Source: an optimization exercise on an open RTL-to-GDS flow (aim: small area and a short achievable clock period). Production flows keep margins and buffers that such runs may drop.
The RTL was checked by simulation tests, not by an equivalence proof against the original design.
The series may have gaps, and a smaller design here may also do less where the tests do not look.

Fig. 1: run 1, the metal 1 layer
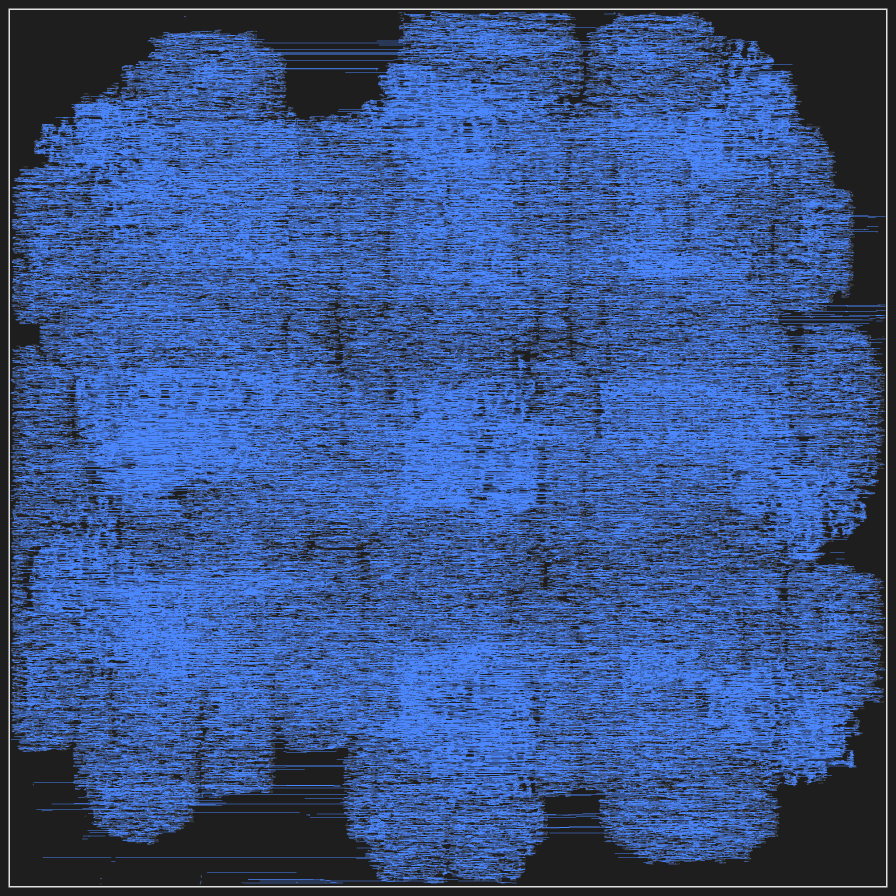
Fig. 2: run 1, metal 2
Scale bar: 500 um.
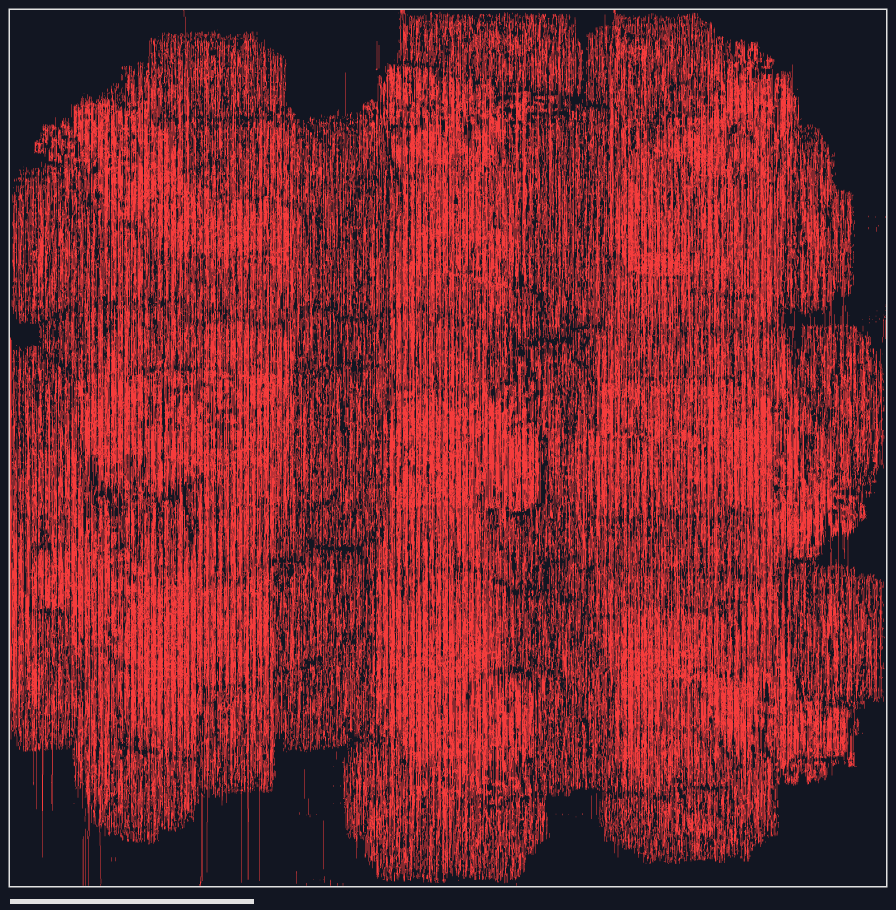
Fig. 3: run 1, M3 wires
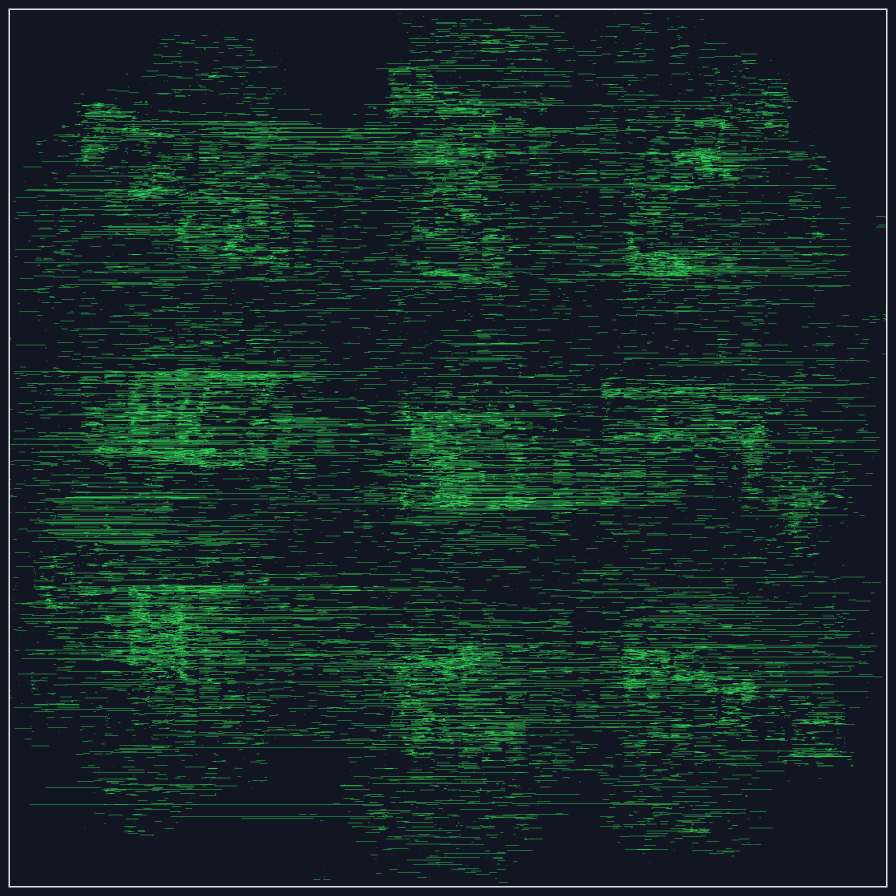
$ cat flow/constraint.sdc
create_clock -name core_clock -period 12.0 [get_ports {clk}]
set_input_delay 2.4000 -clock core_clock [delete_from_list [all_inputs] [get_ports {clk}]]
set_output_delay 2.4000 -clock core_clock [all_outputs]
set_load 0.01 [all_outputs]
$ cat flow/run.sh
#!/bin/bash
# synth_recipe.tcl (not shown) runs the flow's synth.tcl, then flattens the netlist and writes it again
# the make line also repeats each setting of config.mk as NAME=value (left out here)
make -C /OpenROAD-flow-scripts/flow DESIGN_CONFIG=/design/flow/config.mk WORK_HOME=/design/flow/orfs CLKGATE_MAP_FILE= SYNTH_SCRIPT=/design/flow/synth_recipe.tcl finish
$ cat flow/design.v
module NoC (
    input wire clk,
    input wire rst,
    input wire [3:0] in_west,
    input wire [3:0] in_south,
    input wire [3:0] in_east,
    input wire [3:0] in_north,
    input wire [1:0] west_sel,
    input wire [1:0] south_sel,
    input wire [1:0] east_sel,
    input wire [1:0] north_sel,
    input wire in_west_valid,
    input wire in_south_valid,
    input wire in_east_valid,
    input wire in_north_valid,
    input wire in_west_vc,
    input wire in_south_vc,
    input wire in_east_vc,
    input wire in_north_vc,
    output wire [3:0] out_west,
    output wire [3:0] out_south,
    output wire [3:0] out_east,
    output wire [3:0] out_north,
    output wire out_west_valid,
    output wire out_south_valid,
    output wire out_east_valid,
    output wire out_north_valid,
    output wire out_west_vc,
    output wire out_south_vc,
    output wire out_east_vc,
    output wire out_north_vc
);
    wire [3:0] s_in    [0:3];
    wire       s_valid [0:3];
    wire       s_vc    [0:3];
    wire [1:0] s_sel   [0:3];
    assign s_in[0] = in_west;  assign s_valid[0] = in_west_valid;  assign s_vc[0] = in_west_vc;  assign s_sel[0] = west_sel;
    assign s_in[1] = in_south; assign s_valid[1] = in_south_valid; assign s_vc[1] = in_south_vc; assign s_sel[1] = south_sel;
    assign s_in[2] = in_east;  assign s_valid[2] = in_east_valid;  assign s_vc[2] = in_east_vc;  assign s_sel[2] = east_sel;
    assign s_in[3] = in_north; assign s_valid[3] = in_north_valid; assign s_vc[3] = in_north_vc; assign s_sel[3] = north_sel;
    wire [63:0] de_data  [0:11];
    wire        de_valid [0:11];
    wire        de_vc    [0:11];
    wire [64:0] se_data  [0:11];
    wire        se_valid [0:11];
    wire        se_vc    [0:11];
    wire [3:0]  so_data  [0:11];
    wire        so_valid [0:11];
    wire        so_vc    [0:11];
    genvar e;
    generate
        for (e = 0; e < 12; e = e + 1) begin : edge_port
            Deserializer des (
                .clk(clk), .rst(rst),
                .data_in(s_in[e/3]), .valid_in(s_valid[e/3] && s_sel[e/3] == (e%3)), .vc_in(s_vc[e/3]),
                .data_out(de_data[e]), .valid_out(de_valid[e]), .vc_out(de_vc[e])
            );
            Serializer ser (
                .clk(clk), .rst(rst),
                .data_in(se_data[e][63:0]), .valid_in(se_valid[e]), .vc_in(se_vc[e]),
                .data_out(so_data[e]), .valid_out(so_valid[e]), .vc_out(so_vc[e])
            );
        end
    endgenerate
    wire [3:0] o_data  [0:3];
    wire       o_valid [0:3];
    wire       o_vc    [0:3];
    genvar s;
    generate
        for (s = 0; s < 4; s = s + 1) begin : side_out
            assign o_data[s]  = (s_sel[s] == 2'd0) ? so_data[s*3]  : (s_sel[s] == 2'd1) ? so_data[s*3+1]  :
                                (s_sel[s] == 2'd2) ? so_data[s*3+2]  : 4'b0;
            assign o_valid[s] = (s_sel[s] == 2'd0) ? so_valid[s*3] : (s_sel[s] == 2'd1) ? so_valid[s*3+1] :
                                (s_sel[s] == 2'd2) ? so_valid[s*3+2] : 1'b0;
            assign o_vc[s]    = (s_sel[s] == 2'd0) ? so_vc[s*3]    : (s_sel[s] == 2'd1) ? so_vc[s*3+1]    :
                                (s_sel[s] == 2'd2) ? so_vc[s*3+2]    : 1'b0;
        end
    endgenerate
    assign out_west  = o_data[0]; assign out_west_valid  = o_valid[0]; assign out_west_vc  = o_vc[0];
    assign out_south = o_data[1]; assign out_south_valid = o_valid[1]; assign out_south_vc = o_vc[1];
    assign out_east  = o_data[2]; assign out_east_valid  = o_valid[2]; assign out_east_vc  = o_vc[2];
    assign out_north = o_data[3]; assign out_north_valid = o_valid[3]; assign out_north_vc = o_vc[3];
    reg [2:0] lcred;
    always @(posedge clk or posedge rst) begin
        if (rst) lcred <= 3'd4;
        else lcred <= lcred + 3'd1;
    end
    wire lavail = (lcred != 3'd0);
    wire [259:0] r_in_data   [0:8];
    wire [3:0]   r_in_valid  [0:8];
    wire [3:0]   r_in_vc     [0:8];
    wire [7:0]   r_cred_in   [0:8];
    wire [259:0] r_out_data  [0:8];
    wire [3:0]   r_out_valid [0:8];
    wire [3:0]   r_out_vc    [0:8];
    wire [7:0]   r_cred_out  [0:8];
    genvar x, y;
    generate
        for (x = 1; x <= 3; x = x + 1) begin : col
            for (y = 1; y <= 3; y = y + 1) begin : row
                localparam integer R = (x-1)*3 + (y-1);
                Router #(.X(x), .Y(y)) router (
                    .clk(clk), .rst(rst),
                    .in_data(r_in_data[R]), .in_valid(r_in_valid[R]), .in_vc(r_in_vc[R]),
                    .cred_in(r_cred_in[R]), .lavail(lavail),
                    .out_data(r_out_data[R]), .out_valid(r_out_valid[R]), .out_vc(r_out_vc[R]),
                    .cred_out(r_cred_out[R])
                );
                if (y < 3) begin : n_in
                    assign r_in_data[R][0*65 +: 65] = r_out_data[R+1][2*65 +: 65];
                    assign r_in_valid[R][0] = r_out_valid[R+1][2];
                    assign r_in_vc[R][0]    = r_out_vc[R+1][2];
                    assign r_cred_in[R][1:0] = r_cred_out[R+1][5:4];
                end else begin : n_edge
                    assign r_in_data[R][0*65 +: 65] = {|de_data[9+x-1], de_data[9+x-1]};
                    assign r_in_valid[R][0] = de_valid[9+x-1];
                    assign r_in_vc[R][0]    = de_vc[9+x-1];
                    assign r_cred_in[R][1:0] = 2'b11;
                    assign se_data[9+x-1]  = r_out_data[R][0*65 +: 65];
                    assign se_valid[9+x-1] = r_out_valid[R][0];
                    assign se_vc[9+x-1]    = r_out_vc[R][0];
                end
                if (x < 3) begin : e_in
                    assign r_in_data[R][1*65 +: 65] = r_out_data[R+3][3*65 +: 65];
                    assign r_in_valid[R][1] = r_out_valid[R+3][3];
                    assign r_in_vc[R][1]    = r_out_vc[R+3][3];
                    assign r_cred_in[R][3:2] = r_cred_out[R+3][7:6];
                end else begin : e_edge
                    assign r_in_data[R][1*65 +: 65] = {|de_data[6+y-1], de_data[6+y-1]};
                    assign r_in_valid[R][1] = de_valid[6+y-1];
                    assign r_in_vc[R][1]    = de_vc[6+y-1];
                    assign r_cred_in[R][3:2] = 2'b11;
                    assign se_data[6+y-1]  = r_out_data[R][1*65 +: 65];
                    assign se_valid[6+y-1] = r_out_valid[R][1];
                    assign se_vc[6+y-1]    = r_out_vc[R][1];
                end
                if (y > 1) begin : s_in
                    assign r_in_data[R][2*65 +: 65] = r_out_data[R-1][0*65 +: 65];
                    assign r_in_valid[R][2] = r_out_valid[R-1][0];
                    assign r_in_vc[R][2]    = r_out_vc[R-1][0];
                    assign r_cred_in[R][5:4] = r_cred_out[R-1][1:0];
                end else begin : s_edge
                    assign r_in_data[R][2*65 +: 65] = {|de_data[3+x-1], de_data[3+x-1]};
                    assign r_in_valid[R][2] = de_valid[3+x-1];
                    assign r_in_vc[R][2]    = de_vc[3+x-1];
                    assign r_cred_in[R][5:4] = 2'b11;
                    assign se_data[3+x-1]  = r_out_data[R][2*65 +: 65];
                    assign se_valid[3+x-1] = r_out_valid[R][2];
                    assign se_vc[3+x-1]    = r_out_vc[R][2];
                end
                if (x > 1) begin : w_in
                    assign r_in_data[R][3*65 +: 65] = r_out_data[R-3][1*65 +: 65];
                    assign r_in_valid[R][3] = r_out_valid[R-3][1];
                    assign r_in_vc[R][3]    = r_out_vc[R-3][1];
                    assign r_cred_in[R][7:6] = r_cred_out[R-3][3:2];
                end else begin : w_edge
                    assign r_in_data[R][3*65 +: 65] = {|de_data[0+y-1], de_data[0+y-1]};
                    assign r_in_valid[R][3] = de_valid[0+y-1];
                    assign r_in_vc[R][3]    = de_vc[0+y-1];
                    assign r_cred_in[R][7:6] = 2'b11;
                    assign se_data[0+y-1]  = r_out_data[R][3*65 +: 65];
                    assign se_valid[0+y-1] = r_out_valid[R][3];
                    assign se_vc[0+y-1]    = r_out_vc[R][3];
                end
            end
        end
    endgenerate
endmodule
module Router #(
    parameter X = 1,
    parameter Y = 1
) (
    input  wire         clk,
    input  wire         rst,
    input  wire [259:0] in_data,     
    input  wire [3:0]   in_valid,
    input  wire [3:0]   in_vc,
    input  wire [7:0]   cred_in,     
    input  wire         lavail,      
    output wire [259:0] out_data,
    output wire [3:0]   out_valid,
    output wire [3:0]   out_vc,
    output wire [7:0]   cred_out     
);
    wire [15:0] rc_hdr [0:3];
    wire [64:0] cbs    [0:3];
    wire [3:0]  rc_nz, rc_valid, rc_vc, req, sa_vc, cgrant;
    wire [1:0]  vgrant [0:3];
    genvar p;
    generate
        for (p = 0; p < 4; p = p + 1) begin : ib
            Buffer buffer (
                .clk(clk), .rst(rst),
                .din(in_data[p*65 +: 65]), .dvalid(in_valid[p]), .dvc(in_vc[p]),
                .vgrant(vgrant[p]), .cgrant(cgrant[p]),
                .notfull(cred_out[2*p +: 2]),
                .rc_hdr(rc_hdr[p]), .rc_nz(rc_nz[p]), .rc_valid(rc_valid[p]), .rc_vc(rc_vc[p]),
                .req(req[p]), .sa_vc(sa_vc[p]), .cbs(cbs[p])
            );
        end
    endgenerate
    reg  [2:0] cred [0:7];
    wire [9:0] av;
    genvar d;
    generate
        for (d = 0; d < 8; d = d + 1) begin : cr
            assign av[d] = (cred[d] != 3'd0);
        end
    endgenerate
    assign av[9:8] = {lavail, lavail};
    function [3:0] rcomp;
        input [2:0] dy, dx;
        input [9:0] a;
        reg [2:0] prim, sec, port;
        reg [1:0] pa;
        begin
            if (dx == X && dy == Y) begin prim = 3'd4; sec = 3'd4; end
            else if (dx < X) begin
                prim = 3'd3;
                sec = (dy > Y) ? 3'd0 : (dy < Y) ? 3'd2 : 3'd3;
            end
            else if (dy > Y) begin prim = 3'd0; sec = 3'd0; end
            else if (dy < Y) begin prim = 3'd2; sec = 3'd2; end
            else begin prim = 3'd1; sec = 3'd1; end
            port = (a[2*prim +: 2] != 2'b00) ? prim : sec;
            pa = a[2*port +: 2];
            rcomp = {port, ~pa[0] & pa[1]};
        end
    endfunction
    reg  [31:0] tbl;             
    wire [3:0]  comp  [0:3];
    wire [3:0]  route [0:3];
    wire [2:0]  port  [0:3];
    wire [3:0]  rvc;
    wire [3:0]  is_head;
    generate
        for (p = 0; p < 4; p = p + 1) begin : rc
            assign is_head[p] = (rc_hdr[p][9:7] == 3'b000);
            assign comp[p]  = rcomp(rc_hdr[p][15:13], rc_hdr[p][12:10], av);
            assign route[p] = is_head[p] ? comp[p] : tbl[rc_hdr[p][2:0]*4 +: 4];
            assign port[p]  = route[p][3:1];
            assign rvc[p]   = route[p][0];
        end
    endgenerate
    integer k;
    always @(posedge clk or posedge rst) begin
        if (rst) tbl <= 32'b0;
        else begin
            for (k = 0; k < 4; k = k + 1)
                if (is_head[k] && rc_nz[k]) tbl[rc_hdr[k][2:0]*4 +: 4] <= comp[k];
        end
    end
    function [3:0] rr;
        input [1:0] last;
        input [3:0] r;
        integer j;
        reg [1:0] idx;
        reg found;
        begin
            rr = 4'b0; found = 1'b0;
            for (j = 1; j <= 4; j = j + 1) begin
                idx = last + j[1:0];
                if (!found && r[idx]) begin rr[idx] = 1'b1; found = 1'b1; end
            end
        end
    endfunction
    function [1:0] enc4;
        input [3:0] oh;
        begin
            enc4 = {oh[3] | oh[2], oh[3] | oh[1]};
        end
    endfunction
    reg  [1:0] vlast [0:4];
    wire [3:0] vwin  [0:4];
    wire [3:0] vwon;
    wire [3:0] g;
    genvar o;
    generate
        for (o = 0; o < 5; o = o + 1) begin : va
            wire [3:0] r;
            for (p = 0; p < 4; p = p + 1) begin : rq
                assign r[p] = rc_valid[p] && (port[p] == o);
            end
            assign vwin[o] = rr(vlast[o], r);
        end
        for (p = 0; p < 4; p = p + 1) begin : vg
            assign vwon[p] = vwin[0][p] | vwin[1][p] | vwin[2][p] | vwin[3][p] | vwin[4][p];
            assign g[p] = vwon[p] & av[{port[p], rvc[p]}];
            wire gv = req[p] ? sa_vc[p] : rc_vc[p];
            assign vgrant[p] = g[p] ? (gv ? 2'b10 : 2'b01) : 2'b00;
        end
    endgenerate
    always @(posedge clk or posedge rst) begin
        if (rst) begin
            for (k = 0; k < 5; k = k + 1) vlast[k] <= 2'd0;
            for (k = 0; k < 8; k = k + 1) cred[k] <= 3'd4;
        end else begin
            for (k = 0; k < 5; k = k + 1)
                if ((vwin[k] & g) != 4'b0) vlast[k] <= enc4(vwin[k]);
            for (k = 0; k < 8; k = k + 1)
                cred[k] <= cred[k] + {2'b0, cred_in[k]} - {2'b0, vgrant[k/2][k%2]};
        end
    end
    reg  [1:0] clast [0:4];
    reg  [4:0] lk;
    reg  [6:0] lid   [0:4];
    wire [3:0] cwin  [0:4];
    wire [2:0] wtype [0:4];
    wire [6:0] wid   [0:4];
    generate
        for (o = 0; o < 5; o = o + 1) begin : sa
            wire [3:0] r;
            for (p = 0; p < 4; p = p + 1) begin : rq
                assign r[p] = req[p] && (port[p] == o) &&
                              (!lk[o] || cbs[p][54:48] == lid[o]);
            end
            assign cwin[o] = rr(clast[o], r);
            assign wtype[o] = ({3{cwin[o][0]}} & cbs[0][57:55]) | ({3{cwin[o][1]}} & cbs[1][57:55]) |
                              ({3{cwin[o][2]}} & cbs[2][57:55]) | ({3{cwin[o][3]}} & cbs[3][57:55]);
            assign wid[o]   = ({7{cwin[o][0]}} & cbs[0][54:48]) | ({7{cwin[o][1]}} & cbs[1][54:48]) |
                              ({7{cwin[o][2]}} & cbs[2][54:48]) | ({7{cwin[o][3]}} & cbs[3][54:48]);
        end
        for (p = 0; p < 4; p = p + 1) begin : sg
            assign cgrant[p] = cwin[0][p] | cwin[1][p] | cwin[2][p] | cwin[3][p] | cwin[4][p];
        end
        for (o = 0; o < 4; o = o + 1) begin : xb
            assign out_data[o*65 +: 65] = ({65{cwin[o][0]}} & cbs[0]) | ({65{cwin[o][1]}} & cbs[1]) |
                                          ({65{cwin[o][2]}} & cbs[2]) | ({65{cwin[o][3]}} & cbs[3]);
            assign out_valid[o] = cwin[o] != 4'b0;
            assign out_vc[o]    = (cwin[o] & sa_vc) != 4'b0;
        end
    endgenerate
    always @(posedge clk or posedge rst) begin
        if (rst) begin
            lk <= 5'b0;
            for (k = 0; k < 5; k = k + 1) begin
                clast[k] <= 2'd0;
                lid[k] <= 7'd0;
            end
        end else begin
            for (k = 0; k < 5; k = k + 1) begin
                if (cwin[k] != 4'b0) begin
                    clast[k] <= enc4(cwin[k]);
                    if (!lk[k]) begin
                        if (wtype[k] == 3'b000) begin
                            lk[k] <= 1'b1;
                            lid[k] <= wid[k];
                        end
                    end else if (wtype[k] == 3'b010) begin
                        lk[k] <= 1'b0;
                    end
                end
            end
        end
    end
endmodule
module Buffer (
    input  wire        clk,
    input  wire        rst,
    input  wire [64:0] din,
    input  wire        dvalid,
    input  wire        dvc,
    input  wire [1:0]  vgrant,     
    input  wire        cgrant,     
    output wire [1:0]  notfull,
    output wire [15:0] rc_hdr,     
    output wire        rc_nz,      
    output wire        rc_valid,
    output wire        rc_vc,
    output wire        req,        
    output wire        sa_vc,
    output wire [64:0] cbs
);
    reg [64:0] m0 [0:3];
    reg [64:0] m1 [0:3];
    reg [1:0] hd0, tl0, hd1, tl1;
    reg [2:0] n0, n1;
    reg last, gr0, gr1, cl0, cl1;
    wire e0 = (n0 == 3'd0);
    wire e1 = (n1 == 3'd0);
    wire f0 = n0[2];
    wire f1 = n1[2];
    assign notfull = {~f1, ~f0};
    wire [64:0] h0 = m0[hd0];
    wire [64:0] h1 = m1[hd1];
    wire a0 = gr0 & ~e0;
    wire a1 = gr1 & ~e1;
    wire s0 = ~e0 & (e1 | last);
    wire s1 = ~e1 & (e0 | ~last);
    assign rc_hdr   = s0 ? h0[63:48] : h1[63:48];
    assign rc_nz    = s0 ? h0[64] : (s1 & h1[64]);
    assign rc_valid = ~e0 | ~e1;
    assign rc_vc    = ~s0;
    assign req      = a0 | a1;
    assign sa_vc    = ~a0;
    assign cbs      = a0 ? h0 : h1;
    wire dq0 = cgrant & a0;
    wire dq1 = cgrant & a1;
    wire eq0 = dvalid & ~dvc & ~f0;
    wire eq1 = dvalid &  dvc & ~f1;
    always @(posedge clk) begin
        if (eq0) m0[tl0] <= din;
        if (eq1) m1[tl1] <= din;
    end
    always @(posedge clk or posedge rst) begin
        if (rst) begin
            hd0 <= 2'd0; tl0 <= 2'd0; n0 <= 3'd0;
            hd1 <= 2'd0; tl1 <= 2'd0; n1 <= 3'd0;
            last <= 1'b0;
            gr0 <= 1'b0; gr1 <= 1'b0; cl0 <= 1'b0; cl1 <= 1'b0;
        end else begin
            if (eq0) tl0 <= tl0 + 2'd1;
            if (dq0) hd0 <= hd0 + 2'd1;
            n0 <= n0 + {2'b0, eq0} - {2'b0, dq0};
            if (eq1) tl1 <= tl1 + 2'd1;
            if (dq1) hd1 <= hd1 + 2'd1;
            n1 <= n1 + {2'b0, eq1} - {2'b0, dq1};
            gr0 <= vgrant[0] | (gr0 & ~cl0);
            cl0 <= ~vgrant[0] & dq0 & (h0[57:55] == 3'b010);
            gr1 <= vgrant[1] | (gr1 & ~cl1);
            cl1 <= ~vgrant[1] & dq1 & (h1[57:55] == 3'b010);
            if (cgrant) last <= sa_vc;
        end
    end
endmodule
module Serializer (
    input  wire        clk,
    input  wire        rst,
    input  wire [63:0] data_in,
    input  wire        valid_in,
    input  wire        vc_in,
    output wire [3:0]  data_out,
    output reg         valid_out,
    output wire        vc_out
);
    reg [63:0] s0, s1, s2, s3;
    reg [59:0] s4lo;
    reg [3:0]  s4hi;
    reg [3:0]  vcs;
    reg        vc4;
    reg [2:0]  tx, tl, fc;
    reg [3:0]  count;
    wire [2:0] hd = (tx == 3'd4) ? 3'd0 : tx + 3'd1;
    wire do_enq = valid_in && !fc[2];
    wire do_deq = (count == 4'd0) && (fc != 3'd0);
    always @(posedge clk) begin
        if (do_enq) begin
            case (tl)
                3'd0: begin s0 <= data_in; vcs[0] <= vc_in; end
                3'd1: begin s1 <= data_in; vcs[1] <= vc_in; end
                3'd2: begin s2 <= data_in; vcs[2] <= vc_in; end
                3'd3: begin s3 <= data_in; vcs[3] <= vc_in; end
                default: s4lo <= data_in[59:0];
            endcase
        end
    end
    always @(posedge clk or posedge rst) begin
        if (rst) begin
            s4hi <= 4'b0;
            vc4  <= 1'b0;
        end else if (do_enq && tl == 3'd4) begin
            s4hi <= data_in[63:60];
            vc4  <= vc_in;
        end
    end
    always @(posedge clk or posedge rst) begin
        if (rst) begin
            tx <= 3'd4; tl <= 3'd0; fc <= 3'd0; count <= 4'd0; valid_out <= 1'b0;
        end else begin
            valid_out <= do_deq || (count != 4'd0);
            if (do_deq) begin
                tx <= hd;
                count <= 4'd1;
            end else if (count != 4'd0) begin
                count <= count + 4'd1;
            end
            if (do_enq) tl <= (tl == 3'd4) ? 3'd0 : tl + 3'd1;
            case ({do_enq, do_deq})
                2'b10: fc <= fc + 3'd1;
                2'b01: fc <= fc - 3'd1;
                default: ;
            endcase
        end
    end
    wire [63:0] s4 = {s4hi, s4lo};
    reg  [63:0] cur;
    reg         cvc;
    always @(*) begin
        case (tx)
            3'd0: begin cur = s0; cvc = vcs[0]; end
            3'd1: begin cur = s1; cvc = vcs[1]; end
            3'd2: begin cur = s2; cvc = vcs[2]; end
            3'd3: begin cur = s3; cvc = vcs[3]; end
            default: begin cur = s4; cvc = vc4; end
        endcase
    end
    wire [3:0] nib = count - 4'd1;
    assign data_out = cur[nib*4 +: 4];
    assign vc_out = cvc;
endmodule
module Deserializer (
    input  wire        clk,
    input  wire        rst,
    input  wire [3:0]  data_in,
    input  wire        valid_in,
    input  wire        vc_in,
    output reg  [63:0] data_out,
    output reg         valid_out,
    output reg         vc_out
);
    reg [3:0] count;
    always @(posedge clk or posedge rst) begin
        if (rst) begin
            data_out  <= 64'b0;
            count     <= 4'b0;
            valid_out <= 1'b0;
            vc_out    <= 1'b0;
        end else begin
            valid_out <= valid_in && (count == 4'd15);
            if (valid_in) data_out[count*4 +: 4] <= data_in;
            if (valid_in && count == 4'd0) vc_out <= vc_in;
            if (valid_in || count != 4'd0) count <= count + 4'd1;
        end
    end
endmodule
$ cat flow/config.mk
export PLATFORM = sky130hd
export DESIGN_NAME = NoC
export DESIGN_NICKNAME = NoC
export VERILOG_FILES = /design/flow/design.v
export SDC_FILE = /design/flow/constraint.sdc
export NUM_CORES = 8
export LEC_CHECK = 0
export CAP_MARGIN = 30
export CORE_MARGIN = 2
export CORE_UTILIZATION = 35
export PLACE_DENSITY = 0.45
export SLEW_MARGIN = 30
==> impl_metrics.csv, run 1 <==
group,metric,value,unit
status,status,"complete, no violations",
timing,layout_min_cycle_time,10300,ps
floorplanning,chipWidth,1790,um
setup_path,r2r_start,"col[2].row[2].router.ib[3].buffer.n0[2]",
setup_path,cp_slowest_cell,"a21oi_1",
finish,antennaDiodeCount,251,
placement,place.detailed.hpwl,3340000,um
clock_tree,cts_sinks,25400,
finish,final_common_cell,"edfxtp_1",
finish,final_cell_mix,"edfxtp_1 (22.6k), nand2_1 (6,200), mux4_2 (4,926)",
timing,hold_ws,377,ps
setup_path,crit_fanout,52,
clock_tree,cts_root_buf,"clkbuf_16",
finish,nFlopsAndLatches,25400,
floorplanning,tapCellCount,42500,
finish,sh_seq_area,57.9,%
setup_path,reg2regPathDepth,18,
placement,place_congestion,0.991,
placement,post-place-ws,2090,ps
setup_path,path_class,"register to output pin",
finish,syn_to_final_growth,15.3,%
floorplanning,start_util,35.1,%
setup_path,r2r_end,"col[1].row[2].router.ib[1].buffer.m0[2][63]",
logic_synthesis,async_flop_share,11.0,%
logic_synthesis,syn_area,1.12,sq mm
routing,wire_per_inst,39.3,um
clock_tree,cts.clk_slew.worst_paths,60,ps
timing,max_freq,97.1,MHz
finish,seqCellArea,0.748,sq mm
logic_synthesis,synth.most_common_cell,"edfxtp_1",
logic_synthesis,ys_types,122,
setup_path,slowest_delay,710,ps
finish,fin_cells,118000,
setup_path,arrival,7900,ps
finish,n_all_inverters,2032,
clock_tree,post_cts_buffers,0,
clock_tree,post_cts_resized,0,
timing,slew_headroom,14.1,%
finish,clk_share,7.01,%
timing,tightest_slew,1280,ps
setup_path,crit_cells,12,
worst_hold_path,min_path_cells,1,
placement,portBuffers,57,
global_route,grt_max_degree,128,
routing,num_vias,711000,
timing,setup_viol,0,
finish,drive_gt1_share,21.3,%
placement,dpl_cell_area,1.20,sq mm
routing,viasPerCell,6.03,
timing,hold_viol_final,0,
timing,maxSlewViolCount,0,
global_route,grt_pass1_vias,681000,
timing,timing.setup.tns,0,ps
routing,drt_drc_violations_left,0,
logic_synthesis,synth_common_cells,"edfxtp_1 (22.6k), nand2_1 (6,211), mux4_2 (4,926), dfrtp_1 (2,714), clkbuf_1 (2,568)",
finish,largest_class,"sequential cells",
clock_tree,clock_latency,1810,ps
finish,finish.utilization,40.4,%
timing,timing.final.crit_share,85.8,%
worst_hold_path,worst_hold_path_type,"register to register",
routing,totalWireLength,4640000,um
setup_path,critical_path.top_delay_family,"buffers and inverters",
routing,ant_nets,0,
global_route,antenna_found_initial,419,
worst_hold_path,hold_start,"col[1].row[3].router.ib[2].buffer.cl0",
clock_tree,tritoncts,"done",
logic_synthesis,synth_largest_area_cell,"edfxtp_1",
setup_path,endpoint,"out_south[1]",
finish,clockBufferCount,3739,
finish,stdcell_area,1.29,sq mm
global_route,grt.total_usage,27.8,%
routing,drtIter0Drc,93500,
clock_tree,ctsHoldBuffers,0,
setup_path,crit_start,"edge_port[5].ser.count[0]",
finish,multi_input_gates,39200,
logic_synthesis,syn_inst,70600,
finish,bufAreaShareNonClock,2.22,%
clock_tree,clk_path_buf_depth,6,
global_route,grt_pass1_wl,6200000,um
clock_tree,cts_made_buffers,2807,
logic_synthesis,synthesis.nets,72400,
finish,multi_input_area_share,28.1,%
Back to the opening pictures, Fig. 1:
71,447 nets have wire on it. The layer holds 42% of the routed length. The longest straight run is 512 um. The layer carries 1,940 mm of wire.

Back to the opening pictures, Fig. 2:
The layer holds 44% of the routed length. The longest straight run is 521 um. The wires run mostly vertical. 62,838 nets have wire on it. The layer carries 2,020 mm of wire.

Back to the opening pictures, Fig. 3:
The layer carries 394 mm of wire. The longest straight run is 725 um. The wires run mostly horizontal. 8,519 nets have wire on it. The layer holds 8.5% of the routed length.

[run 1: cell families after synthesis]
logic type               after synthesis  share of synthesized area [%]
AO/OA/AOI/OAI                      13500                           8.89
XOR/XNOR                            2283                           1.78
adder cells (fa/ha/maj)             1742                           2.03
buffers and inverters               6113                           2.08
flip-flops                         25400                           66.7
multiplexers                        8107                           12.9
AND/OR/NAND/NOR                    13600                           5.69
[run 1: layer usage]
layer	track usage [%]	routed length (um)	part of all wire [%]
met1	38.5	1940000	42
met2	41.6	2020000	44
met3	6.13	394000	8.5
met4	13.6	281000	6.1
met5	0	1070	0.023
[run 1: sequential cells by signal (all words and copies together) (netlist names), 288 cells and up]
register,cells
edge_port.ser.s3,768
col.row.router.ib.buffer.m0,9360
col.row.router.tbl,288
col.row.router.ib.buffer.m1,9360
edge_port.ser.s0,768
edge_port.ser.s2,768
edge_port.des.data_out,768
edge_port.ser.s1,768
edge_port.ser.s4lo,720
col.row.router.lid,315
## Run 2: files that changed since run 1, shown whole
==> flow/design.v <==
module NoC (
    input wire clk,
    input wire rst,
    input wire [3:0] in_west,
    input wire [3:0] in_south,
    input wire [3:0] in_east,
    input wire [3:0] in_north,
    input wire [1:0] west_sel,
    input wire [1:0] south_sel,
    input wire [1:0] east_sel,
    input wire [1:0] north_sel,
    input wire in_west_valid,
    input wire in_south_valid,
    input wire in_east_valid,
    input wire in_north_valid,
    input wire in_west_vc,
    input wire in_south_vc,
    input wire in_east_vc,
    input wire in_north_vc,
    output wire [3:0] out_west,
    output wire [3:0] out_south,
    output wire [3:0] out_east,
    output wire [3:0] out_north,
    output wire out_west_valid,
    output wire out_south_valid,
    output wire out_east_valid,
    output wire out_north_valid,
    output wire out_west_vc,
    output wire out_south_vc,
    output wire out_east_vc,
    output wire out_north_vc
);
    wire [3:0] s_in    [0:3];
    wire       s_valid [0:3];
    wire       s_vc    [0:3];
    wire [1:0] s_sel   [0:3];
    assign s_in[0] = in_west;  assign s_valid[0] = in_west_valid;  assign s_vc[0] = in_west_vc;  assign s_sel[0] = west_sel;
    assign s_in[1] = in_south; assign s_valid[1] = in_south_valid; assign s_vc[1] = in_south_vc; assign s_sel[1] = south_sel;
    assign s_in[2] = in_east;  assign s_valid[2] = in_east_valid;  assign s_vc[2] = in_east_vc;  assign s_sel[2] = east_sel;
    assign s_in[3] = in_north; assign s_valid[3] = in_north_valid; assign s_vc[3] = in_north_vc; assign s_sel[3] = north_sel;
    wire [63:0] de_data  [0:11];
    wire        de_valid [0:11];
    wire        de_vc    [0:11];
    wire [64:0] se_data  [0:11];
    wire        se_valid [0:11];
    wire        se_vc    [0:11];
    wire [3:0]  so_data  [0:11];
    wire        so_valid [0:11];
    wire        so_vc    [0:11];
    genvar e;
    generate
        for (e = 0; e < 12; e = e + 1) begin : edge_port
            Deserializer des (
                .clk(clk), .rst(rst),
                .data_in(s_in[e/3]), .valid_in(s_valid[e/3] && s_sel[e/3] == (e%3)), .vc_in(s_vc[e/3]),
                .data_out(de_data[e]), .valid_out(de_valid[e]), .vc_out(de_vc[e])
            );
            Serializer ser (
                .clk(clk), .rst(rst),
                .data_in(se_data[e][63:0]), .valid_in(se_valid[e]), .vc_in(se_vc[e]),
                .data_out(so_data[e]), .valid_out(so_valid[e]), .vc_out(so_vc[e])
            );
        end
    endgenerate
    wire [3:0] o_data  [0:3];
    wire       o_valid [0:3];
    wire       o_vc    [0:3];
    genvar s;
    generate
        for (s = 0; s < 4; s = s + 1) begin : side_out
            assign o_data[s]  = (s_sel[s] == 2'd0) ? so_data[s*3]  : (s_sel[s] == 2'd1) ? so_data[s*3+1]  :
                                (s_sel[s] == 2'd2) ? so_data[s*3+2]  : 4'b0;
            assign o_valid[s] = (s_sel[s] == 2'd0) ? so_valid[s*3] : (s_sel[s] == 2'd1) ? so_valid[s*3+1] :
                                (s_sel[s] == 2'd2) ? so_valid[s*3+2] : 1'b0;
            assign o_vc[s]    = (s_sel[s] == 2'd0) ? so_vc[s*3]    : (s_sel[s] == 2'd1) ? so_vc[s*3+1]    :
                                (s_sel[s] == 2'd2) ? so_vc[s*3+2]    : 1'b0;
        end
    endgenerate
    assign out_west  = o_data[0]; assign out_west_valid  = o_valid[0]; assign out_west_vc  = o_vc[0];
    assign out_south = o_data[1]; assign out_south_valid = o_valid[1]; assign out_south_vc = o_vc[1];
    assign out_east  = o_data[2]; assign out_east_valid  = o_valid[2]; assign out_east_vc  = o_vc[2];
    assign out_north = o_data[3]; assign out_north_valid = o_valid[3]; assign out_north_vc = o_vc[3];
    reg [2:0] lcred;
    always @(posedge clk or posedge rst) begin
        if (rst) lcred <= 3'd4;
        else lcred <= lcred + 3'd1;
    end
    wire lavail = (lcred != 3'd0);
    wire [259:0] r_in_data   [0:8];
    wire [3:0]   r_in_valid  [0:8];
    wire [3:0]   r_in_vc     [0:8];
    wire [7:0]   r_cred_in   [0:8];
    wire [259:0] r_out_data  [0:8];
    wire [3:0]   r_out_valid [0:8];
    wire [3:0]   r_out_vc    [0:8];
    wire [7:0]   r_cred_out  [0:8];
    genvar x, y;
    generate
        for (x = 1; x <= 3; x = x + 1) begin : col
            for (y = 1; y <= 3; y = y + 1) begin : row
                localparam integer R = (x-1)*3 + (y-1);
                Router #(.X(x), .Y(y)) router (
                    .clk(clk), .rst(rst),
                    .in_data(r_in_data[R]), .in_valid(r_in_valid[R]), .in_vc(r_in_vc[R]),
                    .cred_in(r_cred_in[R]), .lavail(lavail),
                    .out_data(r_out_data[R]), .out_valid(r_out_valid[R]), .out_vc(r_out_vc[R]),
                    .cred_out(r_cred_out[R])
                );
                if (y < 3) begin : n_in
                    assign r_in_data[R][0*65 +: 65] = r_out_data[R+1][2*65 +: 65];
                    assign r_in_valid[R][0] = r_out_valid[R+1][2];
                    assign r_in_vc[R][0]    = r_out_vc[R+1][2];
                    assign r_cred_in[R][1:0] = r_cred_out[R+1][5:4];
                end else begin : n_edge
                    assign r_in_data[R][0*65 +: 65] = {|de_data[9+x-1], de_data[9+x-1]};
                    assign r_in_valid[R][0] = de_valid[9+x-1];
                    assign r_in_vc[R][0]    = de_vc[9+x-1];
                    assign r_cred_in[R][1:0] = 2'b11;
                    assign se_data[9+x-1]  = r_out_data[R][0*65 +: 65];
                    assign se_valid[9+x-1] = r_out_valid[R][0];
                    assign se_vc[9+x-1]    = r_out_vc[R][0];
                end
                if (x < 3) begin : e_in
                    assign r_in_data[R][1*65 +: 65] = r_out_data[R+3][3*65 +: 65];
                    assign r_in_valid[R][1] = r_out_valid[R+3][3];
                    assign r_in_vc[R][1]    = r_out_vc[R+3][3];
                    assign r_cred_in[R][3:2] = r_cred_out[R+3][7:6];
                end else begin : e_edge
                    assign r_in_data[R][1*65 +: 65] = {|de_data[6+y-1], de_data[6+y-1]};
                    assign r_in_valid[R][1] = de_valid[6+y-1];
                    assign r_in_vc[R][1]    = de_vc[6+y-1];
                    assign r_cred_in[R][3:2] = 2'b11;
                    assign se_data[6+y-1]  = r_out_data[R][1*65 +: 65];
                    assign se_valid[6+y-1] = r_out_valid[R][1];
                    assign se_vc[6+y-1]    = r_out_vc[R][1];
                end
                if (y > 1) begin : s_in
                    assign r_in_data[R][2*65 +: 65] = r_out_data[R-1][0*65 +: 65];
                    assign r_in_valid[R][2] = r_out_valid[R-1][0];
                    assign r_in_vc[R][2]    = r_out_vc[R-1][0];
                    assign r_cred_in[R][5:4] = r_cred_out[R-1][1:0];
                end else begin : s_edge
                    assign r_in_data[R][2*65 +: 65] = {|de_data[3+x-1], de_data[3+x-1]};
                    assign r_in_valid[R][2] = de_valid[3+x-1];
                    assign r_in_vc[R][2]    = de_vc[3+x-1];
                    assign r_cred_in[R][5:4] = 2'b11;
                    assign se_data[3+x-1]  = r_out_data[R][2*65 +: 65];
                    assign se_valid[3+x-1] = r_out_valid[R][2];
                    assign se_vc[3+x-1]    = r_out_vc[R][2];
                end
                if (x > 1) begin : w_in
                    assign r_in_data[R][3*65 +: 65] = r_out_data[R-3][1*65 +: 65];
                    assign r_in_valid[R][3] = r_out_valid[R-3][1];
                    assign r_in_vc[R][3]    = r_out_vc[R-3][1];
                    assign r_cred_in[R][7:6] = r_cred_out[R-3][3:2];
                end else begin : w_edge
                    assign r_in_data[R][3*65 +: 65] = {|de_data[0+y-1], de_data[0+y-1]};
                    assign r_in_valid[R][3] = de_valid[0+y-1];
                    assign r_in_vc[R][3]    = de_vc[0+y-1];
                    assign r_cred_in[R][7:6] = 2'b11;
                    assign se_data[0+y-1]  = r_out_data[R][3*65 +: 65];
                    assign se_valid[0+y-1] = r_out_valid[R][3];
                    assign se_vc[0+y-1]    = r_out_vc[R][3];
                end
            end
        end
    endgenerate
endmodule
module Router #(
    parameter X = 1,
    parameter Y = 1
) (
    input  wire         clk,
    input  wire         rst,
    input  wire [259:0] in_data,     
    input  wire [3:0]   in_valid,
    input  wire [3:0]   in_vc,
    input  wire [7:0]   cred_in,     
    input  wire         lavail,      
    output wire [259:0] out_data,
    output wire [3:0]   out_valid,
    output wire [3:0]   out_vc,
    output wire [7:0]   cred_out     
);
    wire [15:0] rc_hdr [0:3];
    wire [64:0] cbs    [0:3];
    wire [3:0]  rc_nz, rc_valid, rc_vc, req, sa_vc, cgrant;
    wire [1:0]  vgrant [0:3];
    genvar p;
    generate
        for (p = 0; p < 4; p = p + 1) begin : ib
            Buffer buffer (
                .clk(clk), .rst(rst),
                .din(in_data[p*65 +: 65]), .dvalid(in_valid[p]), .dvc(in_vc[p]),
                .vgrant(vgrant[p]), .cgrant(cgrant[p]),
                .notfull(cred_out[2*p +: 2]),
                .rc_hdr(rc_hdr[p]), .rc_nz(rc_nz[p]), .rc_valid(rc_valid[p]), .rc_vc(rc_vc[p]),
                .req(req[p]), .sa_vc(sa_vc[p]), .cbs(cbs[p])
            );
        end
    endgenerate
    reg  [2:0] cred [0:7];
    wire [9:0] av;
    genvar d;
    generate
        for (d = 0; d < 8; d = d + 1) begin : cr
            assign av[d] = (cred[d] != 3'd0);
        end
    endgenerate
    assign av[9:8] = {lavail, lavail};
    function [5:0] rcomp;
        input [2:0] dy, dx;
        input [9:0] a;
        reg lx, gx, ly, gy, ey, aw;
        reg [4:0] oh;
        reg [1:0] pa;
        begin
            lx = dx < X; gx = dx > X;
            ly = dy < Y; gy = dy > Y; ey = (dy == Y);
            aw = a[6] | a[7];
            oh[3] = lx & (aw | ey);
            oh[0] = gy & ~(lx & aw);
            oh[2] = ly & ~(lx & aw);
            oh[1] = gx & ey;
            oh[4] = ~lx & ~gx & ey;
            pa = ({2{oh[0]}} & a[1:0]) | ({2{oh[1]}} & a[3:2]) | ({2{oh[2]}} & a[5:4]) |
                 ({2{oh[3]}} & a[7:6]) | ({2{oh[4]}} & a[9:8]);
            rcomp = {oh, ~pa[0] & pa[1]};
        end
    endfunction
    function [2:0] enc5;
        input [4:0] oh;
        begin
            enc5 = {oh[4], oh[3] | oh[2], oh[3] | oh[1]};
        end
    endfunction
    reg  [31:0] tbl;             
    wire [5:0]  comp  [0:3];
    wire [4:0]  poh   [0:3];     
    wire [3:0]  rvc;
    wire [3:0]  is_head;
    wire [3:0]  tent  [0:3];
    generate
        for (p = 0; p < 4; p = p + 1) begin : rc
            assign is_head[p] = (rc_hdr[p][9:7] == 3'b000);
            assign comp[p]  = rcomp(rc_hdr[p][15:13], rc_hdr[p][12:10], av);
            assign tent[p]  = tbl[rc_hdr[p][2:0]*4 +: 4];
            assign poh[p]   = is_head[p] ? comp[p][5:1] :
                              {tent[p][3:1] == 3'd4, tent[p][3:1] == 3'd3, tent[p][3:1] == 3'd2,
                               tent[p][3:1] == 3'd1, tent[p][3:1] == 3'd0};
            assign rvc[p]   = is_head[p] ? comp[p][0] : tent[p][0];
        end
    endgenerate
    integer k;
    always @(posedge clk or posedge rst) begin
        if (rst) tbl <= 32'b0;
        else begin
            for (k = 0; k < 4; k = k + 1)
                if (is_head[k] && rc_nz[k]) tbl[rc_hdr[k][2:0]*4 +: 4] <= {enc5(comp[k][5:1]), comp[k][0]};
        end
    end
    function [3:0] rr;
        input [3:0] l;       
        input [3:0] r;
        integer i;
        begin
            for (i = 0; i < 4; i = i + 1)
                rr[i] = r[i] & (l[(i+3)%4] |
                                (l[(i+2)%4] & ~r[(i+3)%4]) |
                                (l[(i+1)%4] & ~r[(i+2)%4] & ~r[(i+3)%4]) |
                                (l[i] & ~r[(i+1)%4] & ~r[(i+2)%4] & ~r[(i+3)%4]));
        end
    endfunction
    reg  [3:0] vlast [0:4];
    wire [3:0] vwin  [0:4];
    wire [3:0] vwon;
    wire [3:0] g;
    genvar o;
    generate
        for (o = 0; o < 5; o = o + 1) begin : va
            wire [3:0] r;
            for (p = 0; p < 4; p = p + 1) begin : rq
                assign r[p] = rc_valid[p] & poh[p][o];
            end
            assign vwin[o] = rr(vlast[o], r);
        end
        for (p = 0; p < 4; p = p + 1) begin : vg
            assign vwon[p] = vwin[0][p] | vwin[1][p] | vwin[2][p] | vwin[3][p] | vwin[4][p];
            assign g[p] = vwon[p] & |(poh[p] & (rvc[p] ? {av[9], av[7], av[5], av[3], av[1]} : {av[8], av[6], av[4], av[2], av[0]}));
            wire gv = req[p] ? sa_vc[p] : rc_vc[p];
            assign vgrant[p] = g[p] ? (gv ? 2'b10 : 2'b01) : 2'b00;
        end
    endgenerate
    always @(posedge clk or posedge rst) begin
        if (rst) begin
            for (k = 0; k < 5; k = k + 1) vlast[k] <= 4'b0001;
            for (k = 0; k < 8; k = k + 1) cred[k] <= 3'd4;
        end else begin
            for (k = 0; k < 5; k = k + 1)
                if ((vwin[k] & g) != 4'b0) vlast[k] <= vwin[k];
            for (k = 0; k < 8; k = k + 1)
                cred[k] <= cred[k] + {2'b0, cred_in[k]} - {2'b0, vgrant[k/2][k%2]};
        end
    end
    reg  [3:0] clast [0:4];
    reg  [4:0] lk;
    reg  [6:0] lid   [0:4];
    wire [3:0] cwin  [0:4];
    wire [2:0] wtype [0:4];
    wire [6:0] wid   [0:4];
    generate
        for (o = 0; o < 5; o = o + 1) begin : sa
            wire [3:0] r;
            for (p = 0; p < 4; p = p + 1) begin : rq
                assign r[p] = req[p] & poh[p][o] &
                              (!lk[o] || cbs[p][54:48] == lid[o]);
            end
            assign cwin[o] = rr(clast[o], r);
            assign wtype[o] = ({3{cwin[o][0]}} & cbs[0][57:55]) | ({3{cwin[o][1]}} & cbs[1][57:55]) |
                              ({3{cwin[o][2]}} & cbs[2][57:55]) | ({3{cwin[o][3]}} & cbs[3][57:55]);
            assign wid[o]   = ({7{cwin[o][0]}} & cbs[0][54:48]) | ({7{cwin[o][1]}} & cbs[1][54:48]) |
                              ({7{cwin[o][2]}} & cbs[2][54:48]) | ({7{cwin[o][3]}} & cbs[3][54:48]);
        end
        for (p = 0; p < 4; p = p + 1) begin : sg
            assign cgrant[p] = cwin[0][p] | cwin[1][p] | cwin[2][p] | cwin[3][p] | cwin[4][p];
        end
        for (o = 0; o < 4; o = o + 1) begin : xb
            assign out_data[o*65 +: 65] = ({65{cwin[o][0]}} & cbs[0]) | ({65{cwin[o][1]}} & cbs[1]) |
                                          ({65{cwin[o][2]}} & cbs[2]) | ({65{cwin[o][3]}} & cbs[3]);
            assign out_valid[o] = cwin[o] != 4'b0;
            assign out_vc[o]    = (cwin[o] & sa_vc) != 4'b0;
        end
    endgenerate
    always @(posedge clk or posedge rst) begin
        if (rst) begin
            lk <= 5'b0;
            for (k = 0; k < 5; k = k + 1) begin
                clast[k] <= 4'b0001;
                lid[k] <= 7'd0;
            end
        end else begin
            for (k = 0; k < 5; k = k + 1) begin
                if (cwin[k] != 4'b0) begin
                    clast[k] <= cwin[k];
                    if (!lk[k]) begin
                        if (wtype[k] == 3'b000) begin
                            lk[k] <= 1'b1;
                            lid[k] <= wid[k];
                        end
                    end else if (wtype[k] == 3'b010) begin
                        lk[k] <= 1'b0;
                    end
                end
            end
        end
    end
endmodule
module Buffer (
    input  wire        clk,
    input  wire        rst,
    input  wire [64:0] din,
    input  wire        dvalid,
    input  wire        dvc,
    input  wire [1:0]  vgrant,     
    input  wire        cgrant,     
    output wire [1:0]  notfull,
    output wire [15:0] rc_hdr,     
    output wire        rc_nz,      
    output wire        rc_valid,
    output wire        rc_vc,
    output wire        req,        
    output wire        sa_vc,
    output wire [64:0] cbs
);
    wire [16:0] dh = {din[64], din[63:48]};
    wire [47:0] dp = din[47:0];
    reg [16:0] H0 [0:3];
    reg [16:0] H1 [0:3];
    reg [47:0] P0 [0:3];
    reg [47:0] P1 [0:3];
    reg [3:0] t0, t1;           
    reg [3:0] hp0, tp0, hp1, tp1;   
    reg last, gr0, gr1, cl0, cl1;
    wire ne0 = t0[0];
    wire ne1 = t1[0];
    assign notfull = {~t1[3], ~t0[3]};
    wire a0 = gr0 & ne0;
    wire a1 = gr1 & ne1;
    wire s0 = ne0 & (~ne1 | last);
    assign rc_hdr   = s0 ? H0[0][15:0] : H1[0][15:0];
    assign rc_nz    = s0 ? H0[0][16] : (ne1 & H1[0][16]);
    assign rc_valid = ne0 | ne1;
    assign rc_vc    = ~s0;
    assign req      = a0 | a1;
    assign sa_vc    = ~a0;
    wire [3:0] ps0 = hp0 & {4{a0}};
    wire [3:0] ps1 = hp1 & {4{~a0}};
    wire [47:0] pay = ({48{ps0[0]}} & P0[0]) | ({48{ps0[1]}} & P0[1]) |
                      ({48{ps0[2]}} & P0[2]) | ({48{ps0[3]}} & P0[3]) |
                      ({48{ps1[0]}} & P1[0]) | ({48{ps1[1]}} & P1[1]) |
                      ({48{ps1[2]}} & P1[2]) | ({48{ps1[3]}} & P1[3]);
    wire [16:0] hh = a0 ? H0[0] : H1[0];
    assign cbs = {hh, pay};
    wire dq0 = cgrant & a0;
    wire dq1 = cgrant & a1;
    wire eq0 = dvalid & ~dvc & ~t0[3];
    wire eq1 = dvalid &  dvc & ~t1[3];
    integer i;
    always @(posedge clk) begin
        for (i = 0; i < 4; i = i + 1) begin
            if (dq0 || (eq0 && !t0[i] && (i == 0 || t0[i > 0 ? i - 1 : 0])))
                H0[i] <= (dq0 && i < 3 && t0[i < 3 ? i + 1 : 3]) ? H0[i < 3 ? i + 1 : 3] : dh;
            if (dq1 || (eq1 && !t1[i] && (i == 0 || t1[i > 0 ? i - 1 : 0])))
                H1[i] <= (dq1 && i < 3 && t1[i < 3 ? i + 1 : 3]) ? H1[i < 3 ? i + 1 : 3] : dh;
            if (eq0 && tp0[i]) P0[i] <= dp;
            if (eq1 && tp1[i]) P1[i] <= dp;
        end
    end
    always @(posedge clk or posedge rst) begin
        if (rst) begin
            t0 <= 4'b0; t1 <= 4'b0;
            hp0 <= 4'b0001; tp0 <= 4'b0001; hp1 <= 4'b0001; tp1 <= 4'b0001;
            last <= 1'b0;
            gr0 <= 1'b0; gr1 <= 1'b0; cl0 <= 1'b0; cl1 <= 1'b0;
        end else begin
            case ({eq0, dq0})
                2'b10: t0 <= {t0[2:0], 1'b1};
                2'b01: t0 <= {1'b0, t0[3:1]};
                default: ;
            endcase
            case ({eq1, dq1})
                2'b10: t1 <= {t1[2:0], 1'b1};
                2'b01: t1 <= {1'b0, t1[3:1]};
                default: ;
            endcase
            if (eq0) tp0 <= {tp0[2:0], tp0[3]};
            if (dq0) hp0 <= {hp0[2:0], hp0[3]};
            if (eq1) tp1 <= {tp1[2:0], tp1[3]};
            if (dq1) hp1 <= {hp1[2:0], hp1[3]};
            gr0 <= vgrant[0] | (gr0 & ~cl0);
            cl0 <= ~vgrant[0] & dq0 & (H0[0][9:7] == 3'b010);
            gr1 <= vgrant[1] | (gr1 & ~cl1);
            cl1 <= ~vgrant[1] & dq1 & (H1[0][9:7] == 3'b010);
            if (cgrant) last <= sa_vc;
        end
    end
endmodule
module Serializer (
    input  wire        clk,
    input  wire        rst,
    input  wire [63:0] data_in,
    input  wire        valid_in,
    input  wire        vc_in,
    output reg  [3:0]  data_out,
    output reg         valid_out,
    output reg         vc_out
);
    reg [63:0] s [0:4];
    reg [4:0]  vcs;
    reg [4:0]  hd, tl;           
    wire [4:0] tx = {hd[0], hd[4:1]};    
    reg [2:0]  fc;
    reg [3:0]  count;
    wire sending = (count != 4'd0);
    wire do_enq = valid_in && !fc[2];
    wire do_deq = !sending && (fc != 3'd0);
    integer i;
    always @(posedge clk) begin
        for (i = 0; i < 5; i = i + 1)
            if (do_enq && tl[i]) begin
                s[i]   <= data_in;
                vcs[i] <= vc_in;
            end
    end
    reg  [63:0] cur;
    reg         nvc;
    always @(*) begin
        cur = 64'b0;
        nvc = 1'b0;
        for (i = 0; i < 5; i = i + 1) begin
            cur = cur | ({64{hd[i] & do_deq | tx[i] & ~do_deq}} & s[i]);
            nvc = nvc | (hd[i] & vcs[i]);
        end
    end
    wire [3:0] nib = cur[count*4 +: 4];
    always @(posedge clk or posedge rst) begin
        if (rst) begin
            hd <= 5'b00001; tl <= 5'b00001;
            fc <= 3'd0; count <= 4'd0;
            data_out <= 4'b0; valid_out <= 1'b0; vc_out <= 1'b0;
        end else begin
            valid_out <= do_deq || sending;
            if (do_deq || sending) data_out <= nib;
            if (do_deq) begin
                hd <= {hd[3:0], hd[4]};
                vc_out <= nvc;
                count <= 4'd1;
            end else if (sending) begin
                count <= count + 4'd1;
            end
            if (do_enq) tl <= {tl[3:0], tl[4]};
            case ({do_enq, do_deq})
                2'b10: fc <= fc + 3'd1;
                2'b01: fc <= fc - 3'd1;
                default: ;
            endcase
        end
    end
endmodule
module Deserializer (
    input  wire        clk,
    input  wire        rst,
    input  wire [3:0]  data_in,
    input  wire        valid_in,
    input  wire        vc_in,
    output reg  [63:0] data_out,
    output reg         valid_out,
    output reg         vc_out
);
    reg [3:0] count;
    always @(posedge clk or posedge rst) begin
        if (rst) begin
            data_out  <= 64'b0;
            count     <= 4'b0;
            valid_out <= 1'b0;
            vc_out    <= 1'b0;
        end else begin
            valid_out <= valid_in && (count == 4'd15);
            if (valid_in) data_out[count*4 +: 4] <= data_in;
            if (valid_in && count == 4'd0) vc_out <= vc_in;
            if (valid_in || count != 4'd0) count <= count + 4'd1;
        end
    end
endmodule
==> flow/config.mk <==
export PLATFORM = sky130hd
export DESIGN_NAME = NoC
export DESIGN_NICKNAME = NoC
export VERILOG_FILES = /design/flow/design.v
export SDC_FILE = /design/flow/constraint.sdc
export NUM_CORES = 8
export LEC_CHECK = 0
export CAP_MARGIN = 30
export CORE_MARGIN = 2
export CORE_UTILIZATION = 35
export PLACE_DENSITY = 0.45
export SETUP_SLACK_MARGIN = 5
export SLEW_MARGIN = 30
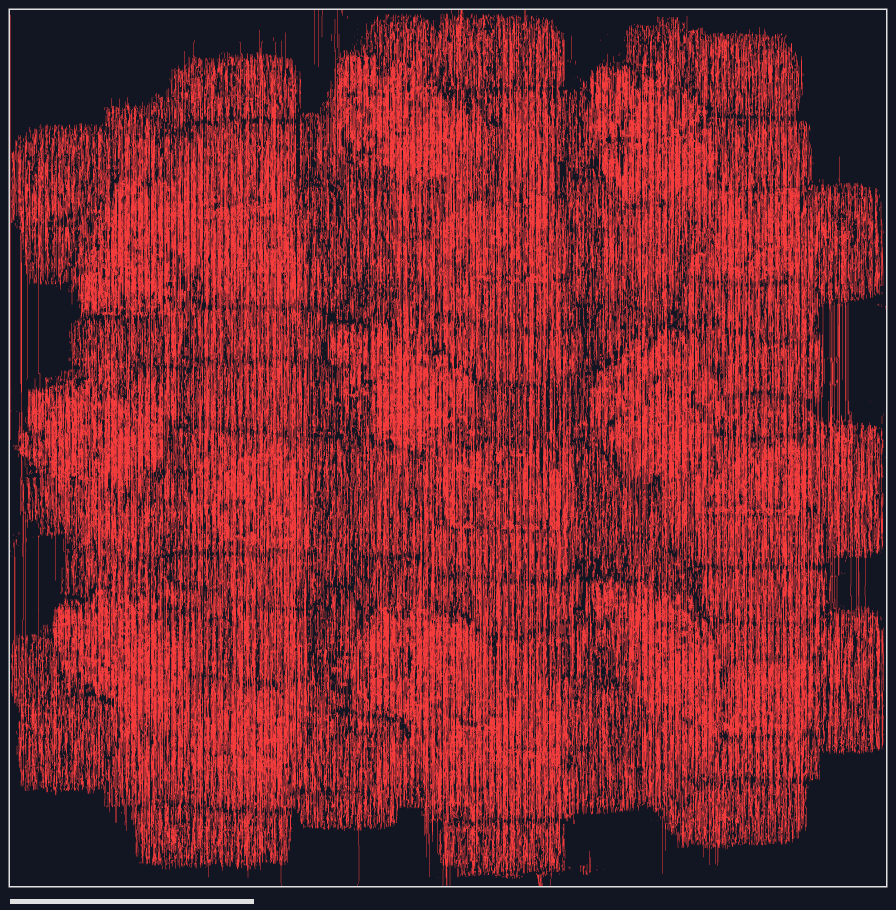
Fig. 4. Metal 2 (run 2).
Scale bar: 500 um.
The wires run mostly vertical. The layer carries 2,030 mm of wire. 65,426 nets have wire on it. The layer holds 44% of the routed length. The longest straight run is 860 um.

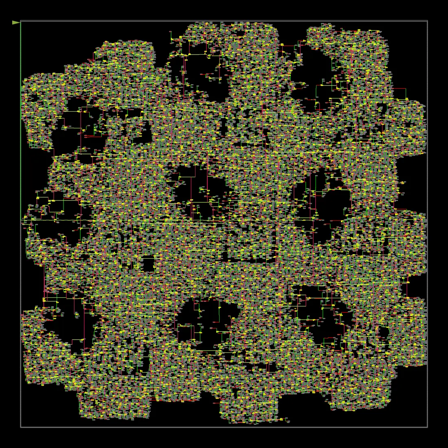
Fig. 5. Clock routing (run 2).
worst-skew pair later-pin latency: 1920 ps
cts bufs inserted: 2,873
CTS sink count: 26.0k

==> impl_metrics.csv, run 2 <==
group,metric,value,unit
finish,n_all_inverters,1877,
routing,drt_pre_antenna_iters,14,
logic_synthesis,async_flop_share,13.0,%
timing,max_freq,142,MHz
placement,post-place-ws,4160,ps
global_route,grt.total_usage,27.8,%
timing,tightest_slew,1150,ps
finish,multi_input_area_share,26.2,%
logic_synthesis,synth-edff-count,22600,
global_route,grt_pass1_wl,6290000,um
timing,rsz0062_at_grt,"true",
setup_path,cp_slowest_cell,"nor3_1",
finish,stdcell_area,1.28,sq mm
logic_synthesis,synth_largest_area_cell,"edfxtp_1",
floorplanning,dieHeight,1790,um
logic_synthesis,synthFlopType,"edfxtp_1",
logic_synthesis,synth_common_cells,"edfxtp_1 (22.6k), a22oi_1 (8,359), mux2_2 (4,687), nand2_1 (4,671), clkbuf_1 (3,401)",
clock_tree,post_cts_buffers,23,
routing,drtIter0Drc,110000,
setup_path,critical_path.top_delay_family,"simple AND/OR/NAND/NOR gates",
logic_synthesis,ys_top_cells_by_area,"edfxtp_1 (61%), dfrtp_1 (6.8%), a22oi_1 (5.6%)",
logic_synthesis,ys_types,151,
finish,final_cell_mix,"edfxtp_1 (22.6k), a22oi_1 (8,358), mux2_2 (4,687)",
setup_path,path_class,"register to register",
finish,nets,79300,
finish,syn_to_final_growth,14.1,%
logic_synthesis,syn_area,1.12,sq mm
clock_tree,cts.clk_slew.worst_paths,70,ps
worst_hold_path,worst_hold_path_type,"register to register",
timing,timing.setup.tns,0,ps
finish,multi_input_gates,44900,
clock_tree,clk_path_buf_depth,6,
routing,dr_wl_met2,2030000,um
finish,clk_share,7.21,%
floorplanning,tapCellCount,42400,
logic_synthesis,yosys.area_share.simple,7.03,%
placement,portBuffers,57,
timing,layout_min_cycle_time,7030,ps
floorplanning,core-area,3.19,sq mm
setup_path,arrival,8580,ps
timing,maxSlewViolCount,0,
timing,fin_ws,4970,ps
finish,bufAreaShareNonClock,1.91,%
setup_path,critPathLaunchType,"register",
status,status,"complete, no violations",
floorplanning,chipWidth,1790,um
finish,antennaDiodeCount,185,
global_route,grt_max_degree,142,
logic_synthesis,synth_mux_area_share,6.27,%
job,drv_cap,0,
clock_tree,cts_root_buf,"clkbuf_16",
clock_tree,post_cts_resized,123,
logic_synthesis,synth_top_family_by_area,"compound AO/OA/AOI/OAI gates",
logic_synthesis,synth-seq-cells,26000,
finish,fillers,295000,
placement,dp_cells,118000,
routing,wl_met1,1970000,um
setup_path,required,13550,ps
timing,slew_headroom,21.2,%
finish,drive_gt1_share,18.1,%
placement,place_congestion,0.988,
global_route,grt.busiest_layer,"met2",
finish,finish.utilization,40.0,%
floorplanning,rows,656,
clock_tree,tritoncts,"done",
global_route,grt_pass1_vias,718000,
timing,hold_ws,396,ps
logic_synthesis,synth.most_common_cell,"edfxtp_1",
global_route,grt.met1_usage,38.8,%
finish,sh_seq_area,59.9,%
global_route,antenna_found_initial,354,
setup_path,worstPathCellList,"buf_4 -> inv_2 -> nor3_1 -> nor4_1 -> a2bb2oi_1 -> o2111ai_1 -> nor2_1 -> a31oi_1 -> and3_2 -> buf_4 -> a222oi_1 -> o21a_1 -> nand2_2 -> nor2_4 -> buf_4",
finish,seqCellArea,0.764,sq mm
finish,largest_class,"sequential cells",
logic_synthesis,synth-compound-area-share,14.3,%
routing,ant_nets,0,
setup_path,crit_fanout,40,
floorplanning,start_util,35.1,%
logic_synthesis,syn_inst,77700,
timing,timing.final.crit_share,58.6,%
routing,wire_per_inst,37.8,um
finish,clockBufferCount,3891,
finish,final_common_cell,"edfxtp_1",
logic_synthesis,synth-seq-area-share,68.3,%
timing,hold_viol_final,0,
routing,highest_layer,"met5",
floorplanning,die_area,3.21,sq mm
routing,wl_met3,407000,um
setup_path,path_common_cell,"buf_4",
clock_tree,ctsHoldBuffers,0,
logic_synthesis,avgSynthCellArea,14.4,sq um
finish,reg_top3,"col.row.router.ib.buffer.P0 x6912, col.row.router.ib.buffer.P1 x6912, edge_port.ser.s x3840",
timing,setup_viol,0,
finish,nFlopsAndLatches,26000,
finish,multi_input_area,0.335,sq mm
routing,viasPerCell,6.13,
global_route,grt.overflow.total,0,
logic_synthesis,synthAdderAreaFrac,0.733,%
global_route,met3_usage,6.09,%
routing,drt_drc_violations_left,0,
logic_synthesis,synth-xor-area-share,0.942,%
floorplanning,io_pins,58,
routing,num_vias,757000,
finish,nNonClkBuffers,2947,
routing,totalWireLength,4670000,um
logic_synthesis,synthesis.nets,78300,
finish,fin_cells,124000,
timing,skew,98.7,ps
global_route,grt_util_met2,41.9,%
setup_path,endpoint_kind,"register",
logic_synthesis,synth_top_cell_area_share,60.7,%
logic_synthesis,ys_warn_count,90,
setup_path,slowest_delay,930,ps
clock_tree,cts.htree.levels,8,
placement,place.detailed.hpwl,3200000,um
placement,dpl_cell_area,1.18,sq mm
setup_path,critical_path_buf_inv_count,4,
[run 2: cell count changes in the layout (fill, tap and decap cells not counted), moves of 551 or more]
cell	delta
xnor2_1	-629
a222oi_1	+1785
o21ai_0	+902
nand4_1	+1318
nand3_1	+1041
buf_4	-791
nand2_1	-1602
a22oi_1	+6722
mux4_2	-4721
ha_1	-1036
mux2i_1	-551
mux2_2	+3571
[run 2: final timing paths]
path	slack (ps)	endpoint	start	depth (start not counted)
max in group asynchronous	8220	edge_port[8].des.data_out[13]	rst	6
min in group asynchronous	1340	edge_port[1].des.data_out[55]	rst	3
worst min register to register	400	col[1].row[3].router.ib[0].buffer.gr0	col[1].row[3].router.ib[0].buffer.cl0	1
worst min-delay path	400	col[1].row[3].router.ib[0].buffer.gr0	col[1].row[3].router.ib[0].buffer.cl0	1
worst max register to register	4970	col[3].row[2].router.ib[0].buffer.P0[0][42]	col[3].row[3].router.ib[3].buffer.t0[0]	15
worst max-delay path	4970	col[3].row[2].router.ib[0].buffer.P0[0][42]	col[3].row[3].router.ib[3].buffer.t0[0]	15
==> run 2 -> run 3 <==
==> flow/flow/run.sh (new file) <==
#!/bin/bash
# The standard ORFS layout (standard.sh, standard synthesis included),
# with timing repair aimed at a 6.5 ns setup margin instead of the default:
# the design's paths are far shorter than the 12 ns clock, and the default
# margin stops the repair long before they are as fast as they can be made.
set -euo pipefail
bash standard.sh SETUP_SLACK_MARGIN=6.5 finish > standard_flow.log 2>&1
==> flow/standard.sh (new file) <==
#!/bin/bash
# synth_recipe.tcl (not shown) runs the flow's synth.tcl, then flattens the netlist and writes it again
# the make line also repeats each setting of config.mk as NAME=value (left out here)
make -C /OpenROAD-flow-scripts/flow DESIGN_CONFIG=/design/flow/config.mk WORK_HOME=/design/flow/orfs CLKGATE_MAP_FILE= SYNTH_SCRIPT=/design/flow/synth_recipe.tcl "${@:-finish}"
--- a/flow/config.mk
+++ b/flow/config.mk
@@ -9,5 +9,4 @@
 export CORE_MARGIN = 2
 export CORE_UTILIZATION = 35
 export PLACE_DENSITY = 0.45
-export SETUP_SLACK_MARGIN = 5
 export SLEW_MARGIN = 30
removed: flow/run.sh
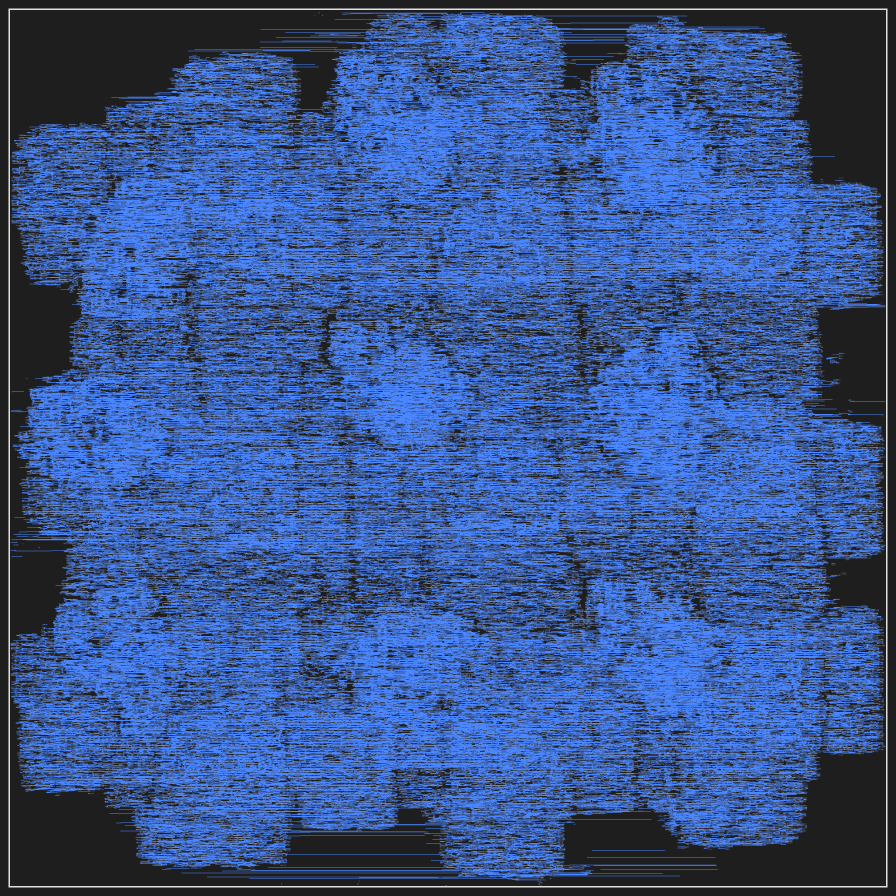
Fig. 6. The metal 1 layer (run 3).
The wires run mostly horizontal. The layer holds 42% of the routed length. The layer carries 1,990 mm of wire. The longest straight run is 597 um. 77,619 nets have wire on it.

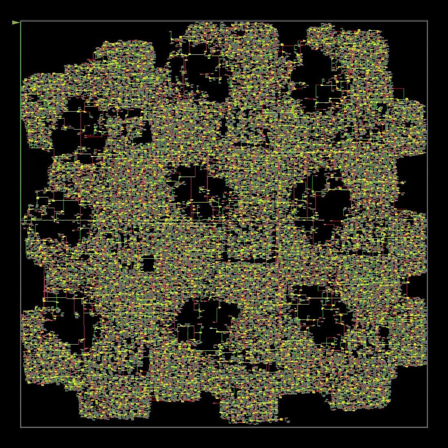
Fig. 7. Clock routing (run 3).
clkbuf count: 3,891
seq_cells: 26.0k
worst-skew pair later-pin latency: 1930 ps
clock skew: 108 ps

==> impl_metrics.csv, run 3 <==
group,metric,value,unit
finish,drive_gt1_share,20.8,%
timing,hold_ws,409,ps
finish,syn_to_final_growth,16.2,%
setup_path,slowest_delay,330,ps
setup_path,crit_start,"south_sel[0]",
worst_hold_path,hold_start,"col[1].row[3].router.ib[1].buffer.cl0",
setup_path,crit_cells,5,
timing,layout_min_cycle_time,5770,ps
global_route,grt_pass1_vias,723000,
routing,drt_drc_violations_left,0,
clock_tree,cts_root_buf,"clkbuf_16",
logic_synthesis,ys_types,151,
floorplanning,io_pins,58,
routing,drt_pre_antenna_iters,15,
clock_tree,tritoncts,"done",
placement,post-place-ws,4160,ps
placement,place_congestion,0.988,
floorplanning,start_util,35.1,%
finish,finish.utilization,40.7,%
setup_path,required,9600,ps
routing,num_vias,764000,
status,status,"complete, no violations",
finish,fillers,294000,
clock_tree,cts.clk_slew.worst_paths,60,ps
clock_tree,clk_path_buf_depth,6,
setup_path,crit_fanout,5,
floorplanning,chipWidth,1790,um
timing,setup_viol,0,
timing,tightest_slew,1210,ps
logic_synthesis,synthesis.nets,78300,
logic_synthesis,syn_area,1.12,sq mm
worst_hold_path,min_path_cells,1,
setup_path,endpoint_kind,"output pin",
timing,slew_headroom,19.3,%
placement,portBuffers,57,
finish,largest_class,"sequential cells",
setup_path,path_class,"input port to output pin",
floorplanning,core-area,3.19,sq mm
setup_path,worstPathCellList,"buf_16 -> buf_12 -> mux2i_4 -> o21ai_4 -> buf_6",
finish,antennaDiodeCount,168,
global_route,grt_pass1_wl,6350000,um
finish,multi_input_area,0.344,sq mm
setup_path,r2r_end,"col[3].row[3].router.ib[3].buffer.P1[2][26]",
global_route,antenna_found_initial,354,
setup_path,critical_path.top_delay_family,"buffers and inverters",
finish,bufAreaShareNonClock,2.91,%
finish,clk_share,7.08,%
timing,timing.final.crit_share,48.1,%
setup_path,endpoint,"out_south[3]",
finish,multi_input_area_share,26.5,%
finish,multi_input_gates,44900,
logic_synthesis,synth_largest_area_cell,"edfxtp_1",
routing,viasPerCell,6.13,
global_route,grt_max_degree,142,
logic_synthesis,synth-seq-cells,26000,
routing,drtIter0Drc,111000,
timing,maxSlewViolCount,0,
floorplanning,dieHeight,1790,um
global_route,grt.overflow.total,0,
logic_synthesis,avgSynthCellArea,14.4,sq um
timing,max_freq,173,MHz
==> run 3: logic make-up (layout without fill, tap and decap cells) <==
| logic type | after synthesis | after routing | share of synthesized area, % |
|---|---|---|---|
| buf+inv | 6768 | 11100 | 2.38 |
| simple gates | 15400 | 15400 | 7.03 |
| mux | 6135 | 6135 | 6.27 |
| flops | 26000 | 26000 | 68.3 |
| compound gates | 21600 | 21600 | 14.3 |
| xor+xnor | 1203 | 1203 | 0.942 |
| fa+ha+maj | 619 | 619 | 0.733 |
| other cells | 0 | 168 | 0 |
==> run 3: repair_timing <==
| action | 4_1_cts | 5_1_grt |
|---|---|---|
| setup buffers | 562 | 411 |
| setup endpoints to repair | 36500 | 20700 |
| cloned | 67 | 35 |
| pin swaps | 228 | 210 |
| endpoints found under the hold margin | 0 | 0 |
| resized for setup | 2585 | 1084 |
==> run 3: layer usage <==
metal  wire length, um  vias up  track usage (%)
met3            423000     7562             6.27
met4            263000       54             12.7
met5               380        -          0.00884
met2           2050000    37800             42.2
met1           1990000   401000             39.0
li1                  -   318000                -
==> run 3 -> run 4 <==
--- a/flow/design.v
+++ b/flow/design.v
@@ -334,19 +334,13 @@
     always @(posedge clk or posedge rst) begin
         if (rst) begin
             lk <= 5'b0;
-            for (k = 0; k < 5; k = k + 1) begin
-                clast[k] <= 4'b0001;
-                lid[k] <= 7'd0;
-            end
+            for (k = 0; k < 5; k = k + 1) clast[k] <= 4'b0001;
         end else begin
             for (k = 0; k < 5; k = k + 1) begin
                 if (cwin[k] != 4'b0) begin
                     clast[k] <= cwin[k];
                     if (!lk[k]) begin
-                        if (wtype[k] == 3'b000) begin
-                            lk[k] <= 1'b1;
-                            lid[k] <= wid[k];
-                        end
+                        if (wtype[k] == 3'b000) lk[k] <= 1'b1;
                     end else if (wtype[k] == 3'b010) begin
                         lk[k] <= 1'b0;
                     end
@@ -354,6 +348,10 @@
             end
         end
     end
+    always @(posedge clk) begin
+        for (k = 0; k < 5; k = k + 1)
+            if (cwin[k] != 4'b0 && !lk[k] && wtype[k] == 3'b000) lid[k] <= wid[k];
+    end
 endmodule
 module Buffer (
     input  wire        clk,
@@ -405,13 +403,33 @@
     wire dq1 = cgrant & a1;
     wire eq0 = dvalid & ~dvc & ~t0[3];
     wire eq1 = dvalid &  dvc & ~t1[3];
+    wire [3:0] sh0, ld0, sh1, ld1;
+    genvar g;
+    generate
+        for (g = 0; g < 4; g = g + 1) begin : hq
+            if (g < 3) begin : mid
+                assign sh0[g] = dq0 & t0[g+1];
+                assign sh1[g] = dq1 & t1[g+1];
+            end else begin : top
+                assign sh0[g] = 1'b0;
+                assign sh1[g] = 1'b0;
+            end
+            if (g > 0) begin : up
+                assign ld0[g] = ~sh0[g] & ((dq0 & t0[g]) | (eq0 & ~t0[g] & t0[g-1]));
+                assign ld1[g] = ~sh1[g] & ((dq1 & t1[g]) | (eq1 & ~t1[g] & t1[g-1]));
+            end else begin : bot
+                assign ld0[g] = ~sh0[g] & ((dq0 & t0[g]) | (eq0 & ~t0[g]));
+                assign ld1[g] = ~sh1[g] & ((dq1 & t1[g]) | (eq1 & ~t1[g]));
+            end
+        end
+    endgenerate
     integer i;
     always @(posedge clk) begin
         for (i = 0; i < 4; i = i + 1) begin
-            if (dq0 || (eq0 && !t0[i] && (i == 0 || t0[i > 0 ? i - 1 : 0])))
-                H0[i] <= (dq0 && i < 3 && t0[i < 3 ? i + 1 : 3]) ? H0[i < 3 ? i + 1 : 3] : dh;
-            if (dq1 || (eq1 && !t1[i] && (i == 0 || t1[i > 0 ? i - 1 : 0])))
-                H1[i] <= (dq1 && i < 3 && t1[i < 3 ? i + 1 : 3]) ? H1[i < 3 ? i + 1 : 3] : dh;
+            H0[i] <= ({17{sh0[i]}} & H0[i < 3 ? i + 1 : 3]) | ({17{ld0[i]}} & dh) |
+                     ({17{~sh0[i] & ~ld0[i]}} & H0[i]);
+            H1[i] <= ({17{sh1[i]}} & H1[i < 3 ? i + 1 : 3]) | ({17{ld1[i]}} & dh) |
+                     ({17{~sh1[i] & ~ld1[i]}} & H1[i]);
             if (eq0 && tp0[i]) P0[i] <= dp;
             if (eq1 && tp1[i]) P1[i] <= dp;
         end
--- a/flow/config.mk
+++ b/flow/config.mk
@@ -8,5 +8,7 @@
 export CAP_MARGIN = 30
 export CORE_MARGIN = 2
 export CORE_UTILIZATION = 35
+export CTS_CLUSTER_DIAMETER = 100
+export CTS_CLUSTER_SIZE = 20
 export PLACE_DENSITY = 0.45
 export SLEW_MARGIN = 30
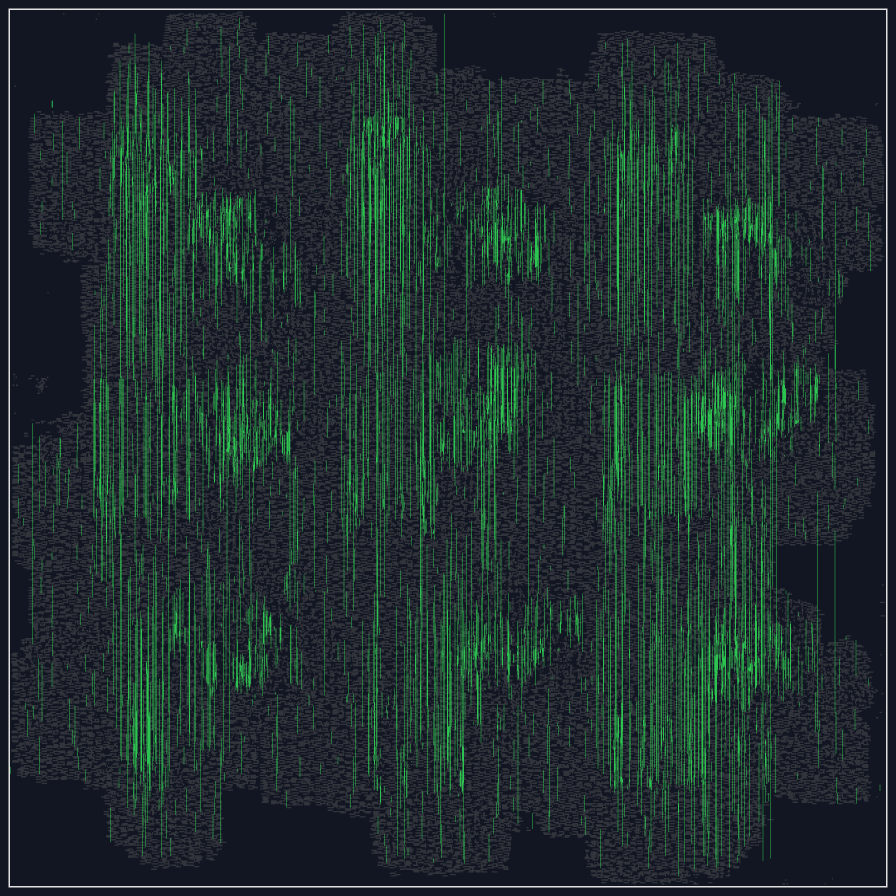
Fig. 8. Metal 4 (run 4).
The longest straight run is 1,110 um. The layer holds 5.8% of the routed length. The wires run mostly vertical. The layer carries 282 mm of wire.

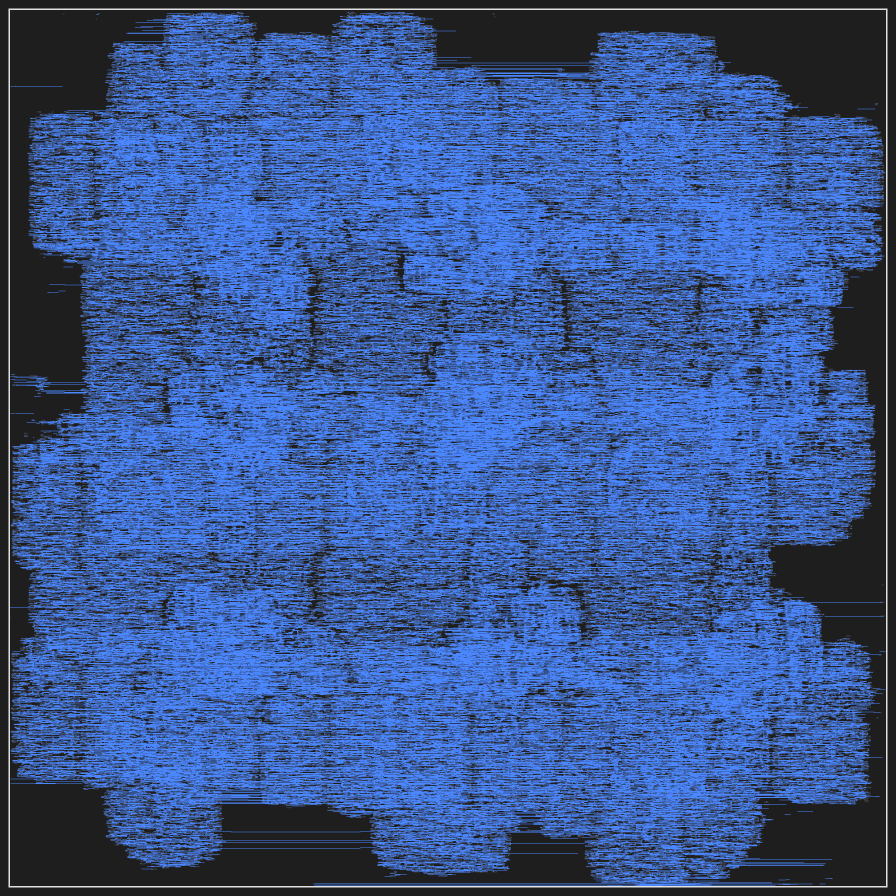
Fig. 9. The metal 1 layer (run 4).
81,499 nets have wire on it. The longest straight run is 1,010 um.

==> impl_metrics.csv, run 4 <==
group,metric,value,unit
finish,nets,84500,
global_route,grt_pass1_wl,6570000,um
routing,wl_met3,441000,um
timing,slew_headroom,16.8,%
routing,dr_wl_met2,2100000,um
logic_synthesis,ys_warn_count,90,
global_route,grt.met1_usage,41.7,%
timing,timing.final.crit_share,48.4,%
placement,dpl_cell_area,1.16,sq mm
setup_path,cp_slowest_cell,"mux2i_4",
floorplanning,rows,651,
setup_path,reg2reg_slack,6390,ps
global_route,grt_util_met2,43.7,%
logic_synthesis,synth_largest_area_cell,"edfxtp_1",
finish,drive_gt1_share,14.0,%
setup_path,endpoint_kind,"output pin",
setup_path,path_class,"input port to output pin",
logic_synthesis,synthFlopType,"edfxtp_1",
floorplanning,chipWidth,1780,um
setup_path,crit_cells,4,
worst_hold_path,hold_start,"col[3].row[3].router.ib[1].buffer.cl0",
logic_synthesis,synth_top_family_by_area,"compound AO/OA/AOI/OAI gates",
finish,final_common_cell,"edfxtp_1",
routing,highest_layer,"met5",
setup_path,reg2regPathDepth,15,
finish,final_cell_mix,"edfxtp_1 (19.3k), a22oi_1 (9,854), nand2_1 (5,118)",
logic_synthesis,synth-xor-area-share,1.12,%
setup_path,required,9600,ps
logic_synthesis,synth-edff-count,19300,
finish,stdcell_area,1.24,sq mm
logic_synthesis,syn_inst,83800,
floorplanning,io_pins,58,
setup_path,crit_start,"south_sel[0]",
logic_synthesis,ys_types,153,
routing,wl_met1,2070000,um
routing,totalWireLength,4900000,um
logic_synthesis,avgSynthCellArea,13.1,sq um
worst_hold_path,min_path_cells,1,
timing,tightest_slew,1210,ps
placement,dp_cells,123000,
clock_tree,cts_sinks,26000,
floorplanning,start_util,35.1,%
setup_path,critPathLaunchType,"input port",
routing,drt_pre_antenna_iters,15,
placement,place_congestion,0.983,
setup_path,r2r_end,"col[3].row[3].router.ib[2].buffer.P0[3][0]",
timing,skew,115,ps
logic_synthesis,synth-compound-area-share,18.5,%
placement,place.detailed.hpwl,3370000,um
timing,hold_viol_final,0,
global_route,grt.total_usage,29.5,%
timing,timing.setup.tns,0,ps
logic_synthesis,async_flop_share,11.8,%
setup_path,arrival,3410,ps
logic_synthesis,ys_top_cells_by_area,"edfxtp_1 (53%), a22oi_1 (6.7%), dfxtp_1 (6.7%)",
placement,post-place-ws,4080,ps
logic_synthesis,syn_area,1.10,sq mm
global_route,met3_usage,5.96,%
logic_synthesis,yosys.area_share.simple,7.63,%
setup_path,crit_fanout,5,
routing,drtIter0Drc,119000,
logic_synthesis,synth_mux_area_share,2.55,%
setup_path,slowest_delay,510,ps
clock_tree,clk_path_buf_depth,6,
global_route,grt_max_degree,127,
routing,drt_drc_violations_left,0,
logic_synthesis,synthesis.nets,84500,
worst_hold_path,worst_hold_path_type,"register to register",
finish,syn_to_final_growth,12.3,%
timing,max_freq,172,MHz
logic_synthesis,synth-seq-cells,26000,
setup_path,critical_path.top_delay_family,"multiplexers",
global_route,grt.overflow.total,0,
timing,maxSlewViolCount,0,
logic_synthesis,synth-seq-area-share,66.3,%
clock_tree,cts.htree.levels,7,
finish,fillers,296000,
global_route,antenna_found_initial,363,
finish,finish.utilization,39.4,%
routing,viasPerCell,6.30,
global_route,grt_pass1_vias,742000,
logic_synthesis,synth_common_cells,"edfxtp_1 (19.3k), a22oi_1 (9,860), nand2_1 (5,280), clkbuf_1 (4,334), o21ai_0 (4,258)",
clock_tree,cts_made_buffers,1530,
routing,wire_per_inst,38.5,um
placement,portBuffers,57,
finish,reg_top3,"col.row.router.ib.buffer.P0 x6912, col.row.router.ib.buffer.P1 x6912, edge_port.ser.s x3840",
clock_tree,clock_latency,1720,ps
worst_hold_path,hold_end,"col[3].row[3].router.ib[1].buffer.gr0",
timing,setup_viol,0,
floorplanning,dieHeight,1780,um
job,drv_cap,0,
logic_synthesis,synth.most_common_cell,"edfxtp_1",
setup_path,r2r_start,"col[3].row[2].router.ib[3].buffer.t0[0]",
clock_tree,cts.clk_slew.worst_paths,90,ps
global_route,grt.busiest_layer,"met2",
setup_path,critical_path_buf_inv_count,2,
clock_tree,tritoncts,"done",
floorplanning,die_area,3.16,sq mm
logic_synthesis,synthAdderAreaFrac,0.747,%
setup_path,worstPathCellList,"buf_16 -> mux2i_4 -> o21ai_4 -> buf_6",
timing,layout_min_cycle_time,5810,ps
timing,hold_ws,413,ps
finish,fin_cells,127000,
status,status,"complete, no violations",
logic_synthesis,synth_top_cell_area_share,52.6,%
routing,ant_nets,0,
setup_path,endpoint,"out_south_valid",
floorplanning,core-area,3.14,sq mm
clock_tree,ctsHoldBuffers,0,
routing,num_vias,801000,
timing,fin_ws,6190,ps
timing,rsz0062_at_grt,"true",
clock_tree,cts_root_buf,"clkbuf_16",
==> run 4: cell count changes after synthesis, moves of 365 or more <==
cell | previous run | this run
mux2_2 | 4687 | 999
nand2_1 | 4671 | 5280
o22ai_1 | 868 | 1356
inv_1 | 1747 | 2925
a21o_1 | 504 | 1219
nor2_1 | 2198 | 2861
dfxtp_1 | 0 | 3672
a22o_1 | 472 | 837
edfxtp_1 | 22620 | 19263
o221ai_1 | 274 | 786
a22oi_1 | 8359 | 9860
a221o_1 | 552 | 1164
clkbuf_1 | 3401 | 4334
o21ai_0 | 2856 | 4258
==> run 4: layout make-up <==
class / instances / area (sq um) / area share, %
Multi-Input combinational cell: 49000 / 355000 / 28.7
Antenna cell: 233 / 583 / 0.0472
Clock buffer: 2544 / 42900 / 3.47
Timing Repair inverter: 4 / 23.8 / 0.00192
Tap cell: 41800 / 52300 / 4.23
Inverter: 3064 / 11800 / 0.953
Sequential cell: 26000 / 730000 / 59.0
Timing Repair Buffer: 4291 / 40000 / 3.24
Clock inverter: 241 / 3550 / 0.288
==> run 4: what timing repair did <==
item | in CTS | in global routing
gates resized for setup | 2797 | 1086
pin swaps | 263 | 200
cloned | 71 | 24
setup endpoints to repair | 33400 | 19300
buffers inserted | 474 | 366
==> run 4 -> run 5 <==
--- a/flow/design.v
+++ b/flow/design.v
@@ -306,6 +306,7 @@
     reg  [4:0] lk;
     reg  [6:0] lid   [0:4];
     wire [3:0] cwin  [0:4];
+    wire [4:0] cany;             
     wire [2:0] wtype [0:4];
     wire [6:0] wid   [0:4];
     generate
@@ -316,6 +317,7 @@
                               (!lk[o] || cbs[p][54:48] == lid[o]);
             end
             assign cwin[o] = rr(clast[o], r);
+            assign cany[o] = r != 4'b0;
             assign wtype[o] = ({3{cwin[o][0]}} & cbs[0][57:55]) | ({3{cwin[o][1]}} & cbs[1][57:55]) |
                               ({3{cwin[o][2]}} & cbs[2][57:55]) | ({3{cwin[o][3]}} & cbs[3][57:55]);
             assign wid[o]   = ({7{cwin[o][0]}} & cbs[0][54:48]) | ({7{cwin[o][1]}} & cbs[1][54:48]) |
@@ -327,7 +329,7 @@
         for (o = 0; o < 4; o = o + 1) begin : xb
             assign out_data[o*65 +: 65] = ({65{cwin[o][0]}} & cbs[0]) | ({65{cwin[o][1]}} & cbs[1]) |
                                           ({65{cwin[o][2]}} & cbs[2]) | ({65{cwin[o][3]}} & cbs[3]);
-            assign out_valid[o] = cwin[o] != 4'b0;
+            assign out_valid[o] = cany[o];
             assign out_vc[o]    = (cwin[o] & sa_vc) != 4'b0;
         end
     endgenerate
@@ -337,7 +339,7 @@
             for (k = 0; k < 5; k = k + 1) clast[k] <= 4'b0001;
         end else begin
             for (k = 0; k < 5; k = k + 1) begin
-                if (cwin[k] != 4'b0) begin
+                if (cany[k]) begin
                     clast[k] <= cwin[k];
                     if (!lk[k]) begin
                         if (wtype[k] == 3'b000) lk[k] <= 1'b1;
@@ -350,7 +352,7 @@
     end
     always @(posedge clk) begin
         for (k = 0; k < 5; k = k + 1)
-            if (cwin[k] != 4'b0 && !lk[k] && wtype[k] == 3'b000) lid[k] <= wid[k];
+            if (cany[k] && !lk[k] && wtype[k] == 3'b000) lid[k] <= wid[k];
     end
 endmodule
 module Buffer (
@@ -477,11 +479,12 @@
     reg [4:0]  vcs;
     reg [4:0]  hd, tl;           
     wire [4:0] tx = {hd[0], hd[4:1]};    
-    reg [2:0]  fc;
     reg [3:0]  count;
     wire sending = (count != 4'd0);
-    wire do_enq = valid_in && !fc[2];
-    wire do_deq = !sending && (fc != 3'd0);
+    wire empty = (tl & hd) != 5'b0;
+    wire full  = (tl & tx) != 5'b0;
+    wire do_enq = valid_in && !full;
+    wire do_deq = !sending && !empty;
     integer i;
     always @(posedge clk) begin
         for (i = 0; i < 5; i = i + 1)
@@ -504,7 +507,7 @@
     always @(posedge clk or posedge rst) begin
         if (rst) begin
             hd <= 5'b00001; tl <= 5'b00001;
-            fc <= 3'd0; count <= 4'd0;
+            count <= 4'd0;
             data_out <= 4'b0; valid_out <= 1'b0; vc_out <= 1'b0;
         end else begin
             valid_out <= do_deq || sending;
@@ -517,11 +520,6 @@
                 count <= count + 4'd1;
             end
             if (do_enq) tl <= {tl[3:0], tl[4]};
-            case ({do_enq, do_deq})
-                2'b10: fc <= fc + 3'd1;
-                2'b01: fc <= fc - 3'd1;
-                default: ;
-            endcase
         end
     end
 endmodule
==> flow/flow/run.sh (replaced) <==
#!/bin/bash
# The standard ORFS layout (standard.sh, standard synthesis included),
# with timing repair aimed at a 6.5 ns setup margin instead of the default and
# allowed to resize cells to other footprints: the design's paths are far
# shorter than the 12 ns clock, and the default repair stops long before they
# are as fast as they can be made.
set -euo pipefail
bash standard.sh SETUP_SLACK_MARGIN=6.5 MATCH_CELL_FOOTPRINT=0 finish > standard_flow.log 2>&1
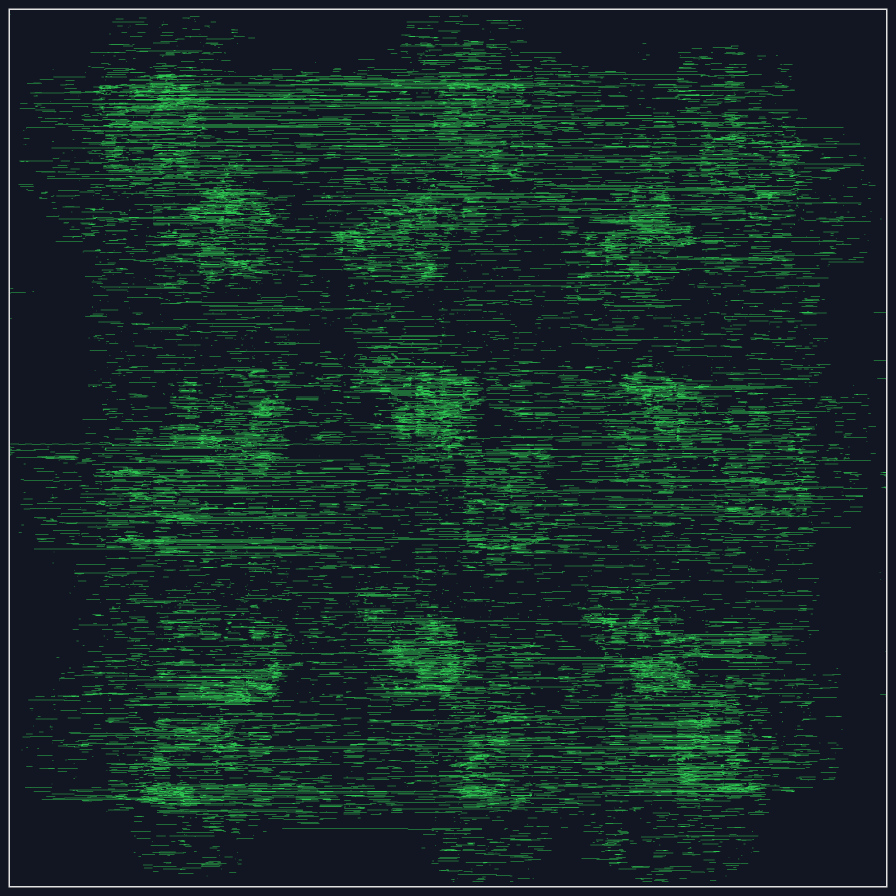
Fig. 10. M3 wires (run 5).
10,074 nets have wire on it. The layer holds 8.8% of the routed length. The longest straight run is 545 um.

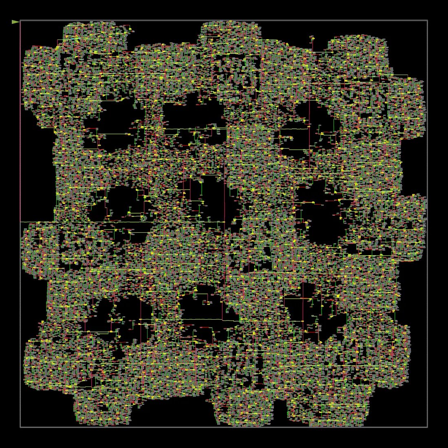
Fig. 11. Clock routing (run 5).
clock skew: 176 ps
seq_cells: 26.0k
clkbuf count: 2,519
CTS sink count: 26.0k

==> impl_metrics.csv, run 5 <==
group,metric,value,unit
setup_path,worstPathCellList,"buf_16 -> buf_12 -> mux2i_4 -> o21ai_4 -> buf_6",
setup_path,cp_slowest_cell,"o21ai_4",
timing,fin_ws,6270,ps
logic_synthesis,avgSynthCellArea,13.1,sq um
routing,ant_nets,0,
placement,portBuffers,57,
logic_synthesis,synth-seq-cells,26000,
timing,tightest_slew,1250,ps
logic_synthesis,synth-xor-area-share,0.984,%
logic_synthesis,synth_mux_area_share,2.67,%
floorplanning,start_util,35.1,%
routing,drtIter0Drc,113000,
setup_path,r2r_start,"col[1].row[1].router.ib[1].buffer.t0[0]",
status,status,"complete, no violations",
setup_path,r2r_end,"edge_port[0].ser.s[1][18]",
setup_path,crit_start,"north_sel[0]",
timing,layout_min_cycle_time,5730,ps
global_route,met3_usage,5.83,%
setup_path,critical_path.top_delay_family,"buffers and inverters",
global_route,grt.overflow.total,0,
finish,fillers,296000,
finish,nNonClkBuffers,4157,
timing,rsz0062_at_grt,"true",
setup_path,crit_fanout,7,
placement,dp_cells,124000,
finish,drive_gt1_share,13.8,%
finish,final_common_cell,"edfxtp_1",
setup_path,required,9600,ps
floorplanning,core-area,3.14,sq mm
logic_synthesis,synth-seq-area-share,66.2,%
global_route,grt_util_met2,43.0,%
finish,fin_cells,127000,
timing,maxSlewViolCount,0,
worst_hold_path,worst_hold_path_type,"register to register",
logic_synthesis,synthesis.nets,84900,
clock_tree,cts.clk_slew.worst_paths,90,ps
timing,timing.final.crit_share,47.7,%
floorplanning,die_area,3.16,sq mm
setup_path,reg2reg_slack,6320,ps
global_route,grt_max_degree,134,
finish,clk_share,3.79,%
finish,stdcell_area,1.23,sq mm
placement,place_congestion,0.986,
timing,timing.setup.tns,0,ps
logic_synthesis,synth_top_cell_area_share,52.6,%
global_route,grt.busiest_layer,"met2",
finish,finish.utilization,39.3,%
global_route,grt_pass1_vias,743000,
logic_synthesis,synth.most_common_cell,"edfxtp_1",
clock_tree,tritoncts,"done",
job,drv_cap,0,
timing,hold_ws,376,ps
global_route,antenna_found_initial,305,
timing,hold_viol_final,0,
logic_synthesis,synth_top_family_by_area,"compound AO/OA/AOI/OAI gates",
global_route,grt_pass1_wl,6480000,um
routing,wl_met1,2040000,um
logic_synthesis,synth-compound-area-share,18.4,%
clock_tree,clk_path_buf_depth,6,
finish,nets,84800,
routing,drt_pre_antenna_iters,17,
setup_path,slowest_delay,260,ps
finish,multi_input_area,0.357,sq mm
routing,wl_met3,423000,um
placement,place.detailed.hpwl,3310000,um
logic_synthesis,async_flop_share,11.7,%
global_route,grt.met1_usage,40.7,%
finish,antennaDiodeCount,151,
logic_synthesis,synth_common_cells,"edfxtp_1 (19.3k), a22oi_1 (9,850), nand2_1 (5,725), o21ai_0 (4,463), clkbuf_1 (4,253)",
logic_synthesis,synthAdderAreaFrac,0.714,%
routing,viasPerCell,6.25,
==> run 5: worst reg2reg max path, cell delays in order, from the launching register on <==
cell and delay [ps]:
dfrtp_2 500, buf_12 200, nand2_2 100, buf_6 350, nor3_1 160, nor4_1 260, nand4_1 190, o311ai_0 630
o2111a_2 490, o21bai_1 150, a32o_4 310, buf_12 170, buf_4 510, a222oi_1 1080, o21ai_2 330
==> run 5: repair_timing <==
item | CTS | global route
buffers inserted | 465 | 329
setup endpoints to repair | 33200 | 18200
gates resized for setup | 2641 | 1072
cloned | 42 | 25
pin swaps | 238 | 179
==> run 5: cells by family after synthesis <==
| kind of cell | Yosys count |
|---|---|
| simple gates | 17700 |
| xor+xnor | 1236 |
| buf+inv | 8642 |
| compound gates | 27600 |
| flops | 26000 |
| fa+ha+maj | 599 |
| mux | 2519 |
==> run 5 -> run 6 <==
--- a/flow/design.v
+++ b/flow/design.v
@@ -271,7 +271,13 @@
                                 (l[i] & ~r[(i+1)%4] & ~r[(i+2)%4] & ~r[(i+3)%4]));
         end
     endfunction
-    reg  [3:0] vlast [0:4];
+    function [1:0] enc4;
+        input [3:0] oh;
+        begin
+            enc4 = {oh[3] | oh[2], oh[3] | oh[1]};
+        end
+    endfunction
+    reg  [1:0] vlast [0:4];      
     wire [3:0] vwin  [0:4];
     wire [3:0] vwon;
     wire [3:0] g;
@@ -282,7 +288,7 @@
             for (p = 0; p < 4; p = p + 1) begin : rq
                 assign r[p] = rc_valid[p] & poh[p][o];
             end
-            assign vwin[o] = rr(vlast[o], r);
+            assign vwin[o] = rr(4'b0001 << vlast[o], r);
         end
         for (p = 0; p < 4; p = p + 1) begin : vg
             assign vwon[p] = vwin[0][p] | vwin[1][p] | vwin[2][p] | vwin[3][p] | vwin[4][p];
@@ -293,16 +299,16 @@
     endgenerate
     always @(posedge clk or posedge rst) begin
         if (rst) begin
-            for (k = 0; k < 5; k = k + 1) vlast[k] <= 4'b0001;
+            for (k = 0; k < 5; k = k + 1) vlast[k] <= 2'd0;
             for (k = 0; k < 8; k = k + 1) cred[k] <= 3'd4;
         end else begin
             for (k = 0; k < 5; k = k + 1)
-                if ((vwin[k] & g) != 4'b0) vlast[k] <= vwin[k];
+                if ((vwin[k] & g) != 4'b0) vlast[k] <= enc4(vwin[k]);
             for (k = 0; k < 8; k = k + 1)
                 cred[k] <= cred[k] + {2'b0, cred_in[k]} - {2'b0, vgrant[k/2][k%2]};
         end
     end
-    reg  [3:0] clast [0:4];
+    reg  [1:0] clast [0:4];      
     reg  [4:0] lk;
     reg  [6:0] lid   [0:4];
     wire [3:0] cwin  [0:4];
@@ -316,7 +322,7 @@
                 assign r[p] = req[p] & poh[p][o] &
                               (!lk[o] || cbs[p][54:48] == lid[o]);
             end
-            assign cwin[o] = rr(clast[o], r);
+            assign cwin[o] = rr(4'b0001 << clast[o], r);
             assign cany[o] = r != 4'b0;
             assign wtype[o] = ({3{cwin[o][0]}} & cbs[0][57:55]) | ({3{cwin[o][1]}} & cbs[1][57:55]) |
                               ({3{cwin[o][2]}} & cbs[2][57:55]) | ({3{cwin[o][3]}} & cbs[3][57:55]);
@@ -336,11 +342,11 @@
     always @(posedge clk or posedge rst) begin
         if (rst) begin
             lk <= 5'b0;
-            for (k = 0; k < 5; k = k + 1) clast[k] <= 4'b0001;
+            for (k = 0; k < 5; k = k + 1) clast[k] <= 2'd0;
         end else begin
             for (k = 0; k < 5; k = k + 1) begin
                 if (cany[k]) begin
-                    clast[k] <= cwin[k];
+                    clast[k] <= enc4(cwin[k]);
                     if (!lk[k]) begin
                         if (wtype[k] == 3'b000) lk[k] <= 1'b1;
                     end else if (wtype[k] == 3'b010) begin
@@ -477,12 +483,15 @@
 );
     reg [63:0] s [0:4];
     reg [4:0]  vcs;
-    reg [4:0]  hd, tl;           
-    wire [4:0] tx = {hd[0], hd[4:1]};    
+    reg [2:0]  hb, tb;           
+    wire [2:0] xb = (hb == 3'd0) ? 3'd4 : hb - 3'd1;    
+    wire [4:0] hd = 5'b00001 << hb;
+    wire [4:0] tl = 5'b00001 << tb;
+    wire [4:0] tx = 5'b00001 << xb;
     reg [3:0]  count;
     wire sending = (count != 4'd0);
-    wire empty = (tl & hd) != 5'b0;
-    wire full  = (tl & tx) != 5'b0;
+    wire empty = (tb == hb);
+    wire full  = (tb == xb);
     wire do_enq = valid_in && !full;
     wire do_deq = !sending && !empty;
     integer i;
@@ -506,20 +515,20 @@
     wire [3:0] nib = cur[count*4 +: 4];
     always @(posedge clk or posedge rst) begin
         if (rst) begin
-            hd <= 5'b00001; tl <= 5'b00001;
+            hb <= 3'd0; tb <= 3'd0;
             count <= 4'd0;
             data_out <= 4'b0; valid_out <= 1'b0; vc_out <= 1'b0;
         end else begin
             valid_out <= do_deq || sending;
             if (do_deq || sending) data_out <= nib;
             if (do_deq) begin
-                hd <= {hd[3:0], hd[4]};
+                hb <= (hb == 3'd4) ? 3'd0 : hb + 3'd1;
                 vc_out <= nvc;
                 count <= 4'd1;
             end else if (sending) begin
                 count <= count + 4'd1;
             end
-            if (do_enq) tl <= {tl[3:0], tl[4]};
+            if (do_enq) tb <= (tb == 3'd4) ? 3'd0 : tb + 3'd1;
         end
     end
 endmodule
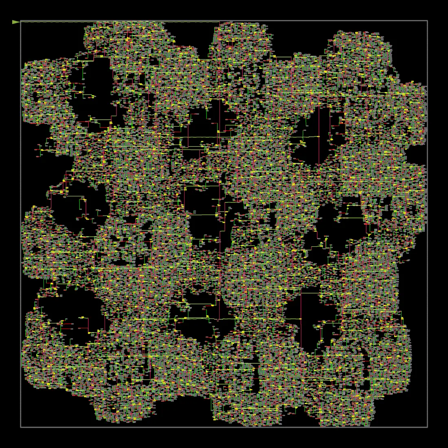
Fig. 12. Clock routing (run 6).
cts bufs inserted: 1,513

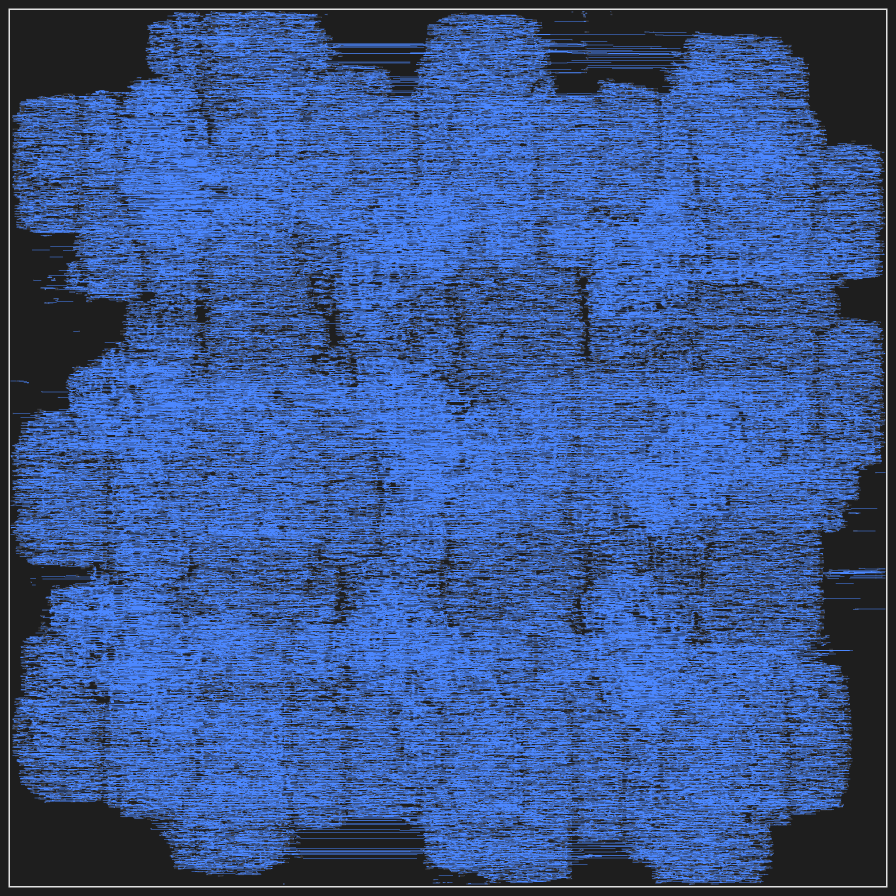
Fig. 13. The metal 1 layer (run 6).
The layer holds 42% of the routed length. The wires run mostly horizontal. 80,690 nets have wire on it. The layer carries 2,030 mm of wire. The longest straight run is 366 um.

==> impl_metrics.csv, run 6 <==
group,metric,value,unit
logic_synthesis,synth_top_cell_area_share,53.1,%
worst_hold_path,min_path_cells,1,
logic_synthesis,syn_area,1.09,sq mm
placement,dpl_cell_area,1.15,sq mm
logic_synthesis,synth-seq-cells,25700,
routing,num_vias,787000,
routing,highest_layer,"met5",
logic_synthesis,avgSynthCellArea,13.1,sq um
logic_synthesis,synthesis.nets,83600,
logic_synthesis,yosys.area_share.simple,7.61,%
setup_path,endpoint,"col[3].row[3].router.ib[3].buffer.P1[2][3]",
setup_path,r2r_end,"col[3].row[3].router.ib[3].buffer.P1[2][3]",
finish,multi_input_area,0.352,sq mm
logic_synthesis,synth_top_family_by_area,"compound AO/OA/AOI/OAI gates",
routing,drtIter0Drc,114000,
logic_synthesis,synth_mux_area_share,2.50,%
routing,wl_met3,405000,um
timing,timing.final.crit_share,47.1,%
clock_tree,clock_latency,1720,ps
finish,final_cell_mix,"edfxtp_1 (19.3k), a22oi_1 (8,762), nand2_1 (6,160)",
clock_tree,cts_sinks,25700,
timing,rsz0062_at_grt,"true",
logic_synthesis,synth-compound-area-share,18.5,%
setup_path,worstPathCellList,"mux4_2 -> nor2_1 -> o21ai_0 -> o221ai_2 -> a41oi_2 -> a211o_1 -> o31ai_4 -> a221oi_4 -> buf_4 -> buf_4 -> a22o_1 -> a221o_1",
setup_path,crit_fanout,47,
worst_hold_path,hold_start,"col[3].row[2].router.ib[0].buffer.cl0",
logic_synthesis,synthFlopType,"edfxtp_1",
floorplanning,start_util,35.0,%
setup_path,required,13290,ps
setup_path,reg2regPathDepth,12,
timing,layout_min_cycle_time,5660,ps
setup_path,path_common_cell,"buf_4",
setup_path,cp_slowest_cell,"dfrtp_1",
logic_synthesis,async_flop_share,10.9,%
timing,tightest_slew,1250,ps
finish,nets,83600,
global_route,grt.total_usage,29.1,%
finish,reg_top3,"col.row.router.ib.buffer.P0 x6912, col.row.router.ib.buffer.P1 x6912, edge_port.ser.s x3840",
setup_path,slowest_delay,1010,ps
setup_path,critPathLaunchType,"register",
routing,ant_nets,0,
logic_synthesis,synth.most_common_cell,"edfxtp_1",
setup_path,path_class,"register to register",
setup_path,crit_cells,12,
finish,fillers,293000,
global_route,grt.busiest_layer,"met2",
global_route,grt_pass1_vias,734000,
finish,stdcell_area,1.22,sq mm
floorplanning,io_pins,58,
global_route,grt_pass1_wl,6440000,um
floorplanning,chipWidth,1770,um
setup_path,critical_path.top_delay_family,"compound AO/OA/AOI/OAI gates",
routing,totalWireLength,4780000,um
finish,seqCellArea,0.723,sq mm
timing,setup_viol,0,
logic_synthesis,synth-edff-count,19300,
clock_tree,cts_root_buf,"clkbuf_16",
timing,skew,140,ps
routing,dr_wl_met2,2080000,um
setup_path,endpoint_kind,"register",
clock_tree,clk_path_buf_depth,6,
routing,wire_per_inst,38.0,um
timing,maxSlewViolCount,0,
floorplanning,core-area,3.11,sq mm
timing,slew_headroom,16.8,%
status,status,"complete, no violations",
finish,syn_to_final_growth,12.2,%
routing,viasPerCell,6.26,
logic_synthesis,ys_top_cells_by_area,"edfxtp_1 (53%), dfxtp_1 (6.8%), a22oi_1 (6.1%)",
routing,wl_met1,2030000,um
setup_path,critical_path_buf_inv_count,2,
job,drv_cap,0,
clock_tree,tritoncts,"done",
timing,max_freq,177,MHz
placement,portBuffers,57,
worst_hold_path,worst_hold_path_type,"register to register",
setup_path,reg2reg_slack,6340,ps
global_route,antenna_found_initial,387,
floorplanning,dieHeight,1770,um
setup_path,r2r_start,"col[2].row[3].router.tbl[3]",
routing,drt_pre_antenna_iters,14,
setup_path,crit_start,"col[2].row[3].router.tbl[3]",
## run 6: worst register-to-register path, stage by stage, from the launching register on
cell and delay (ps):
dfrtp_1 1010, mux4_2 400, nor2_1 50, o21ai_0 260, o221ai_2 220, a41oi_2 520
a211o_1 270, o31ai_4 190, a221oi_4 250, buf_4 330, buf_4 670, a22o_1 320
a221o_1 760
## run 6: layout make-up
type | instances | area share [%]
Antenna cell | 241 | 0.0494
Clock buffer | 2503 | 3.47
Clock inverter | 230 | 0.308
Inverter | 2641 | 0.832
Multi-Input combinational cell | 48700 | 28.8
Sequential cell | 25700 | 59.2
Tap cell | 41300 | 4.23
Timing Repair Buffer | 4223 | 3.13
Timing Repair inverter | 5 | 0.00246
## run 6: repair_timing
action / CTS / global route
gates resized for setup: 2882 / 1009
setup buffers: 454 / 285
pin swaps: 253 / 127
endpoints found under the setup margin: 33000 / 16500
cloned: 71 / 9
## run 6: metrics by stage
step	hold WS (ps)	worst slack, ps	std cells	utilization (%)
6_report	354	6340	126000	39.3
5_1_grt	396	6320	125000	39.3
3_3_place_gp	403	3990	122000	36.9
3_5_place_dp	405	4080	122000	37.1
4_1_cts	360	6300	125000	39.0
2_1_floorplan	395	-29290	82800	-
==> run 6 -> run 7 <==
--- a/flow/config.mk
+++ b/flow/config.mk
@@ -7,8 +7,8 @@
 export LEC_CHECK = 0
 export CAP_MARGIN = 30
 export CORE_MARGIN = 2
-export CORE_UTILIZATION = 35
+export CORE_UTILIZATION = 40
 export CTS_CLUSTER_DIAMETER = 100
 export CTS_CLUSTER_SIZE = 20
-export PLACE_DENSITY = 0.45
+export PLACE_DENSITY = 0.5
 export SLEW_MARGIN = 30
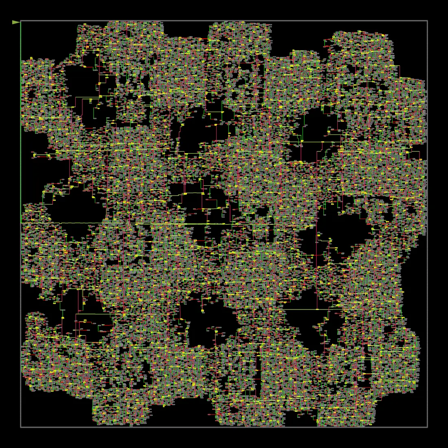
Fig. 14. Clock routing (run 7).
worst-skew pair later-pin latency: 1840 ps
cts bufs inserted: 1,496
clkbuf count: 2,524
CTS sink count: 25.7k

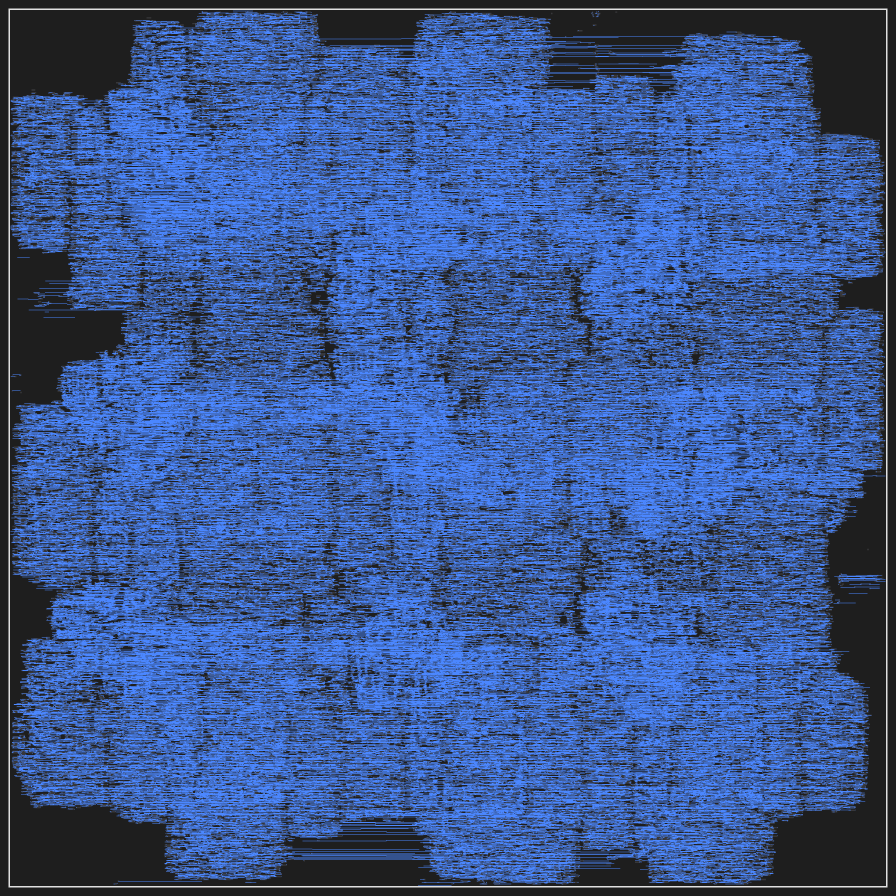
Fig. 15. The metal 1 layer (run 7).
80,266 nets have wire on it. The layer holds 41% of the routed length.

==> impl_metrics.csv, run 7 <==
group,metric,value,unit
finish,stdcell_area,1.21,sq mm
setup_path,r2r_start,"col[2].row[1].router.ib[0].buffer.t0[0]",
floorplanning,io_pins,58,
logic_synthesis,synth_top_family_by_area,"compound AO/OA/AOI/OAI gates",
logic_synthesis,syn_area,1.09,sq mm
logic_synthesis,synth_largest_area_cell,"edfxtp_1",
timing,timing.final.crit_share,47.2,%
logic_synthesis,async_flop_share,10.9,%
setup_path,arrival,3260,ps
floorplanning,core-area,2.72,sq mm
timing,timing.setup.tns,0,ps
setup_path,critical_path_buf_inv_count,5,
logic_synthesis,synth-edff-count,19300,
clock_tree,cts_root_buf,"clkbuf_16",
timing,hold_viol_final,0,
logic_synthesis,avgSynthCellArea,13.1,sq um
setup_path,path_class,"input port to output pin",
logic_synthesis,synthesis.nets,83600,
global_route,grt_pass1_vias,727000,
finish,syn_to_final_growth,11.1,%
setup_path,crit_fanout,4,
logic_synthesis,synth_top_cell_area_share,53.1,%
setup_path,cp_slowest_cell,"nor2b_4",
finish,drive_gt1_share,12.9,%
timing,max_freq,177,MHz
logic_synthesis,synth_mux_area_share,2.50,%
logic_synthesis,synth-seq-cells,25700,
logic_synthesis,synthAdderAreaFrac,0.892,%
finish,nets,83400,
setup_path,slowest_delay,170,ps
routing,dr_wl_met2,1960000,um
floorplanning,start_util,40.0,%
clock_tree,cts.clk_slew.worst_paths,90,ps
routing,totalWireLength,4540000,um
logic_synthesis,ys_warn_count,90,
routing,viasPerCell,6.53,
logic_synthesis,yosys.area_share.simple,7.61,%
timing,layout_min_cycle_time,5660,ps
setup_path,path_common_cell,"buf_6",
finish,final_cell_mix,"edfxtp_1 (19.3k), a22oi_1 (8,771), nand2_1 (6,191)",
logic_synthesis,synthFlopType,"edfxtp_1",
routing,drtIter0Drc,121000,
worst_hold_path,min_path_cells,2,
setup_path,reg2regPathDepth,15,
floorplanning,chipWidth,1650,um
global_route,met3_usage,7.05,%
placement,dp_cells,116000,
placement,dpl_cell_area,1.14,sq mm
setup_path,endpoint_kind,"output pin",
finish,fin_cells,120000,
logic_synthesis,ys_types,155,
placement,place_congestion,1.01,
finish,final_common_cell,"edfxtp_1",
global_route,antenna_found_initial,309,
routing,drt_drc_violations_left,0,
logic_synthesis,ys_top_cells_by_area,"edfxtp_1 (53%), dfxtp_1 (6.8%), a22oi_1 (6.1%)",
global_route,grt.met1_usage,43.8,%
routing,wire_per_inst,37.8,um
floorplanning,dieHeight,1650,um
global_route,grt.total_usage,31.7,%
finish,fillers,246000,
timing,setup_viol,0,
clock_tree,cts.htree.levels,7,
job,drv_cap,0,
logic_synthesis,syn_inst,82800,
finish,reg_top3,"col.row.router.ib.buffer.P0 x6912, col.row.router.ib.buffer.P1 x6912, edge_port.ser.s x3840",
timing,maxSlewViolCount,0,
routing,wl_met1,1850000,um
setup_path,r2r_end,"col[1].row[1].router.ib[1].buffer.P0[3][26]",
setup_path,required,9600,ps
routing,drt_pre_antenna_iters,17,
timing,hold_ws,403,ps
setup_path,critPathLaunchType,"input port",
logic_synthesis,synth-xor-area-share,1.12,%
logic_synthesis,synth-compound-area-share,18.5,%
global_route,grt_max_degree,137,
timing,tightest_slew,1250,ps
logic_synthesis,synth_common_cells,"edfxtp_1 (19.3k), a22oi_1 (8,780), nand2_1 (6,378), clkbuf_1 (4,399), o21ai_0 (4,261)",
timing,rsz0062_at_grt,"true",
floorplanning,rows,606,
timing,skew,123,ps
logic_synthesis,synth-seq-area-share,66.4,%
setup_path,critical_path.top_delay_family,"buffers and inverters",
routing,wl_met3,444000,um
routing,highest_layer,"met5",
placement,place.detailed.hpwl,3100000,um
clock_tree,tritoncts,"done",
global_route,grt.busiest_layer,"met2",
global_route,grt_pass1_wl,6150000,um
worst_hold_path,hold_end,"col[1].row[2].router.ib[3].buffer.H1[2][4]",
finish,finish.utilization,44.5,%
timing,fin_ws,6340,ps
global_route,grt_util_met2,47.0,%
logic_synthesis,synth.most_common_cell,"edfxtp_1",
timing,slew_headroom,15.9,%
status,status,"complete, no violations",
worst_hold_path,worst_hold_path_type,"register to register",
floorplanning,die_area,2.73,sq mm
routing,num_vias,785000,
routing,ant_nets,0,
placement,post-place-ws,4020,ps
placement,portBuffers,57,
setup_path,reg2reg_slack,6390,ps
clock_tree,clk_path_buf_depth,6,
global_route,grt.overflow.total,0,
setup_path,worstPathCellList,"buf_16 -> nor2b_4 -> buf_6 -> buf_6 -> buf_6 -> nand2_4 -> o21ai_4 -> buf_6",
## run 7: cell counts after synthesis
No cell type changed its count.
## run 7: cell type report
class                      count  area, sq um  share of cell area (%)
clock buffer                2524        41600                    3.44
antenna                      149          373                  0.0308
timing repair buffer        3980        35600                    2.95
sequential                 25700       723000                    59.8
inverter                    2641        10100                   0.838
clock inverter               200         3410                   0.282
timing repair inverter         4         25.0                 0.00207
multi-input combinational  48700       350000                    28.9
tap                        36200        45300                    3.74
## run 7: how the worst max path moves through the flow
stage / cells after the start / end / slack, ps / start
6_report: 8 / out_west[1] / 6340 / west_sel[0]
5_1_grt: 8 / out_west[1] / 6280 / west_sel[0]
4_1_cts: 8 / out_west[1] / 6290 / west_sel[0]
3_5_place_dp: 13 / register / 4020 / col[1].row[1].router.ib[0].buffer.t0[0]
3_3_place_gp: 18 / col[1].row[2].router.cred[2][2] / 4000 / col[1].row[2].router.ib[0].buffer.t1[0]
2_1_floorplan: 1 / col[1].row[1].router.clast[0][0] / -29290 / rst
## run 7: repair_timing
action                                  in CTS  in global routing
endpoints found under the setup margin   33000              18300
gates cloned                                43                 14
pin swaps                                  219                135
hold buffers                                 0                  0
buffers inserted                           409                262
gates resized for setup                   2695                913

==> screenshots <==
Metal 4.
(a)
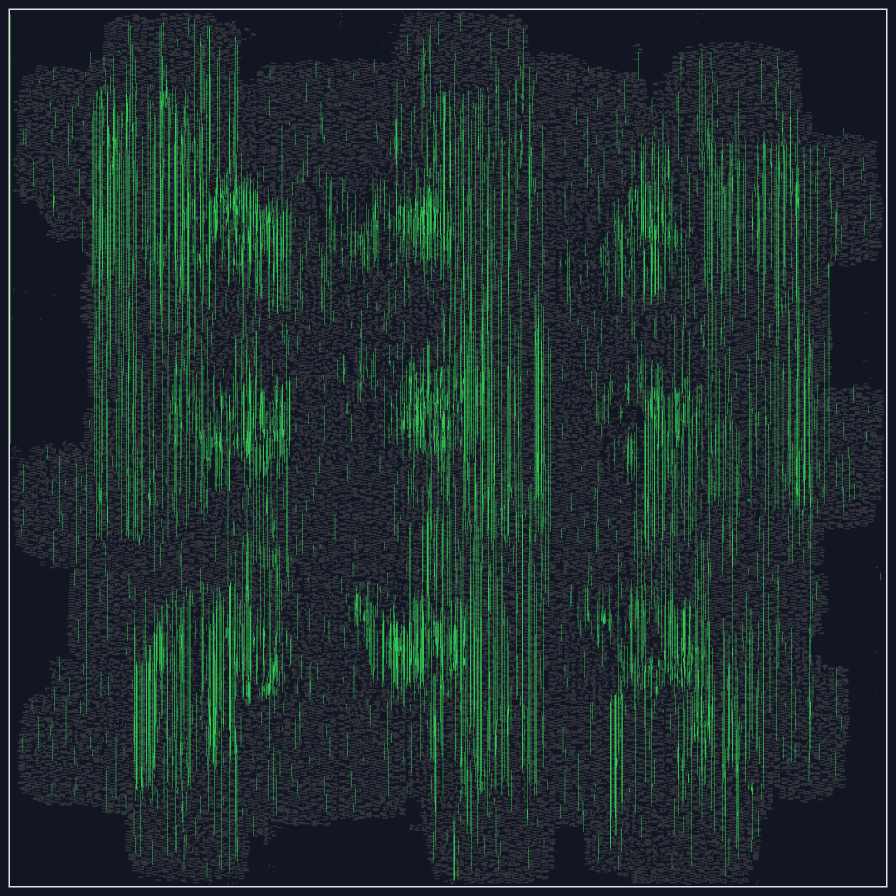
(b)
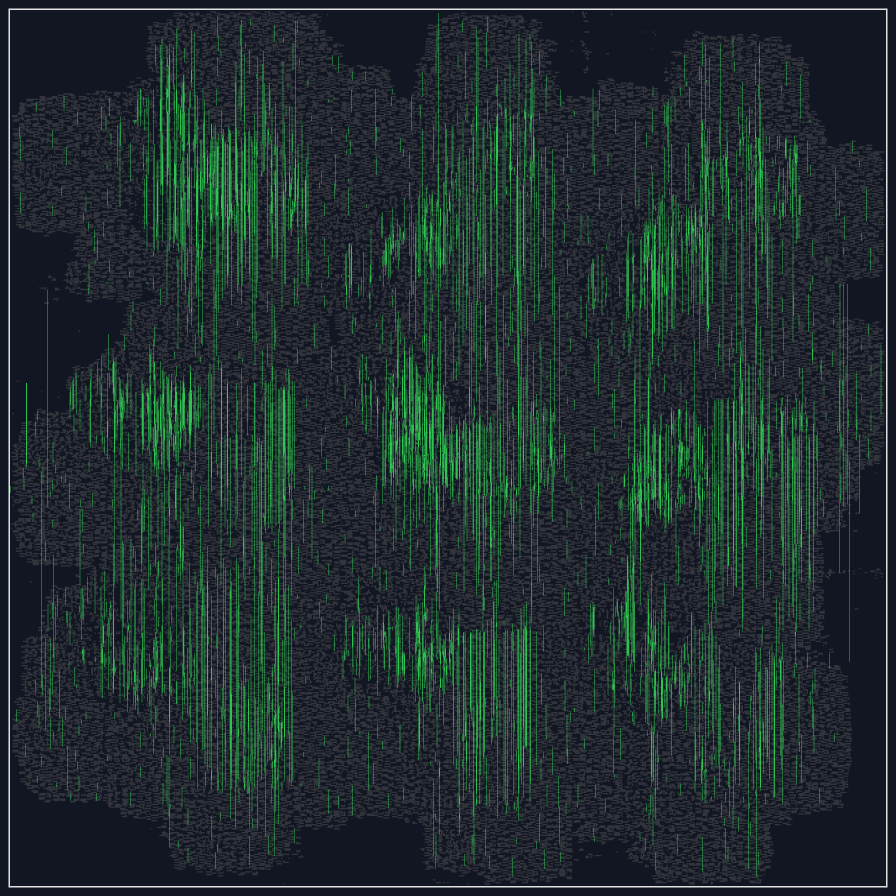
(c)
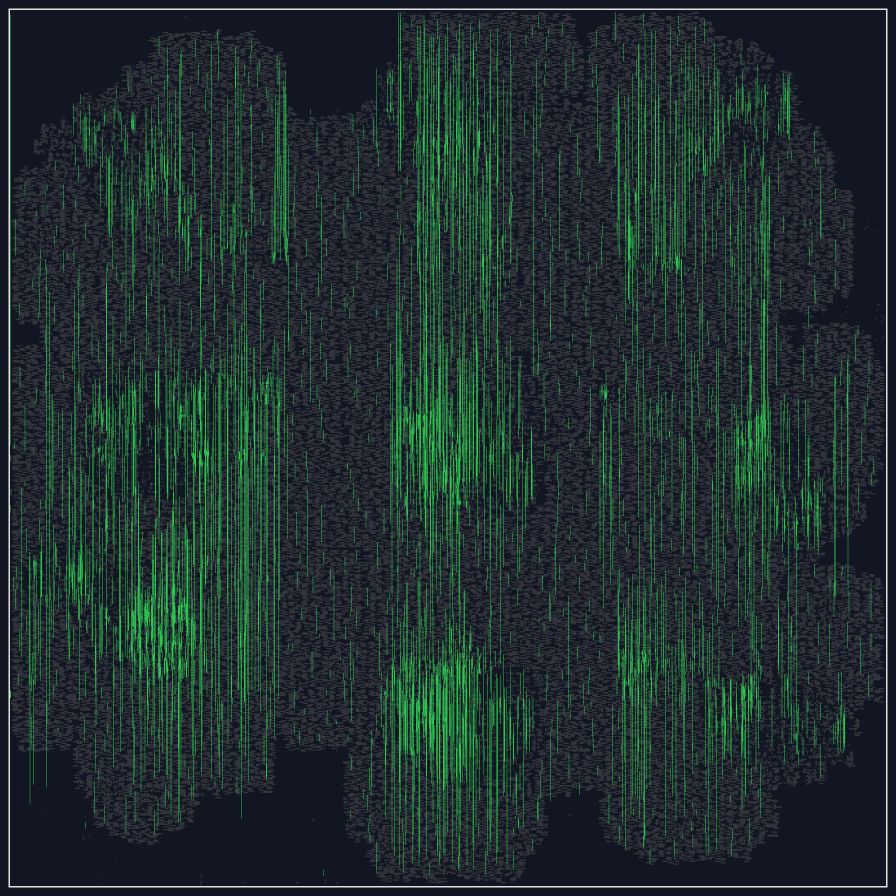
(d)
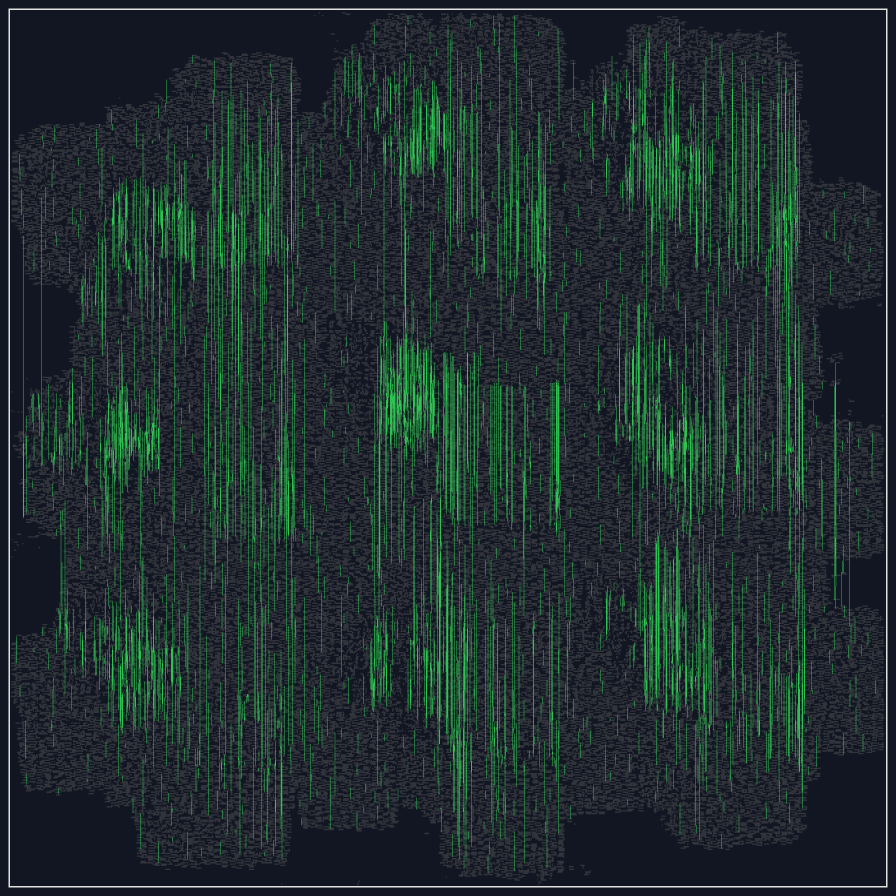
For run 3, see (d).
For run 1, see (c).
For run 5, see (a).
For run 6, see (b).

==> what the ideal ports hide <==
Ports are ideal in the flow. The routed layouts listed here were re-timed in OpenROAD. Step 1, drivers: a clkbuf_16 drives clk and a buf_2 each remaining input, both assumed. Step 2, shift: input delay + t, output delay - t, t = (earliest + latest rising clock arrival at the registers) / 2. This alone moves slack from input paths to output paths. a / b / c = ideal ports / drivers / drivers and shift; a / b = the first two.
| run | shift t [ns] | slack for setup (ns) | hold slack, ns | worst slew at a driven data input, ns | pins driven straight from the clock port |
|---|---|---|---|---|---|
| run 1 | 1.962 | 1.704 / 1.459 / 1.939 | 0.377 / 0.377 / 0.377 | 0.43 | 1 |
| run 2 | 2.023 | 4.966 / 4.966 / 4.966 | 0.396 / 0.396 / 0.396 | 0.07 | 1 |
| run 3 | 2.026 | 6.229 / 6.152 / 6.152 | 0.409 / 0.409 / 0.409 | 0.15 | 1 |
| run 4 | 1.881 | 6.193 / 5.823 / 5.699 | 0.413 / 0.413 / 0.413 | 0.86 | 1 |
| run 5 | 1.891 | 6.272 / 6.202 / 5.991 | 0.376 / 0.376 / 0.376 | 0.16 | 1 |
| run 6 | 1.908 | 6.344 / 6.287 / 6.209 | 0.354 / 0.354 / 0.354 | 0.18 | 1 |
| run 7 | 1.932 | 6.338 / 6.232 / 6.232 | 0.403 / 0.403 / 0.403 | 0.21 | 1 |
After both steps every run listed still meets setup and hold. For run 4, which loses most, drivers alone change the setup slack by -0.370 ns; drivers and shift together by -0.494 ns. Setup slack includes reset recovery checks.
